Context: an optimization exercise on an open-source flow, tuned for small area, a short achievable clock period and few clock cycles. The choices shown serve that exercise and are no tape-out recipe.
Only simulation tests tie the RTL to the original design; equivalence was not proved.
Not every run is shown, and edits may drop behaviour that the tests do not exercise.

File: flow/config.mk
export PLATFORM = sky130hd
export DESIGN_NAME = mips
export DESIGN_NICKNAME = mips
export VERILOG_FILES = /design/flow/design.v
export SDC_FILE = /design/flow/constraint.sdc
export NUM_CORES = 4
export LEC_CHECK = 0
export CAP_MARGIN = 20
export CORE_MARGIN = 2
export CORE_UTILIZATION = 40
export SLEW_MARGIN = 20
File: flow/constraint.sdc
create_clock -name core_clock -period 100.0 [get_ports {clk}]
set_input_delay 20.0000 -clock core_clock [delete_from_list [all_inputs] [get_ports {clk}]]
set_output_delay 20.0000 -clock core_clock [all_outputs]
set_load 0.01 [all_outputs]
File: flow/design.v
`timescale 1ns / 1ps
module IFU(
        input [31:0] NPC,
        input clk,rst,
        output [31:0] INS,
        output [31:0] PC,
        output [31:0] ins_addr,
        input [31:0] ins_rd
    );
    reg [31:0] PC_reg;
    always @(posedge clk) begin
        if(rst) begin
            PC_reg = 32'h0000_3000;
        end else begin
            PC_reg <= NPC;
        end
    end
    assign PC = PC_reg;
    assign ins_addr = PC_reg;
    assign INS = ins_rd;
endmodule
`timescale 1ns / 1ps
module NPC(
    input [31:0] PC,
    input [31:0] C_PC, 
    input [15:0] IMM16,
    input [25:0] IMM26,
    input [31:0] IMM32,
    input [2:0] NPCOp,
    input EQ,LT,
    input [2:0] NPCCond,
    input stall,
    output [31:0] NPC
    );
    wire [31:0] _norm, _b, _j26, _j32;
    wire _cond, _uncond, _eq, _lt, _gt, _le, _ge, _ne;
    wire [31:0] _NPC, _NPC_temp;
    assign _norm = C_PC + 4,
           _b = PC + 4 + {{14{IMM16[15]}},IMM16,{2{1'b0}}},
           _j26 = {PC[31:28],IMM26,{2{1'b0}}},
           _j32 = IMM32;
    assign _uncond = 1'b1,
           _eq = EQ,
           _ne = !EQ,
           _lt = LT,
           _gt = !EQ & !LT,
           _le = LT | EQ,
           _ge = !LT;
    assign _cond = (NPCCond == 3'b101) ? _uncond : 
                   (NPCCond == 3'b110) ? _ne : 
                   (NPCCond == 3'b000) ? _eq : 
                   (NPCCond == 3'b001) ? _lt : 
                   (NPCCond == 3'b010) ? _gt : 
                   (NPCCond == 3'b011) ? _le : _ge;
    assign _NPC_temp = (NPCOp == 3'b000) ? _norm :
                 (NPCOp == 3'b001) ? _b :
                 (NPCOp == 3'b010) ? _j26 : _j32;
    assign _NPC = (_cond) ? _NPC_temp : _norm;
    assign NPC = (stall) ? C_PC : _NPC;
endmodule
`timescale 1ns / 1ps
module CMP(
    input [31:0] A1,A2,
    input CMPSigned,
    output EQ,
    output LT
    );
assign EQ = A1 == A2;
wire LT_signed = $signed(A1) < $signed(A2);
wire LT_unsigned = A1 < A2;
assign LT = (CMPSigned) ? LT_signed : LT_unsigned;
endmodule
`timescale 1ns / 1ps
module EXT(
    input [15:0] A,
    input EXTOp,  
    output [31:0] B
    );
    assign B = EXTOp ? {{16{A[15]}},A} : {{16{1'b0}},A};
endmodule
`timescale 1ns / 1ps
module GRF(
    input [4:0] A1,A2,A3,
    input [31:0] WD,
    input [31:0] PC,
    input GRFWe,
    input clk,rst,
    output [31:0] RD1,RD2
    );
    reg [31:0] GRF_REG [0:31]; 
    integer i;
    always @(posedge clk) begin
        if (rst) begin
            for (i = 0; i < 32; i = i + 1) begin
                GRF_REG[i] <= 32'd0;
            end
        end else if (GRFWe) begin
            GRF_REG[A3] <= (A3 == 5'b0) ? 32'b0 : WD;
        end
    end
    assign RD1 = GRF_REG[A1];
    assign RD2 = GRF_REG[A2];
endmodule
`timescale 1ns / 1ps
module ALU(
    input [31:0] A,B,
    input [4:0] SHAMT,
    input [3:0] ALUOp,
    output reg [31:0] C
    );
    always @(*) begin
        case(ALUOp) 
          4'b0000: C = A + B;
          4'b0001: C = A - B;
          4'b0010: C = A | B;
          4'b0011: C = B << SHAMT;
          4'b0100: C = A & B;
          default: C = A + B;
        endcase
    end
endmodule
`timescale 1ns / 1ps
module MD(
	input clk,rst,
	input start,
	output reg busy,
	input MDOp,
	input MDSigned,
	input MDOvrd,
	input MDOvrdDest,
	input [31:0] D1, D2,
	output [31:0] LO, HI,
	output ovrd_hi, ovrd_lo
    );
	reg [31:0] LO_reg, HI_reg;
	reg [3:0] timer;
	reg status;
	reg ovrd_hi_reg, ovrd_lo_reg;
	reg [63:0] calc_result_reg;
	wire [63:0] calc_result;
	wire [63:0] mul, div;
	wire [63:0] mul_signed, mul_unsigned;
	wire [63:0] div_signed, div_unsigned;
	wire [31:0] q_signed, q_unsigned, r_signed, r_unsigned;
	wire lo_ovrd, hi_ovrd;
	assign mul_signed = $signed(D1) * $signed(D2);
	assign mul_unsigned = D1 * D2;
	assign q_signed = $signed(D1) / $signed(D2);
	assign q_unsigned = D1 / D2;
	assign r_signed = $signed(D1) % $signed(D2);
	assign r_unsigned = D1 % D2;
	assign div_signed = {r_signed,q_signed};
	assign div_unsigned = {r_unsigned,q_unsigned};
	assign mul = (MDSigned) ? mul_signed : mul_unsigned;
	assign div = (MDSigned) ? div_signed : div_unsigned;
	assign calc_result = (MDOp) ? mul : div;
	assign lo_ovrd = MDOvrd & !MDOvrdDest,
		   hi_ovrd = MDOvrd & MDOvrdDest;
	always @(posedge clk) begin
		if(rst) begin
			LO_reg <= 32'b0;
			HI_reg <= 32'b0;
			timer <= 4'b0;
			status <= 1'b0;
			ovrd_hi_reg <= 1'b0;
			ovrd_lo_reg <= 1'b0;
			busy <= 1'b0;
			calc_result_reg <= 64'b0;
		end else begin
			if(lo_ovrd) begin
				LO_reg <= D1;
				ovrd_lo_reg <= 1'b1;
			end
			if(hi_ovrd) begin
				HI_reg <= D1;
				ovrd_hi_reg <= 1'b1;
			end
			if(start) begin
				timer <= (MDOp) ? 4'd4 : 4'd9;  
				status <= 1'b1;
				ovrd_hi_reg <= 1'b0;
				ovrd_lo_reg <= 1'b0;
				calc_result_reg <= calc_result;
				busy <= 1'b1;
			end else if(status) begin
				timer <= timer - 1;
				if(timer == 5'b0) begin
					busy <= 1'b0;
					status <= 1'b0;
					if(!hi_ovrd & !ovrd_hi_reg) HI_reg <= calc_result_reg[63:32];
					if(!lo_ovrd & !ovrd_lo_reg) LO_reg <= calc_result_reg[31:0];
				end
			end
		end
	end
	assign LO = LO_reg, 
		   HI = HI_reg;
	assign ovrd_hi = hi_ovrd | ovrd_hi_reg,
		   ovrd_lo = lo_ovrd | ovrd_lo_reg;
endmodule
`timescale 1ns / 1ps
module DM(
    input DMWe,
    input [1:0] DMOp,
    input DMEXTOp,
    input [31:0] ADDR,WD,
    input [31:0] PC,
    output [31:0] RD,
    output [31:0] data_addr,
    output [31:0] data_wd,
    output reg [3:0] data_byte_we,
    output [31:0] data_pc,
    input [31:0] data_rd
    );
assign data_addr = ADDR,
       data_wd = wd_temp,
       data_pc = PC;
always @(*) begin
    if (DMWe) begin
        case(DMOp)
            2'b00: begin
                data_byte_we = 4'b1111;
            end
            2'b01:begin
                case(ADDR[1])
                    1'b1: data_byte_we = 4'b1100;
                    1'b0: data_byte_we = 4'b0011;
                endcase
            end
            2'b10:begin
                case(ADDR[1:0])
                    2'b11: data_byte_we = 4'b1000;
                    2'b10: data_byte_we = 4'b0100;
                    2'b01: data_byte_we = 4'b0010;
                    2'b00: data_byte_we = 4'b0001;
                endcase
            end
            default: data_byte_we = 4'b0000;
        endcase
    end else begin
        data_byte_we = 4'b0000;
    end
end
wire [31:0] wd_temp;
wire [31:0] wd_half_temp;
wire [31:0] wd_byte_temp;
assign wd_half_temp = (ADDR[1] == 1'b1) ? {WD[15:0],{16{1'b0}}} :
                                          {{16{1'b0}},WD[15:0]};
assign wd_byte_temp = (ADDR[1:0] == 2'b11) ? {WD[7:0],{24{1'b0}}} : 
                      (ADDR[1:0] == 2'b10) ? {{8{1'b0}},WD[7:0],{16{1'b0}}} :
                      (ADDR[1:0] == 2'b01) ? {{16{1'b0}},WD[7:0],{8{1'b0}}} :
                      {{24{1'b0}},WD[7:0]};
assign wd_temp = (DMOp == 2'b00) ? WD :
                 (DMOp == 2'b01) ? wd_half_temp :
                 wd_byte_temp;
wire [15:0] data_rd_half_temp;
wire [7:0] data_rd_byte_temp;
wire [31:0] data_rd_half, data_rd_byte;
assign data_rd_half_temp = (ADDR[1] == 1'b1) ? data_rd[31:16] : 
                                               data_rd[15:0];
assign data_rd_byte_temp = (ADDR[1:0] == 2'b11) ? data_rd[31:24] :
                           (ADDR[1:0] == 2'b10) ? data_rd[23:16] :
                           (ADDR[1:0] == 2'b01) ? data_rd[15:8] :
                           data_rd[7:0];
assign data_rd_half = (DMEXTOp) ? {{16{data_rd_half_temp[15]}},data_rd_half_temp} : 
                                  {{16{1'b0}},data_rd_half_temp};
assign data_rd_byte = (DMEXTOp) ? {{24{data_rd_byte_temp[7]}},data_rd_byte_temp} :
                                  {{24{1'b0}},data_rd_byte_temp};
assign RD = (DMOp == 2'b00) ? data_rd : 
            (DMOp == 2'b01) ? data_rd_half :
                                 data_rd_byte ; 
endmodule
`timescale 1ns / 1ps
module CTRL(
    input [31:0] INS,
    output [4:0] rs,rt,rd,shamt,
    output [15:0] imm16,
    output [25:0] imm26,
    output [3:0] alu_op,
    output [2:0] npc_op,
                 npc_cond,
    output grf_we, 
           ext_signed,
           dm_we,
    output cmp_signed,
    output [1:0] dm_op,
    output dm_ext_signed,
    output [3:0] mgrfa3_c,
                 mgrfwd_c,
                 malub_c,
                 malusa_c,
    output [1:0] mcmpa2_c,
    output forward_e,
    output forward_m,
    output forward_w,
    output [4:0] target,
    output [2:0] forward_src_d,
    output [2:0] forward_src, 
    output [2:0] t_use_rd1, t_use_rd2, t_new,
    output [2:0] set_cond,
    output md_start, md_op, md_signed, md_ovrd, md_ovrd_dest,
    output read_hi, read_lo,
    output neo
    );
    wire [5:0] _opcode, _funct;
    wire [4:0] _rs, _rt, _rd, _shamt;
    wire [15:0] _imm16;
    wire [25:0] _imm26;
    assign _opcode = INS[31:26],  
           _rs = INS[25:21],
           _rt = INS[20:16],
           _rd = INS[15:11],
           _shamt = INS[10:6],
           _funct = INS[5:0];
    assign _imm16 = INS[15:0],  
           _imm26 = INS[25:0];  
       assign rs = _rs,
              rt = _rt,
              rd = _rd,
              shamt = _shamt,
              imm16 = _imm16,
              imm26 = _imm26;
    wire _special;
    wire _add, _sub, _jr, _sll;  
    wire _ori, _lw, _sw, _beq, _lui;  
    wire _jal;  
    wire _and, _andi, _addi, _or;
    wire _lb, _lh, _sb, _sh;
    wire _bne;
    wire _slt, _sltu;
    wire _mult, _multu, _div, _divu;
    wire _mfhi, _mflo, _mthi, _mtlo;
    wire _neo;  
    assign _special = !(|_opcode);
    assign _add = _special & (_funct == 6'b100000),
           _sub = _special & (_funct == 6'b100010),
           _jr = _special & (_funct == 6'b001000),
           _sll = _special & (_funct == 6'b000000);
    assign _ori = (_opcode == 6'b001101),
           _lw = (_opcode == 6'b100011),
           _sw = (_opcode == 6'b101011),
           _beq = (_opcode == 6'b000100),
           _lui = (_opcode == 6'b001111);
    assign _jal = (_opcode == 6'b000011);
    assign _and = _special & (_funct == 6'b100100);
    assign _andi = (_opcode == 6'b001100);
    assign _addi = (_opcode == 6'b001000);
    assign _or = _special & (_funct == 6'b100101);
    assign _lh = (_opcode == 6'b100001);
    assign _sh = (_opcode == 6'b101001);
    assign _lb = (_opcode == 6'b100000);
    assign _sb = (_opcode == 6'b101000);
    assign _slt = _special & (_funct == 6'b101010);
    assign _sltu = _special & (_funct == 6'b101011);
    assign _bne = (_opcode == 6'b000101);
    assign _mult = _special & (_funct == 6'b011000),
           _multu = _special & (_funct == 6'b011001),
           _div = _special & (_funct == 6'b011010),
           _divu = _special & (_funct == 6'b011011);
    assign _mfhi = _special & (_funct == 6'b010000),
           _mflo = _special & (_funct == 6'b010010),
           _mthi = _special & (_funct == 6'b010001),
           _mtlo = _special & (_funct == 6'b010011);
    assign _neo = (_opcode == 6'b111111) & (_funct == 6'b111111);
    assign neo = _neo;
              wire _no_reg_usage;
              assign _no_reg_usage = _lui | _md_read;
                     wire _branch;
                            assign _branch = _beq | _bne;
                     wire _jump;  
                            wire _jump_26, _jump_32;
                                   assign _jump = _jump_26 | _jump_32;
                                          assign _jump_26 = _jal,
                                                 _jump_32 = _jr;
                     wire _cond;
                            wire _cond_eq, _cond_lt, _cond_gt, _cond_le, _cond_ge, _cond_uncond, _cond_ne;
                                   assign _cond = _cond_uncond | _cond_eq | _cond_ne;
                                          assign _cond_uncond = _jal | _jr,
                                                 _cond_ne = _bne,
                                                 _cond_eq = _beq;
                     wire _link;
                            assign _link = _jal;
                     wire _cmp_signed;
                     assign _cmp_signed = _cond | (_set & !_set_unsigned);
                     assign cmp_signed = (_cmp_signed) ? 1'b1 : 1'b0;
                     wire _cmp_with_zero;
                            assign _cmp_with_zero = 1'b0;  
                     wire _cmp_with_signed_imm16;
                            assign _cmp_with_signed_imm16 = _set_imm16;
                     wire _set;
                            wire _set_lt;
                                   assign _set = _set_lt;
                                          assign _set_lt = _slt | _sltu;
                            wire _set_imm16;
                                   assign _set_imm16 = 1'b0;  
                            wire _set_unsigned;
                                   assign _set_unsigned = _sltu;
                     wire _calc;
                            wire _calc_and, _calc_add, _calc_sub, _calc_or, _calc_sll, _calc_imm16, _calc_shift;
                                   assign _calc = _calc_and | _calc_add | _calc_sub | _calc_or | _calc_sll;
                                          assign _calc_and = _and | _andi,
                                                 _calc_add = _add | _memory | _addi,
                                                 _calc_sub = _sub,
                                                 _calc_or = _or | _ori,
                                                 _calc_sll = _sll | _lui,
                                                 _calc_imm16 = _andi | _addi | _ori | _lui | _memory,
                                                 _calc_shift = _sll;
                            wire _calc_zero_ext, _calc_signed_ext;
                                   assign _calc_zero_ext = _andi | _ori,
                                          _calc_signed_ext = _addi;
                     wire _md;
                            assign _md = _md_mult | _md_div | _md_write | _md_read;
                                   wire _md_signed;
                                          assign _md_signed = _mult | _div;
                                   wire _md_mult, _md_div;
                                          assign _md_mult = _mult | _multu,
                                                 _md_div = _div | _divu;
                                   wire _md_write;
                                          wire _md_mthi, _md_mtlo;
                                          assign _md_write = _md_mthi | _md_mtlo;
                                                 assign _md_mthi = _mthi,
                                                        _md_mtlo = _mtlo;
                                   wire _md_read;
                                          wire _md_mfhi, _md_mflo;
                                          assign _md_read = _md_mfhi | _md_mflo;
                                                 assign _md_mfhi = _mfhi,
                                                        _md_mflo = _mflo;
                     wire _memory;
                            wire _memory_read, _memory_write;
                                   assign _memory = _memory_read | _memory_write;
                                          assign _memory_read = _lw | _lh | _lb,
                                                 _memory_write = _sw | _sh | _sb;
                            wire _memory_word, _memory_half, _memory_byte;
                                   assign _memory_word = _lw | _sw,
                                          _memory_half = _lh | _sh,
                                          _memory_byte = _lb | _sb;
                            wire _memory_ext_signed;
                                   assign _memory_ext_signed = _lb | _lh;
              assign forward_e = _set | _link;
              assign forward_m = (_calc & !_memory) | _link | _set | _md_read;
              assign forward_w = (_calc & !_memory_write) | _link | _set | _md_read;
              assign target = ( (_calc & !_calc_imm16) | (_set & !_set_imm16) | _md_read) ? _rd : 
                            ((_calc_imm16 & !_memory_write) | _set_imm16) ? _rt :
                            (_link) ? 5'd31 : 5'b0;
                     wire _src_d_set = _set;
                     wire _src_d_pc_8 = _link;
                     assign forward_src_d = (_src_d_set) ? 3'b000 :
                                            (_src_d_pc_8) ? 3'b001 :
                                            3'b000;
                     wire _src_alu;
                     wire _src_pc_8;
                     wire _src_set;
                     wire _src_hi, _src_lo;
                     assign _src_alu = (_calc & !_memory);
                     assign _src_pc_8 = _link;
                     assign _src_set = _set;
                     assign _src_hi = _md_mfhi;
                     assign _src_lo = _md_mflo;
                     assign forward_src = (_src_hi) ? 3'b011 :
                                          (_src_lo) ? 3'b100 :
                                          (_src_set) ? 3'b010 :
                                          (_src_alu) ? 3'b000 :
                                          (_src_pc_8) ? 3'b001 : 3'b000;  
              assign t_use_rd1 = (_no_reg_usage | _calc_shift) ? 3'd3 :     
                            ( (_calc & !_no_reg_usage & !_calc_shift) | _md_mult | _md_div | _md_write) ? 3'd1 :
                            (_set) ? 3'd0 :
                            3'd0;
              assign t_use_rd2 = (_memory_read | _no_reg_usage | _set_imm16 | _md_write) ? 3'd3 :         
                            (_memory_write) ? 3'd2 :
                            ((_calc & !_no_reg_usage & !_memory) | _md_mult | _md_div ) ? 3'd1 :
                            ((_set & !_set_imm16)) ? 3'd0 :
                            3'd0;
              assign t_new = (_memory_read) ? 3'd2 :
                            ((_calc & !_memory) | _md_read) ? 3'd1 : 
                            (_set) ? 3'd0 :
                            3'd0;
                     wire _npc_op_b, _npc_op_j26, _npc_op_j32;  
                     assign _npc_op_b = _branch,
                            _npc_op_j26 = _jump_26,
                            _npc_op_j32 = _jump_32;
                     wire _npc_cond_uncond, _npc_cond_eq, _npc_cond_lt, _npc_cond_gt, _npc_cond_le, _npc_cond_ge, _npc_cond_ne;
                     assign _npc_cond_uncond = _cond_uncond,
                            _npc_cond_ne = _cond_ne,
                            _npc_cond_eq = _cond_eq;
                            assign npc_op = (_npc_op_b) ? 3'b001 :
                                          (_npc_op_j26) ? 3'b010 :
                                          (_npc_op_j32) ? 3'b011 : 3'b000;
                            assign npc_cond = (_npc_cond_uncond) ? 3'b101 : 
                                              (_npc_cond_ne) ? 3'b110 : 
                                              (_npc_cond_eq) ? 3'b000 : 
                                                               3'b000;  
                     assign mcmpa2_c = (_cmp_with_zero) ? 2'b01 :
                                       (_cmp_with_signed_imm16) ? 2'b10 :
                                       2'b00;
                     wire _ext_signed; 
                     assign _ext_signed = _memory | _cmp_with_signed_imm16 | _calc_signed_ext;
                     assign ext_signed = (_ext_signed) ? 1'b1 : 1'b0;
                     assign set_cond = (_set_lt) ? 3'b00 :
                                       3'b00;
                     wire _alu_and, _alu_add, _alu_sub, _alu_or, _alu_sll;  
                     assign _alu_and = _calc_and,
                            _alu_add = _calc_add, 
                            _alu_sub = _calc_sub,
                            _alu_or = _calc_or,
                            _alu_sll = _calc_sll;
                     assign alu_op = (_alu_and) ? 4'b0100 : 
                                     (_alu_add) ? 4'b0000 :
                                     (_alu_sub) ? 4'b0001 :
                                     (_alu_or) ? 4'b0010 :
                                     (_alu_sll) ? 4'b0011 : 4'b0000;     
                            wire _malub_grf_a2, _malub_ext_b;  
                            assign _malub_grf_a2 = !_calc_imm16,
                                   _malub_ext_b = _calc_imm16;  
                            assign malub_c =  (_malub_grf_a2) ? 3'b000 :
                                              (_malub_ext_b) ? 3'b001 : 
                                              3'b000;
                            wire _malusa_5d16, _malusa_v;  
                            assign _malusa_5d16 = _lui;
                            assign malusa_c = (_malusa_5d16) ? 3'b001 : 3'b000; 
                     assign md_start = _md_mult | _md_div;
                     assign md_op = (_md_mult) ? 1'b1 : 1'b0;
                     assign md_signed = _md_signed;
                     assign md_ovrd = _md_write;
                     assign md_ovrd_dest = (_md_mthi) ? 1'b1 : 1'b0;
                     assign read_hi = _md_mfhi,
                            read_lo = _md_mflo;
                     wire _dm_we;
                     assign _dm_we = _memory_write;
                     assign dm_we = (_dm_we) ? 1'b1 : 1'b0;
                     wire _dm_op_word, _dm_op_half, _dm_op_byte;
                     assign _dm_op_word = _memory_word,
                            _dm_op_half = _memory_half,
                            _dm_op_byte = _memory_byte;
                     assign dm_op = (_dm_op_word) ? 2'b00 :
                                    (_dm_op_half) ? 2'b01 :
                                    2'b10;
                     wire _dm_ext_signed;
                     assign _dm_ext_signed = _memory_ext_signed;
                     assign dm_ext_signed = (_dm_ext_signed) ? 1'b1 : 1'b0;
                     wire _grf_we_n;
                     assign _grf_we_n = _memory_write | (_branch & !_link) | (_jump & !_link) | _md_mult | _md_div | _md_write;
                     assign grf_we = (!_grf_we_n) ? 1'b1 : 1'b0;
                            wire _mgrfa3_rd, _mgrfa3_rt, _mgrfa3_5d31;  
                            assign _mgrfa3_rd = (!_calc_imm16 & !_set_imm16) | _md_read,
                                   _mgrfa3_5d31 = _link,
                                   _mgrfa3_rt = _calc_imm16 | _set_imm16;  
                            assign mgrfa3_c = (_mgrfa3_5d31) ? 3'b010:  
                                          (_mgrfa3_rd) ? 3'b000 : 
                                          (_mgrfa3_rt) ? 3'b001 : 
                                          3'b000;
                            wire  _mgrfwd_dm_rd, _mgrfwd_pc_8, _mgrfwd_set;  
                            wire _mgrfwd_hi, _mgrfwd_lo;
                            assign _mgrfwd_dm_rd = _memory_read,
                                   _mgrfwd_pc_8 = _link,
                                   _mgrfwd_set = _set,
                                   _mgrfwd_hi = _md_mfhi,
                                   _mgrfwd_lo = _md_mflo;
                            assign mgrfwd_c = (_mgrfwd_hi) ? 3'b100 :
                                              (_mgrfwd_lo) ? 3'b101 :
                                              (_mgrfwd_dm_rd) ? 3'b001 :
                                              (_mgrfwd_pc_8) ? 3'b010 : 
                                              (_mgrfwd_set) ? 3'b011 :
                                              3'b000;
endmodule
`timescale 1ns / 1ps
module mips( 
    input clk,
    input reset,
    input [31:0] i_inst_rdata,
    output [31:0] i_inst_addr,
    input [31:0] m_data_rdata,
    output [31:0] m_data_addr, m_data_wdata, m_inst_addr,
    output [3:0] m_data_byteen,
    output w_grf_we,
    output [4:0] w_grf_addr,
    output [31:0] w_grf_wdata,
    output [31:0] w_inst_addr
    );
            wire [31:0] _IFU_NPC;
            wire [31:0] _IFU_INS, _IFU_PC;
        IFU Ifu (
            .NPC(_IFU_NPC),
            .clk(clk), .rst(reset),
            .INS(_IFU_INS),
            .PC(_IFU_PC),
            .ins_addr(i_inst_addr),
            .ins_rd(i_inst_rdata)
        );
            assign _IFU_NPC = _NPC_NPC;
        reg [31:0] C_IFU_INS, C_IFU_PC;
        reg [31:0] C_NPC_NPC;
        always @(posedge clk) begin
            if (reset | (_flush_CD & !_stall)) begin
                C_IFU_INS <= 32'b0;
                C_IFU_PC <= 32'b0;
                C_NPC_NPC <= 32'b0;
            end else begin
                if(!_stall) begin
                    C_IFU_INS <= _IFU_INS;
                    C_IFU_PC <= _IFU_PC;
                    C_NPC_NPC <= _NPC_NPC;
                end
            end
        end
            wire [31:0] _CTRL_D_INS;
            wire [4:0] _CTRL_D_RS, _CTRL_D_RT, _CTRL_D_RD, _CTRL_D_SHAMT; 
            wire [15:0] _CTRL_D_IMM16;
            wire [25:0] _CTRL_D_IMM26;
            wire [3:0] _CTRL_D_ALU_Op;
            wire [2:0] _CTRL_D_NPC_Op,_CTRL_D_NPC_Cond;
            wire _CTRL_D_GRF_We, _CTRL_D_EXT_Signed, _CTRL_D_DM_We;
            wire [3:0] _CTRL_D_MGRFA3_c, _CTRL_D_MGRFWD_c, _CTRL_D_MALUB_c, _CTRL_D_MALUSA_c;
            wire [2:0] _CTRL_D_t_use_rd1, _CTRL_D_t_use_rd2, _CTRL_D_t_new;
            wire _CTRL_D_neo;
            wire [1:0] _CTRL_D_MCMPA2_c;
            wire [2:0] _CTRL_D_SET_Cond;
            wire _CTRL_D_read_hi, _CTRL_D_read_lo;
            wire _CTRL_D_CMP_signed;
        CTRL Ctrl_D (
            .INS(_CTRL_D_INS),
            .rs(_CTRL_D_RS), .rt(_CTRL_D_RT), .rd(_CTRL_D_RD), .shamt(_CTRL_D_SHAMT),
            .imm16(_CTRL_D_IMM16), .imm26(_CTRL_D_IMM26),
            .alu_op(_CTRL_D_ALU_Op), .npc_op(_CTRL_D_NPC_Op), .npc_cond(_CTRL_D_NPC_Cond),
            .grf_we(_CTRL_D_GRF_We), .ext_signed(_CTRL_D_EXT_Signed), .dm_we(_CTRL_D_DM_We),
            .mgrfa3_c(_CTRL_D_MGRFA3_c), .mgrfwd_c(_CTRL_D_MGRFWD_c), .malub_c(_CTRL_D_MALUB_c), .malusa_c(_CTRL_D_MALUSA_c),
            .t_use_rd1(_CTRL_D_t_use_rd1), .t_use_rd2(_CTRL_D_t_use_rd2), .t_new(_CTRL_D_t_new),
            .neo(_CTRL_D_neo),
            .mcmpa2_c(_CTRL_D_MCMPA2_c),
            .set_cond(_CTRL_D_SET_Cond),
            .read_hi(_CTRL_D_read_hi), .read_lo(_CTRL_D_read_lo),
            .cmp_signed(_CTRL_D_CMP_signed)
        );
            assign _CTRL_D_INS = C_IFU_INS;
            wire [4:0] _GRF_A1, _GRF_A2;
            wire [4:0]  _GRF_A3;
            wire [31:0] _GRF_WD;
            wire _GRF_We;
            wire [31:0] _GRF_PC;
            wire [31:0] _GRF_RD1, _GRF_RD2;
        GRF Grf (
            .A1(_GRF_A1), .A2(_GRF_A2), .A3(_GRF_A3),
            .WD(_GRF_WD),
            .GRFWe(_GRF_We),
            .clk(clk), .rst(reset),
            .RD1(_GRF_RD1), .RD2(_GRF_RD2),
            .PC(_GRF_PC)
        );
            assign _GRF_A1 = _CTRL_D_RS,
                   _GRF_A2 = _CTRL_D_RT;
        wire _flush_CD;
        wire _flush_CD_cond;
        assign _flush_CD = 1'b0;  
        wire _stall;
        wire _stall_rd1, _stall_rd2;
        wire _stall_rd1_E, _stall_rd2_E;
        wire _stall_rd1_M, _stall_rd2_M;
        wire _stall_E_cond, _stall_M_cond;
        wire _stall_MD_HI, _stall_MD_LO;
        wire _stall_MD;
        assign _stall_rd1_E_cond = ( $signed(D_t_new) - $signed(_CTRL_D_t_use_rd1) > $signed(3'd0) );
        assign _stall_rd1_M_cond = ( $signed(E_t_new) - $signed(_CTRL_D_t_use_rd1) > $signed(3'd1) );
        assign _stall_rd2_E_cond = ( $signed(D_t_new) - $signed(_CTRL_D_t_use_rd2) > $signed(3'd0) );
        assign _stall_rd2_M_cond = ( $signed(E_t_new) - $signed(_CTRL_D_t_use_rd2) > $signed(3'd1) );
        assign _stall_rd1_E = (_target_E == _GRF_A1) & _stall_rd1_E_cond & (_GRF_A1 != 5'b0);
        assign _stall_rd2_E = (_target_E == _GRF_A2) & _stall_rd2_E_cond & (_GRF_A2 != 5'b0);
        assign _stall_rd1_M = (_target_M == _GRF_A1) & _stall_rd1_M_cond & (_GRF_A1 != 5'b0);
        assign _stall_rd2_M = (_target_M == _GRF_A2) & _stall_rd2_M_cond & (_GRF_A2 != 5'b0);
        assign _stall_rd1 = _stall_rd1_E | _stall_rd1_M;
        assign _stall_rd2 = _stall_rd2_E | _stall_rd2_M;
        assign _stall_MD_HI = (_CTRL_E_MD_Start | (_MD_Busy & !_MD_ovrd_hi)) & (_CTRL_D_read_hi);
        assign _stall_MD_LO = (_CTRL_E_MD_Start | (_MD_Busy & !_MD_ovrd_lo)) & (_CTRL_D_read_lo);
        assign _stall_MD = _stall_MD_HI | _stall_MD_LO;
        assign _stall = _stall_rd1 | _stall_rd2 | _stall_MD;
            wire [31:0] _GRF_RD1_F, _GRF_RD2_F;
            wire _forward_RD1_E_D = (_GRF_A1 == _target_E) & _forward_E & (_GRF_A1 != 5'b0);
            wire _forward_RD2_E_D = (_GRF_A2 == _target_E) & _forward_E & (_GRF_A2 != 5'b0);
            wire _forward_RD1_M_D = (_GRF_A1 == _target_M) & _forward_M & (_GRF_A1 != 5'b0);
            wire _forward_RD2_M_D = (_GRF_A2 == _target_M) & _forward_M & (_GRF_A2 != 5'b0);
            wire _forward_RD1_W_D = (_GRF_A1 == _target_W) & _forward_W & (_GRF_A1 != 5'b0);
            wire _forward_RD2_W_D = (_GRF_A2 == _target_W) & _forward_W & (_GRF_A2 != 5'b0);
            assign _GRF_RD1_F = (_forward_RD1_E_D) ? (_forward_data_E) :
                                (_forward_RD1_M_D) ? (_forward_data_M) :
                                (_forward_RD1_W_D) ? (_GRF_WD) :
                                _GRF_RD1;
            assign _GRF_RD2_F = (_forward_RD2_E_D) ? (_forward_data_E) :
                                (_forward_RD2_M_D) ? (_forward_data_M) :
                                (_forward_RD2_W_D) ? (_GRF_WD) :
                                _GRF_RD2;
            wire [31:0] _NPC_PC,_NPC_C_PC;
            wire [15:0] _NPC_IMM16;
            wire [25:0] _NPC_IMM26;
            wire [31:0] _NPC_IMM32;
            wire [2:0] _NPC_Op, _NPC_Cond;
            wire _NPC_EQ, _NPC_LT;
            wire [31:0] _NPC_NPC;
        NPC Npc (
            .PC(_NPC_PC), .C_PC(_NPC_C_PC),
            .IMM16(_NPC_IMM16), .IMM26(_NPC_IMM26), .IMM32(_NPC_IMM32),
            .NPCOp(_NPC_Op), .NPCCond(_NPC_Cond),
            .EQ(_NPC_EQ), .LT(_NPC_LT),
            .NPC(_NPC_NPC),
            .stall(_stall)
        );
            assign _NPC_PC = C_IFU_PC,
                _NPC_C_PC = _IFU_PC,
                _NPC_Op = _CTRL_D_NPC_Op,
                _NPC_Cond = _CTRL_D_NPC_Cond,
                _NPC_IMM16 = _CTRL_D_IMM16,
                _NPC_IMM26 = _CTRL_D_IMM26,
                _NPC_IMM32 = _GRF_RD1_F,  
                _NPC_EQ = _CMP_EQ,
                _NPC_LT = _CMP_LT;
            wire [15:0] _EXT_A;
            wire _EXT_Signed;
            wire [31:0] _EXT_B;
        EXT Ext (
            .A(_EXT_A),
            .EXTOp(_EXT_Signed),
            .B(_EXT_B)
        );
            assign _EXT_A = _CTRL_D_IMM16,
                _EXT_Signed = _CTRL_D_EXT_Signed;
            wire [31:0] _CMP_A1, _CMP_A2;
            wire _CMP_Signed;
            wire _CMP_EQ, _CMP_LT;
        CMP Cmp (
            .A1(_CMP_A1), .A2(_CMP_A2),
            .EQ(_CMP_EQ), .LT(_CMP_LT),
            .CMPSigned(_CMP_Signed)
        );
            wire [31:0] _MCMPA2;
            assign _MCMPA2 = (_CTRL_D_MCMPA2_c == 2'b01) ? 32'b0 : 
                             (_CTRL_D_MCMPA2_c == 2'b10) ? _EXT_B : 
                             (_CTRL_D_MCMPA2_c == 2'b00) ? _GRF_RD2_F :
                            _GRF_RD2_F;
            assign _CMP_A1 = _GRF_RD1_F,
                   _CMP_A2 = _MCMPA2,
                   _CMP_Signed = _CTRL_D_CMP_signed;
            wire _SET_CMP_EQ, _SET_CMP_LT;
            wire [31:0] _SET_RESULT;
            wire _SET_COND;
            wire _SET_LT;
            assign _SET_LT = _SET_CMP_LT;
            assign _SET_COND = (_CTRL_D_SET_Cond == 3'b00) ? _SET_LT : 
                                _SET_LT;
            assign _SET_RESULT = (_SET_COND) ? 32'd1 : 32'd0;
            assign _SET_CMP_LT = _CMP_LT,
                   _SET_CMP_EQ = _CMP_EQ;
        reg [31:0] D_IFU_INS, D_IFU_PC;
        reg [31:0] D_NPC_NPC;
        reg [31:0] D_EXT_B;
        reg [31:0] D_GRF_RD1, D_GRF_RD2;
        reg [4:0] D_GRF_A1, D_GRF_A2;
        reg D_CMP_EQ, D_CMP_LT;
        reg [2:0] D_t_new;
        reg [31:0] D_SET_RESULT;
        always @(posedge clk) begin
            if (reset | _stall) begin
                D_IFU_INS <= 32'b0;
                D_IFU_PC <= 32'b0;
                D_NPC_NPC <= 32'b0;
                D_EXT_B <= 32'b0;
                D_GRF_RD1 <= 32'b0;
                D_GRF_RD2 <= 32'b0;
                D_CMP_EQ <= 1'b0;
                D_CMP_LT <= 1'b0;
                D_GRF_A1 <= 5'b0;
                D_GRF_A2 <= 5'b0;
                D_t_new <= 3'b0;
                D_SET_RESULT <= 32'b0;
            end else begin
                D_IFU_INS <= C_IFU_INS;
                D_IFU_PC <= C_IFU_PC;
                D_NPC_NPC <= C_NPC_NPC;
                D_EXT_B <= _EXT_B;
                D_GRF_RD1 <= _GRF_RD1_F;
                D_GRF_RD2 <= _GRF_RD2_F;
                D_CMP_EQ <= _CMP_EQ;
                D_CMP_LT <= _CMP_LT;
                D_GRF_A1 <= _GRF_A1;
                D_GRF_A2 <= _GRF_A2;
                D_t_new <= _CTRL_D_t_new;
                D_SET_RESULT <= _SET_RESULT;
            end
        end
            wire [31:0] _CTRL_E_INS;
            wire [4:0] _CTRL_E_RS, _CTRL_E_RT, _CTRL_E_RD, _CTRL_E_SHAMT; 
            wire [15:0] _CTRL_E_IMM16;
            wire [25:0] _CTRL_E_IMM26;
            wire [3:0] _CTRL_E_ALU_Op;
            wire [2:0] _CTRL_E_NPC_Op,_CTRL_E_NPC_Cond;
            wire _CTRL_E_GRF_We, _CTRL_E_EXT_Signed, _CTRL_E_DM_We;
            wire [3:0] _CTRL_E_MGRFA3_c, _CTRL_E_MGRFWD_c, _CTRL_E_MALUB_c, _CTRL_E_MALUSA_c;
            wire [4:0] _target_E;
            wire _forward_E;
            wire [2:0] _forward_E_src;
            wire _CTRL_E_neo;
            wire _CTRL_E_forward_D;
            wire _CTRL_E_MD_Start, _CTRL_E_MD_Op, _CTRL_E_MD_Signed, _CTRL_E_MD_Ovrd, _CTRL_E_MD_Ovrd_Dest;
        CTRL Ctrl_E (
            .INS(_CTRL_E_INS),
            .rs(_CTRL_E_RS), .rt(_CTRL_E_RT), .rd(_CTRL_E_RD), .shamt(_CTRL_E_SHAMT),
            .imm16(_CTRL_E_IMM16), .imm26(_CTRL_E_IMM26),
            .alu_op(_CTRL_E_ALU_Op), 
            .npc_op(_CTRL_E_NPC_Op), .npc_cond(_CTRL_E_NPC_Cond),
            .grf_we(_CTRL_E_GRF_We), .ext_signed(_CTRL_E_EXT_Signed), .dm_we(_CTRL_E_DM_We),
            .mgrfa3_c(_CTRL_E_MGRFA3_c), .mgrfwd_c(_CTRL_E_MGRFWD_c), .malub_c(_CTRL_E_MALUB_c), .malusa_c(_CTRL_E_MALUSA_c),
            .target(_target_E), .forward_e(_forward_E), .forward_src_d(_forward_E_src),
            .neo(_CTRL_E_neo),
            .md_start(_CTRL_E_MD_Start), .md_op(_CTRL_E_MD_Op), .md_signed(_CTRL_E_MD_Signed), .md_ovrd(_CTRL_E_MD_Ovrd), .md_ovrd_dest(_CTRL_E_MD_Ovrd_Dest)
        );
            assign _CTRL_E_INS = D_IFU_INS;
            wire [31:0] _forward_data_E;
            assign _forward_data_E = (_forward_E_src == 3'b000) ? D_SET_RESULT : 
                                     (_forward_E_src == 3'b001) ? (D_IFU_PC + 8) :
                                     D_SET_RESULT; 
            wire [31:0] _D_GRF_RD1_F, _D_GRF_RD2_F;
            wire _forward_RD1_M_E = (D_GRF_A1 == _target_M) & _forward_M & (D_GRF_A1 != 5'b0); 
            wire _forward_RD2_M_E = (D_GRF_A2 == _target_M) & _forward_M & (D_GRF_A2 != 5'b0);
            wire _forward_RD1_W_E = (D_GRF_A1 == _target_W) & _forward_W & (D_GRF_A1 != 5'b0);
            wire _forward_RD2_W_E = (D_GRF_A2 == _target_W) & _forward_W & (D_GRF_A2 != 5'b0);
            assign _D_GRF_RD1_F = (_forward_RD1_M_E) ? (_forward_data_M) :
                                  (_forward_RD1_W_E) ? (_GRF_WD) :
                                  D_GRF_RD1;
            assign _D_GRF_RD2_F = (_forward_RD2_M_E) ? (_forward_data_M) :
                                  (_forward_RD2_W_E) ? (_GRF_WD) :
                                  D_GRF_RD2;
            wire [31:0] _ALU_A, _ALU_B;
            wire [4:0] _ALU_SHAMT;
            wire [3:0] _ALU_Op;
            wire [31:0] _ALU_C;
        ALU Alu (
            .A(_ALU_A), .B(_ALU_B),
            .SHAMT(_ALU_SHAMT),
            .ALUOp(_ALU_Op),
            .C(_ALU_C)
        );
            wire [31:0] _MALUB;
            wire [4:0] _MALUSA;
            assign _MALUB = (_CTRL_E_MALUB_c == 3'b000) ? _D_GRF_RD2_F : D_EXT_B;
            assign _MALUSA = (_CTRL_E_MALUSA_c == 3'b000) ? _CTRL_E_SHAMT : 5'd16;
            assign _ALU_A = _D_GRF_RD1_F,
                _ALU_B = _MALUB,
                _ALU_SHAMT = _MALUSA,
                _ALU_Op = _CTRL_E_ALU_Op;
            wire _MD_Start;
            wire _MD_Op;
            wire _MD_Signed;
            wire _MD_Ovrd, _MD_Ovrd_Dest;
            wire [31:0] _MD_D1, _MD_D2;
            wire _MD_Busy;
            wire [31:0] _MD_LO, _MD_HI;
            wire _MD_ovrd_hi, _MD_ovrd_lo;
        MD Md (
            .clk(clk), .rst(reset),
            .start(_MD_Start), 
            .MDOp(_MD_Op), .MDSigned(_MD_Signed),
            .MDOvrd(_MD_Ovrd), .MDOvrdDest(_MD_Ovrd_Dest),
            .D1(_MD_D1), .D2(_MD_D2),
            .busy(_MD_Busy),
            .LO(_MD_LO), .HI(_MD_HI),
            .ovrd_hi(_MD_ovrd_hi), .ovrd_lo(_MD_ovrd_lo)
        );
        assign _MD_D1 = _D_GRF_RD1_F,
               _MD_D2 = _D_GRF_RD2_F;
        assign _MD_Start = _CTRL_E_MD_Start,
               _MD_Op = _CTRL_E_MD_Op,
               _MD_Signed = _CTRL_E_MD_Signed,
               _MD_Ovrd = _CTRL_E_MD_Ovrd,
               _MD_Ovrd_Dest = _CTRL_E_MD_Ovrd_Dest;
        reg [31:0] E_IFU_INS, E_IFU_PC;
        reg [31:0] E_NPC_NPC;
        reg [31:0] E_EXT_B;
        reg [31:0] E_GRF_RD1, E_GRF_RD2;
        reg E_CMP_EQ, E_CMP_LT;
        reg [31:0] E_ALU_C;
        reg [4:0] E_GRF_A1, E_GRF_A2;
        reg [2:0] E_t_new;
        reg [31:0] E_SET_RESULT;
        reg [31:0] E_HI, E_LO;
        always @(posedge clk) begin
            if (reset) begin
                E_IFU_INS <= 32'b0;
                E_IFU_PC <= 32'b0;
                E_NPC_NPC <= 32'b0;
                E_EXT_B <= 32'b0;
                E_GRF_RD1 <= 32'b0;
                E_GRF_RD2 <= 32'b0;
                E_CMP_EQ <= 1'b0;
                E_CMP_LT <= 1'b0;
                E_ALU_C <= 32'b0;
                E_GRF_A1 <= 5'b0;
                E_GRF_A2 <= 5'b0;
                E_t_new <= 3'b0;
                E_SET_RESULT <= 32'b0;
                E_HI <= 32'b0;
                E_LO <= 32'b0;
            end else begin    
                E_IFU_INS <= D_IFU_INS;
                E_IFU_PC <= D_IFU_PC;
                E_NPC_NPC <= D_NPC_NPC;
                E_EXT_B <= D_EXT_B;
                E_GRF_RD1 <= _D_GRF_RD1_F;
                E_GRF_RD2 <= _D_GRF_RD2_F;
                E_CMP_EQ <= D_CMP_EQ;
                E_CMP_LT <= D_CMP_LT;
                E_ALU_C <= _ALU_C;
                E_GRF_A1 <= D_GRF_A1;
                E_GRF_A2 <= D_GRF_A2;
                E_t_new <= D_t_new;
                E_SET_RESULT <= D_SET_RESULT;
                E_HI <= _MD_HI;
                E_LO <= _MD_LO;
            end
        end
            wire [31:0] _CTRL_M_INS;
            wire [4:0] _CTRL_M_RS, _CTRL_M_RT, _CTRL_M_RD, _CTRL_M_SHAMT; 
            wire [15:0] _CTRL_M_IMM16;
            wire [25:0] _CTRL_M_IMM26;
            wire [3:0] _CTRL_M_ALU_Op;
            wire [2:0] _CTRL_M_NPC_Op,_CTRL_M_NPC_Cond;
            wire _CTRL_M_GRF_We, _CTRL_M_EXT_Signed, _CTRL_M_DM_We;
            wire [1:0] _CTRL_M_DM_Op;
            wire _CTRL_M_DM_EXT_Signed;
            wire [3:0] _CTRL_M_MGRFA3_c, _CTRL_M_MGRFWD_c, _CTRL_M_MALUB_c, _CTRL_M_MALUSA_c;
            wire _forward_M;
            wire [4:0] _target_M;
            wire [2:0] _forward_M_src;
            wire _CTRL_M_neo;
        CTRL Ctrl_M (
            .INS(_CTRL_M_INS),
            .rs(_CTRL_M_RS), .rt(_CTRL_M_RT), .rd(_CTRL_M_RD), .shamt(_CTRL_M_SHAMT),
            .imm16(_CTRL_M_IMM16), .imm26(_CTRL_M_IMM26),
            .alu_op(_CTRL_M_ALU_Op), .npc_op(_CTRL_M_NPC_Op), .npc_cond(_CTRL_M_NPC_Cond),
            .grf_we(_CTRL_M_GRF_We), .ext_signed(_CTRL_M_EXT_Signed), 
            .dm_we(_CTRL_M_DM_We), .dm_op(_CTRL_M_DM_Op), .dm_ext_signed(_CTRL_M_DM_EXT_Signed),
            .mgrfa3_c(_CTRL_M_MGRFA3_c), .mgrfwd_c(_CTRL_M_MGRFWD_c), .malub_c(_CTRL_M_MALUB_c), .malusa_c(_CTRL_M_MALUSA_c),
            .target(_target_M), .forward_m(_forward_M), .forward_src(_forward_M_src),
            .neo(_CTRL_M_neo)
        );
            assign _CTRL_M_INS = E_IFU_INS;
            wire [31:0] _forward_data_M;
            assign _forward_data_M = (_forward_M_src == 3'b011) ? E_HI :
                                     (_forward_M_src == 3'b100) ? E_LO :
                                     (_forward_M_src == 3'b010) ? E_SET_RESULT : 
                                     (_forward_M_src == 3'b000) ? E_ALU_C :
                                     (_forward_M_src == 3'b001) ? (E_IFU_PC + 8) :
                                     E_ALU_C;  
            wire [31:0] _E_GRF_RD1_F, _E_GRF_RD2_F;
            wire _forward_RD1_W_M = (E_GRF_A1 == _target_W) & _forward_W & (E_GRF_A1 != 5'b0);
            wire _forward_RD2_W_M = (E_GRF_A2 == _target_W) & _forward_W & (E_GRF_A2 != 5'b0);
            assign _E_GRF_RD1_F = (_forward_RD1_W_M) ? (_GRF_WD) :
                                E_GRF_RD1;
            assign _E_GRF_RD2_F =  (_forward_RD2_W_M) ? (_GRF_WD) :
                                E_GRF_RD2;
            wire _DM_We;
            wire [31:0] _DM_ADDR;
            wire [31:0] _DM_WD;
            wire [31:0] _DM_RD;
        DM Dm (
            .DMWe(_DM_We), .DMOp(_CTRL_M_DM_Op), .DMEXTOp(_CTRL_M_DM_EXT_Signed),
            .ADDR(_DM_ADDR), .WD(_DM_WD),
            .RD(_DM_RD),
            .PC(E_IFU_PC),
            .data_addr(m_data_addr), .data_wd(m_data_wdata), .data_byte_we(m_data_byteen), .data_pc(m_inst_addr),
            .data_rd(m_data_rdata)
        );
            assign _DM_ADDR = E_ALU_C,
                _DM_WD = _E_GRF_RD2_F,
                _DM_We = _CTRL_M_DM_We;
        reg [31:0] M_IFU_INS, M_IFU_PC;
        reg [31:0] M_NPC_NPC;
        reg [31:0] M_EXT_B;
        reg [31:0] M_GRF_RD1, M_GRF_RD2;
        reg M_CMP_EQ, M_CMP_LT;
        reg [31:0] M_ALU_C;
        reg [31:0] M_DM_RD;
        reg [31:0] M_SET_RESULT;
        reg [31:0] M_HI, M_LO;
        always @(posedge clk) begin
            if (reset) begin
                M_IFU_INS <= 32'b0;
                M_IFU_PC <= 32'b0;
                M_NPC_NPC <= 32'b0;
                M_EXT_B <= 32'b0;
                M_GRF_RD1 <= 32'b0;
                M_GRF_RD2 <= 32'b0;
                M_CMP_EQ <= 1'b0;
                M_CMP_LT <= 1'b0;
                M_ALU_C <= 32'b0;
                M_DM_RD <= 32'b0;
                M_SET_RESULT <= 32'b0;
                M_HI <= 32'b0;
                M_LO <= 32'b0;
            end else begin
                M_IFU_INS <= E_IFU_INS;
                M_IFU_PC <= E_IFU_PC;
                M_NPC_NPC <= E_NPC_NPC;
                M_EXT_B <= E_EXT_B;
                M_GRF_RD1 <= _E_GRF_RD1_F;
                M_GRF_RD2 <= _E_GRF_RD2_F;
                M_CMP_EQ <= E_CMP_EQ;
                M_CMP_LT <= E_CMP_LT;
                M_ALU_C <= E_ALU_C;
                M_DM_RD <= _DM_RD;
                M_SET_RESULT <= E_SET_RESULT;
                M_HI <= E_HI;
                M_LO <= E_LO;
            end
        end
            wire [31:0] _CTRL_W_INS;
            wire [4:0] _CTRL_W_RS, _CTRL_W_RT, _CTRL_W_RD, _CTRL_W_SHAMT; 
            wire [15:0] _CTRL_W_IMM16;
            wire [25:0] _CTRL_W_IMM26;
            wire [3:0] _CTRL_W_ALU_Op;
            wire [2:0] _CTRL_W_NPC_Op,_CTRL_W_NPC_Cond;
            wire _CTRL_W_GRF_We, _CTRL_W_EXT_Signed, _CTRL_W_DM_We;
            wire [3:0] _CTRL_W_MGRFA3_c, _CTRL_W_MGRFWD_c, _CTRL_W_MALUB_c, _CTRL_W_MALUSA_c;
            wire _forward_W;
            wire [4:0] _target_W;
            wire _CTRL_W_neo;
        CTRL Ctrl_W (
            .INS(_CTRL_W_INS),
            .rs(_CTRL_W_RS), .rt(_CTRL_W_RT), .rd(_CTRL_W_RD), .shamt(_CTRL_W_SHAMT),
            .imm16(_CTRL_W_IMM16), .imm26(_CTRL_W_IMM26),
            .alu_op(_CTRL_W_ALU_Op), .npc_op(_CTRL_W_NPC_Op), .npc_cond(_CTRL_W_NPC_Cond),
            .grf_we(_CTRL_W_GRF_We), .ext_signed(_CTRL_W_EXT_Signed), .dm_we(_CTRL_W_DM_We),
            .mgrfa3_c(_CTRL_W_MGRFA3_c), .mgrfwd_c(_CTRL_W_MGRFWD_c), .malub_c(_CTRL_W_MALUB_c), .malusa_c(_CTRL_W_MALUSA_c),
            .target(_target_W), .forward_w(_forward_W),
            .neo(_CTRL_W_neo)
        );
            assign _CTRL_W_INS = M_IFU_INS;
            wire [4:0] _MGRFA3;
            wire [31:0] _MGRFWD;
            assign _MGRFA3 = (_CTRL_W_MGRFA3_c == 3'b010) ? 5'd31 :
                             (_CTRL_W_MGRFA3_c == 3'b001) ? _CTRL_W_RT : _CTRL_W_RD;
            assign _MGRFWD = (_CTRL_W_MGRFWD_c == 3'b100) ? M_HI :
                             (_CTRL_W_MGRFWD_c == 3'b101) ? M_LO :
                             (_CTRL_W_MGRFWD_c == 3'b011) ? M_SET_RESULT :
                             (_CTRL_W_MGRFWD_c == 3'b000) ? M_ALU_C :
                             (_CTRL_W_MGRFWD_c == 3'b001) ? M_DM_RD : M_IFU_PC + 8;
            assign _GRF_A3 = _MGRFA3,
                   _GRF_We = _CTRL_W_GRF_We,
                   _GRF_WD = _MGRFWD,
                   _GRF_PC = M_IFU_PC;
            assign w_grf_addr = _GRF_A3,
                   w_grf_we = _GRF_We,
                   w_grf_wdata = _GRF_WD,
                   w_inst_addr = _GRF_PC;
endmodule
File: flow/run.sh
#!/bin/bash
# synth_recipe.tcl (not shown) runs the flow's synth.tcl, then flattens the netlist and writes it again
# the make line also repeats each setting of config.mk as NAME=value (left out here)
make -C /OpenROAD-flow-scripts/flow DESIGN_CONFIG=/design/flow/config.mk WORK_HOME=/design/flow/orfs CLKGATE_MAP_FILE= SYNTH_SCRIPT=/design/flow/synth_recipe.tcl finish
==> run_1/by_instance.png <==
Drawn at 1 px/um.
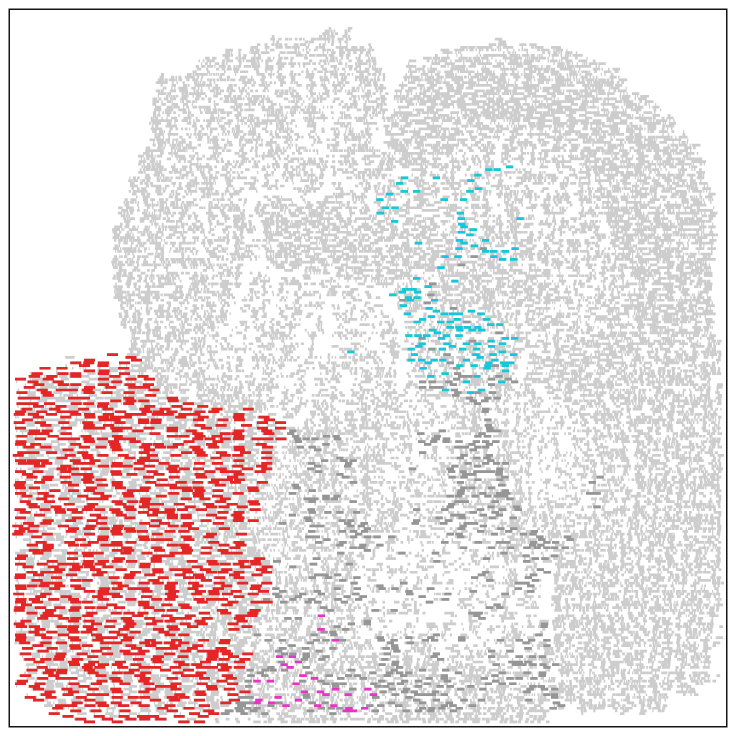
Key: cyan = `Md` [sequential cells 136]; magenta = `Ifu` [sequential cells 32, where bottom middle]; red = `Grf` [sequential cells 1024]
Another 574 sequential cells are not colored.

==> run_1/placement.png <==
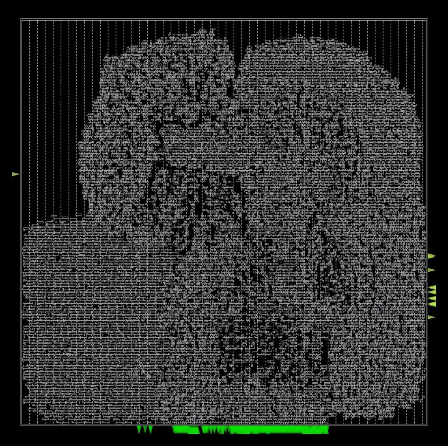
Seq area share: 19.63%
# rows: 261

==> impl_metrics.json, run 1 <==
{
  "syn_area_per_cell_um2": 8.800,
  "routabilityCongestion": 1.070,
  "nNonClkInverters": 2073,
  "diodes": 105,
  "path_class": "register to register",
  "highest_layer": "met5",
  "fin_util_pct": 46.04,
  "path_common_cell": "o21a_1",
  "post-place-cells": 30498,
  "pre_cts_slack_ns": -0.9149,
  "hold_start": "Ifu.PC_reg[15]",
  "status": "no timing/DRC/antenna violations",
  "hold_viol_final": 0,
  "wl_met2_um": 426000,
  "start_util_pct": 40.13,
  "critical_path.max_stage_delay_ns": 1.07,
  "ys_top_cells_by_area": "edfxtp_1 15%, fa_1 15%, ha_1 9.8%",
  "grt_usage_pct": 37.37,
  "start_kind": "register",
  "numCtsBuffers": 204,
  "synth_top_cells_by_count": "2960 x nor2_1, 2540 x nand2_1, 2041 x inv_1",
  "synth_xor_area_share_pct": 4.152,
  "tritoncts": "built",
  "place_hpwl_um": 747700,
  "timing.fmax_ghz": 0.01056,
  "ctsHoldBuffers": 0,
  "period_share_pct": 94.72,
  "critPathLaunch": "M_IFU_PC[3]",
  "slew_headroom_pct": 9.282,
  "skew_ns": 0.1364
}
Testbench counts for the RTL of run 1, summed over its fixed seeds: cycles 33,208.
==> run_1/flops_by_reg.png <==
Drawn at 1 px/um.
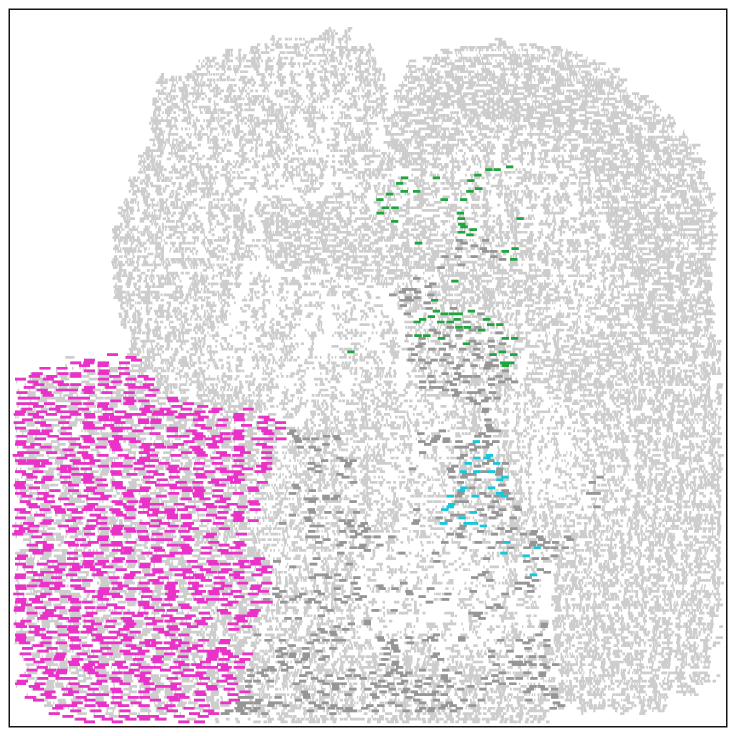
Key: green = `Md.calc_result_reg` [sequential cells 64]; cyan = `M_HI` [sequential cells 32]; magenta = `Grf.GRF_REG` [sequential cells 1024]

==> run_1/wires.png <==
Drawn at 1 px/um. Only two layers are drawn.
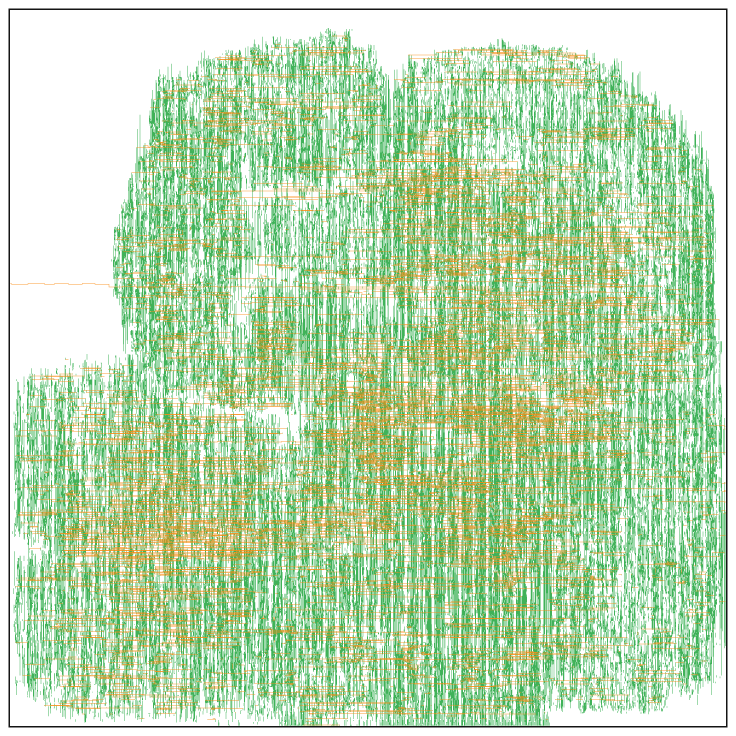
Key: green = metal 2 [wire length 426 mm]; orange = metal 3 [wire length 106 mm]

## Run 2: files that changed since run 1, shown whole
removed: flow/run.sh
==> flow/design.v <==
`timescale 1ns / 1ps
module mips(
    input clk,
    input reset,
    input [31:0] i_inst_rdata,
    output [31:0] i_inst_addr,
    input [31:0] m_data_rdata,
    output [31:0] m_data_addr, m_data_wdata, m_inst_addr,
    output [3:0] m_data_byteen,
    output w_grf_we,
    output [4:0] w_grf_addr,
    output [31:0] w_grf_wdata,
    output [31:0] w_inst_addr
    );
    function [34:0] add34(input [33:0] a, input [33:0] b, input ci);
        integer n;
        reg c;
        begin
            c = ci;
            for (n = 0; n < 34; n = n + 1) begin
                add34[n] = a[n] ^ b[n] ^ c;
                c = (a[n] & b[n]) | ((a[n] ^ b[n]) & c);
            end
            add34[34] = c;
        end
    endfunction
    reg [14:2] pc;
    reg [31:0] ir;
    reg [14:2] ir_pc;
    reg ir_v;
    reg m_we;
    reg [4:0] m_wa;
    reg [31:0] m_res;
    reg [13:0] m_addr;   
    reg [14:2] m_pc;
    reg [3:0] m_be;
    reg [31:0] m_wd;
    reg m_ld;
    reg [1:0] m_sz;      
    reg [1:0] m_al;      
    reg w_we;
    reg [4:0] w_wa;
    reg [31:0] w_val;
    reg [31:0] w_out;    
    reg [14:2] w_pc;
    wire [5:0] op = ir[31:26];
    wire [5:0] fn = ir[5:0];
    wire [4:0] rs = ir[25:21];
    wire [4:0] rt = ir[20:16];
    wire [4:0] rd = ir[15:11];
    wire [4:0] sh = ir[10:6];
    wire [15:0] imm = ir[15:0];
    wire rtype  = (op == 6'b000000);
    wire f_alu  = rtype & fn[5];                   
    wire f_sll  = rtype & (fn[5:3] == 3'b000);
    wire f_jr   = rtype & (fn[5:3] == 3'b001);
    wire f_mf   = rtype & (fn[5:3] == 3'b010) & ~fn[0];
    wire f_mt   = rtype & (fn[5:3] == 3'b010) & fn[0];
    wire f_md   = rtype & (fn[5:3] == 3'b011);
    wire i_alu  = (op[5:3] == 3'b001);             
    wire i_lui  = i_alu & op[1];
    wire i_logic = i_alu & op[2] & ~op[1];         
    wire ld     = op[5] & ~op[3];
    wire st     = op[5] & op[3];
    wire br     = (op[5:1] == 5'b00010);
    wire jal    = (op[5:1] == 5'b00001);
    wire uses_rs = f_alu | f_jr | f_md | f_mt | (i_alu & ~i_lui) | op[5] | br;
    wire uses_rt = f_alu | f_sll | f_md | st | br;
    reg [31:0] gr [1:31];
    wire [31:0] dec_s = 32'd1 << rs;
    wire [31:0] dec_t = 32'd1 << rt;
    reg [31:0] gr_rs, gr_rt;
    integer k;
    always @(*) begin
        gr_rs = 32'd0;
        gr_rt = 32'd0;
        for (k = 1; k < 32; k = k + 1) begin
            gr_rs = gr_rs | ({32{dec_s[k]}} & gr[k]);
            gr_rt = gr_rt | ({32{dec_t[k]}} & gr[k]);
        end
    end
    always @(posedge clk) begin
        if (w_we) gr[w_wa] <= w_val;
    end
    wire fa_m = m_we & (m_wa == rs);
    wire fa_w = w_we & (w_wa == rs);
    wire fb_m = m_we & (m_wa == rt);
    wire fb_w = w_we & (w_wa == rt);
    wire [31:0] va = fa_m ? m_res : fa_w ? w_val : gr_rs;
    wire [31:0] vb = fb_m ? m_res : fb_w ? w_val : gr_rt;
    wire md_busy;
    wire ld_haz = m_we & m_ld & ((uses_rs & (m_wa == rs)) | (uses_rt & (m_wa == rt)));
    wire stall = ir_v & (ld_haz | ((f_mf | f_mt) & md_busy));
    wire go = ir_v & ~stall;
    wire [31:0] ext = {{16{imm[15] & ~op[2]}}, imm};
    wire [31:0] b = rtype ? vb : ext;
    wire subm = rtype & (fn[1] | fn[3]);
    wire [31:0] bx = b ^ {32{subm}};
    wire [34:0] sum_lo = add34({18'd0, va[15:0]}, {18'd0, bx[15:0]}, subm);
    wire [34:0] sum_h0 = add34({18'd0, va[31:16]}, {18'd0, bx[31:16]}, 1'b0);
    wire [34:0] sum_h1 = add34({18'd0, va[31:16]}, {18'd0, bx[31:16]}, 1'b1);
    wire [31:0] sum = {sum_lo[16] ? sum_h1[15:0] : sum_h0[15:0], sum_lo[15:0]};
    wire ult = (va[31] ^ b[31]) ? b[31] : sum[31];
    wire slt = (va[31] ^ b[31]) ? va[31] : sum[31];
    wire lt = fn[0] ? ult : slt;
    wire lor = rtype ? fn[0] : op[0];
    wire [31:0] logic_r = lor ? (va | b) : (va & b);
    wire [4:0] samt = rtype ? sh : 5'd16;
    wire [31:0] shl = b << samt;
    wire [34:0] pc_inc_f = add34({21'd0, pc}, 34'd0, 1'b1);
    wire [14:2] pc_inc = pc_inc_f[12:0];
    wire [31:0] md_hi, md_lo;
    wire s_lt = f_alu & fn[3];
    wire s_logic = (f_alu & ~fn[3] & fn[2]) | i_logic;
    wire s_shift = f_sll | i_lui;
    wire s_hi = f_mf & ~fn[1];
    wire s_lo = f_mf & fn[1];
    wire s_sum = ~(s_lt | s_logic | s_shift | f_mf | jal);
    wire [31:0] res = ({32{s_sum}} & sum)
                    | ({32{s_logic}} & logic_r)
                    | ({32{s_shift}} & shl)
                    | ({31'd0, s_lt & lt})
                    | ({32{jal}} & {17'd0, pc_inc, 2'b00})
                    | ({32{s_hi}} & md_hi)
                    | ({32{s_lo}} & md_lo);
    wire writes = f_alu | f_sll | f_mf | i_alu | ld | jal;
    wire [4:0] wa = jal ? 5'd31 : rtype ? rd : rt;
    wire eq = (va == vb);
    wire taken = br & (eq ^ op[0]);
    wire [34:0] pc_br_f = add34({21'd0, pc}, {21'd0, imm[12:0]}, 1'b0);
    wire [14:2] pc_br = pc_br_f[12:0];
    wire [14:2] npc = ~go ? (ir_v ? pc : pc_inc)
                    : taken ? pc_br
                    : jal ? ir[12:0]
                    : f_jr ? va[14:2]
                    : pc_inc;
    wire [1:0] al = sum[1:0];
    wire szw = op[1];             
    wire szh = ~op[1] & op[0];    
    wire szb = ~op[1] & ~op[0];   
    wire [3:0] be = szw ? 4'b1111
                  : szh ? (al[1] ? 4'b1100 : 4'b0011)
                  : (4'b0001 << al);
    wire [31:0] wd = szw ? vb : szh ? {2{vb[15:0]}} : {4{vb[7:0]}};
    wire md_start = go & f_md;
    wire md_div = fn[1];
    wire md_uns = fn[0];
    wire md_mt = go & f_mt;
    reg [32:0] H;       
    reg [31:0] L;       
    reg [31:0] Dr;      
    wire [32:0] Dv = {isdiv | (msg & Dr[31]), Dr};
    reg dcin;
    reg [4:0] cnt;
    reg run, isdiv, msg;
    reg nega, negq, negr;
    wire mlast = (cnt == 5'd0);
    wire [32:0] mr0 = {33{L[0]}} & Dv;
    wire [34:0] ms0 = add34({H[32], H}, {mr0[32], mr0}, 1'b0);
    wire [32:0] mr1 = {33{L[1]}} & Dv;
    wire [34:0] ms1 = add34({ms0[33], ms0[33:1]}, {mr1[32], mr1}, 1'b0);
    wire [32:0] mr2 = {33{L[2]}} & Dv;
    wire [34:0] ms2 = add34({ms1[33], ms1[33:1]}, {mr2[32], mr2}, 1'b0);
    wire msub = msg & mlast;
    wire [32:0] mr3 = {33{L[3]}} & (Dv ^ {33{msub}});
    wire [34:0] ms3 = add34({ms2[33], ms2[33:1]}, {mr3[32], mr3}, L[3] & msub);
    wire [32:0] mh = ms3[33:1];
    wire [31:0] ml = {ms3[0], ms2[0], ms1[0], ms0[0], L[31:4]};
    wire [32:0] dx = {H[31:0], L[31]};
    wire [34:0] ds = add34({1'b0, dx}, {Dv[32], Dv}, dcin);
    wire [31:0] dh = ds[33] ? dx[31:0] : ds[31:0];
    wire [31:0] dl = {L[30:0], ~ds[33]};
    wire neg_h = ~nega & ~negq;
    wire [34:0] nv_f = add34({2'b0, ~(neg_h ? H[31:0] : L)}, 34'd0, 1'b1);
    wire [31:0] nv = nv_f[31:0];
    wire nb = ~md_uns & vb[31];
    always @(posedge clk) begin
        if (reset) begin
            run <= 1'b0;
            nega <= 1'b0;
            negq <= 1'b0;
            negr <= 1'b0;
        end else if (md_start) begin
            run <= 1'b1;
            nega <= md_div & ~md_uns & va[31];
            negq <= md_div & ~md_uns & (va[31] ^ vb[31]);
            negr <= md_div & ~md_uns & va[31];
        end else if (run) begin
            if (nega) nega <= 1'b0;
            else if (mlast) run <= 1'b0;
        end else if (negq) begin
            negq <= 1'b0;
        end else if (negr) begin
            negr <= 1'b0;
        end
    end
    always @(posedge clk) begin
        if (md_start) begin
            isdiv <= md_div;
            msg <= ~md_uns;
            cnt <= md_div ? 5'd31 : 5'd7;
            H <= 33'd0;
            L <= va;
            Dr <= vb ^ {32{md_div & ~nb}};
            dcin <= ~nb;
        end else if (run) begin
            if (nega) begin
                L <= nv;
            end else begin
                if (isdiv) begin
                    H <= {1'b0, dh};
                    L <= dl;
                end else begin
                    H <= mh;
                    L <= ml;
                end
                cnt <= cnt - 5'd1;
            end
        end else if (negq) begin
            L <= nv;
        end else if (negr) begin
            H <= {1'b0, nv};
        end else if (md_mt) begin
            if (fn[1]) L <= va;
            else H <= {1'b0, va};
        end
    end
    assign md_hi = H[31:0];
    assign md_lo = L;
    assign md_busy = run | negq | negr;
    always @(posedge clk) begin
        if (reset) begin
            pc <= 13'h0c00;
            ir_v <= 1'b0;
            m_we <= 1'b0;
            m_be <= 4'b0;
            w_we <= 1'b0;
        end else begin
            pc <= npc;
            if (~stall) ir_v <= 1'b1;
            m_we <= go & writes & (wa != 5'd0);
            m_be <= (go & st) ? be : 4'b0;
            w_we <= m_we;
        end
    end
    always @(posedge clk) begin
        if (~stall) begin
            ir <= i_inst_rdata;
            ir_pc <= pc;
        end
        m_wa <= wa;
        m_res <= res;
        if (go & op[5]) m_addr <= res[13:0];
        m_pc <= ir_pc;
        m_wd <= wd;
        m_ld <= ld;
        m_sz <= op[1:0];
        m_al <= al;
        w_wa <= m_wa;
        w_pc <= m_pc;
        w_val <= wv;
        if (m_we) w_out <= wv;
    end
    wire m_szw = m_sz[1];
    wire m_szh = ~m_sz[1] & m_sz[0];
    wire m_szb = ~m_sz[1] & ~m_sz[0];
    wire m_nl = ~m_ld;
    wire m_w  = m_ld & m_szw;
    wire m_b0 = m_ld & (m_szw | (m_szh & ~m_al[1]) | (m_szb & m_al == 2'd0));
    wire m_b1 = m_ld & m_szb & (m_al == 2'd1);
    wire m_b2 = m_ld & ((m_szh & m_al[1]) | (m_szb & m_al == 2'd2));
    wire m_b3 = m_ld & m_szb & (m_al == 2'd3);
    wire m_h0 = m_ld & (m_szw | (m_szh & ~m_al[1]));
    wire m_h1 = m_ld & m_szh & m_al[1];
    wire m_bs = m_ld & m_szb;
    wire m_hs = m_ld & ~m_szw;
    wire [3:0] m_sg = {(m_szh & m_al[1]) | (m_szb & m_al == 2'd3), m_szb & m_al == 2'd2,
                       (m_szh & ~m_al[1]) | (m_szb & m_al == 2'd1), m_szb & m_al == 2'd0};
    wire [31:0] d = m_data_rdata;
    wire sgn = (m_sg[0] & d[7]) | (m_sg[1] & d[15]) | (m_sg[2] & d[23]) | (m_sg[3] & d[31]);
    wire [31:0] wv;
    assign wv[7:0] = ({8{m_nl}} & m_res[7:0]) | ({8{m_b0}} & d[7:0]) | ({8{m_b1}} & d[15:8])
                   | ({8{m_b2}} & d[23:16]) | ({8{m_b3}} & d[31:24]);
    assign wv[15:8] = ({8{m_nl}} & m_res[15:8]) | ({8{m_h0}} & d[15:8]) | ({8{m_h1}} & d[31:24])
                    | ({8{m_bs & sgn}});
    assign wv[31:16] = ({16{m_nl}} & m_res[31:16]) | ({16{m_w}} & d[31:16]) | ({16{m_hs & sgn}});
    assign i_inst_addr = {17'd0, pc, 2'b00};
    assign m_data_addr = {18'd0, m_addr};
    assign m_data_wdata = m_wd;
    assign m_data_byteen = m_be;
    assign m_inst_addr = {17'd0, m_pc, 2'b00};
    assign w_grf_we = w_we;
    assign w_grf_addr = w_wa;
    assign w_grf_wdata = w_out;
    assign w_inst_addr = {17'd0, w_pc, 2'b00};
endmodule
==> flow/flow/run.sh <==
#!/bin/bash
# The standard layout (standard.sh: standard synthesis, floorplan, place, CTS,
# route, finish) with two changes:
#  - ABC maps the combinational logic with an area-oriented script (flow/abc_map.script,
#    used in place of ORFS's abc_speed.script in a private copy of ORFS's scripts);
#    registers are mapped exactly as in the standard synthesis (dfflibmap runs before ABC,
#    and ABC does not touch flip-flops);
#  - the input and output port buffers are sky130_fd_sc_hd__buf_2 instead of the cell
#    buffer_ports picks by default. Every port still gets its own buffer.
# The make output goes to flow_make.log; ORFS keeps each step's full log under orfs/logs/.
set -euo pipefail
here=$(pwd)
rm -rf "$here/orfs_scripts"
cp -r "$FLOW_HOME/scripts" "$here/orfs_scripts"
cp "$here/flow/abc_map.script" "$here/orfs_scripts/abc_speed.script"
bash standard.sh "SCRIPTS_DIR=$here/orfs_scripts" "BUFFER_PORTS_ARGS=-buffer_cell sky130_fd_sc_hd__buf_2" finish > flow_make.log 2>&1
==> flow/flow/abc_map.script <==
&get -n
&st
&dch
&nf -R 1000 -p
&st
&dch
&nf -R 1000 -p
&put
==> flow/standard.sh <==
#!/bin/bash
# synth_recipe.tcl (not shown) runs the flow's synth.tcl, then flattens the netlist and writes it again
# the make line also repeats each setting of config.mk as NAME=value (left out here)
make -C /OpenROAD-flow-scripts/flow DESIGN_CONFIG=/design/flow/config.mk WORK_HOME=/design/flow/orfs CLKGATE_MAP_FILE= SYNTH_SCRIPT=/design/flow/synth_recipe.tcl "${@:-finish}"
==> flow/config.mk <==
export PLATFORM = sky130hd
export DESIGN_NAME = mips
export DESIGN_NICKNAME = mips
export VERILOG_FILES = /design/flow/design.v
export SDC_FILE = /design/flow/constraint.sdc
export NUM_CORES = 4
export LEC_CHECK = 0
export CAP_MARGIN = 20
export CORE_MARGIN = 5
export CORE_UTILIZATION = 50
export CTS_CLUSTER_DIAMETER = 100
export CTS_CLUSTER_SIZE = 20
export SLEW_MARGIN = 20
==> impl_metrics.json, run 2 <==
{
  "ctsHoldBuffers": 0,
  "hold_start": "m_pc[9]",
  "place_hpwl_um": 203100,
  "start_kind": "register",
  "post-place-cells": 7224,
  "critPathLaunch": "w_out[10]",
  "final_cell_mix": "1155 x edfxtp_1, 356 x a222oi_1, 352 x a22oi_1, 348 x nand2_1, 318 x a21oi_1",
  "ys_top_cells_by_area": "edfxtp_1 54%, fa_1 6.2%, dfxtp_1 6.0%",
  "post-synth-top-count-cell": "edfxtp_1",
  "multi_input_area_share_pct": 35.51,
  "nNonClkInverters": 176,
  "slew_headroom_pct": 14.66,
  "syn_area_per_cell_um2": 12.91,
  "status": "no timing/DRC/antenna violations",
  "drv_slew": 0,
  "grt_max_degree": 69,
  "wl_met2_um": 130300,
  "crit_fanout": 10,
  "routabilityCongestion": 1.026,
  "hold_viol_final": 0,
  "synth_top_cells_by_count": "1155 x edfxtp_1, 384 x nor2_1, 356 x a222oi_1",
  "pre_cts_slack_ns": 78.14,
  "holdPathStages": 0,
  "numCtsBuffers": 80,
  "grt_usage_pct": 46.72,
  "period_share_pct": 21.73,
  "path_class": "register to output pin",
  "highest_layer": "met5",
  "timing.fmax_ghz": 0.04601,
  "skew_ns": 0.05150,
  "start_util_pct": 50.46,
  "critical_path.max_stage_delay_ns": 0.76
}
Testbench counts for the RTL of run 2, summed over its fixed seeds: cycles 32,729.
==> run_2/placement.png <==
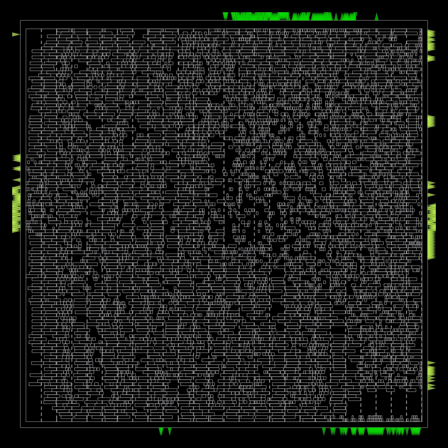
# rows: 131
Tap Count: 1729

==> run_2/flops_by_reg.png <==
Drawn at 1.5 px/um.
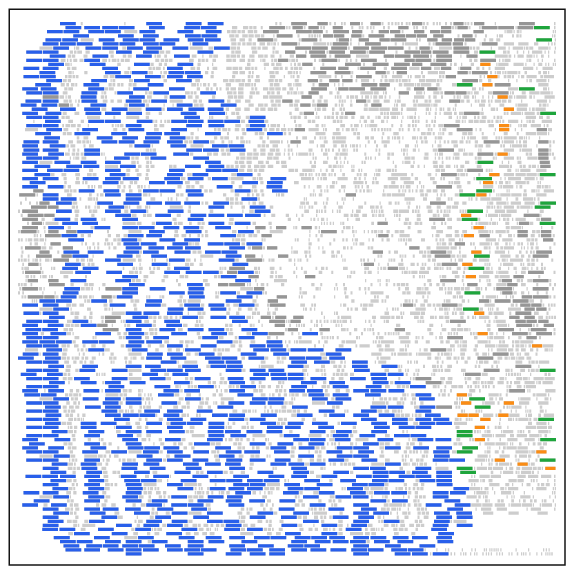
Register Area: 38580 um2
Seq area share: 52.79%
Final Util: 57.09%

==> run_2/wires.png <==
Drawn at 1 px/um. Only two layers are drawn.
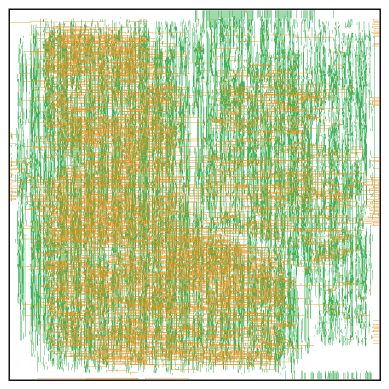
Key: orange = metal 3 [wire length 61.4 mm]; green = metal 2 [wire length 130 mm]

-- separate check: timing with driven ports --
The results above use ideal ports. As a check the final layouts listed here were re-extracted and re-timed, cells and wires unchanged. Step 1 sets driving cells, clkbuf_16 on the clock port and buf_2 on the other inputs (assumed; they add their load-dependent delay and slew). Step 2 adds t to the input delays and takes it off the output delays; t is the mean of the earliest and latest rising clock arrival at the registers after step 1. Input paths then give back, and output paths get back, about the clock's delay inside the block. Slacks: ideal ports / drivers / drivers and shift; pairs: ideal ports / drivers.
| run | shift t [ns] | setup WS [ns] | hold slack, ns | worst data-port slew with drivers (ns) |
|---|---|---|---|---|
| run 1 | 1.006 | 5.277 / 5.277 / 5.277 | 0.437 / 0.437 / 0.437 | 0.17 |
| run 2 | 0.796 | 78.266 / 78.182 / 78.216 | 0.340 / 0.340 / 0.340 | 0.07 |
After both steps setup and hold are still met in every run listed. The setup slack of run 2, which loses most, moves by -0.084 ns with the drivers and by -0.050 ns with both steps.
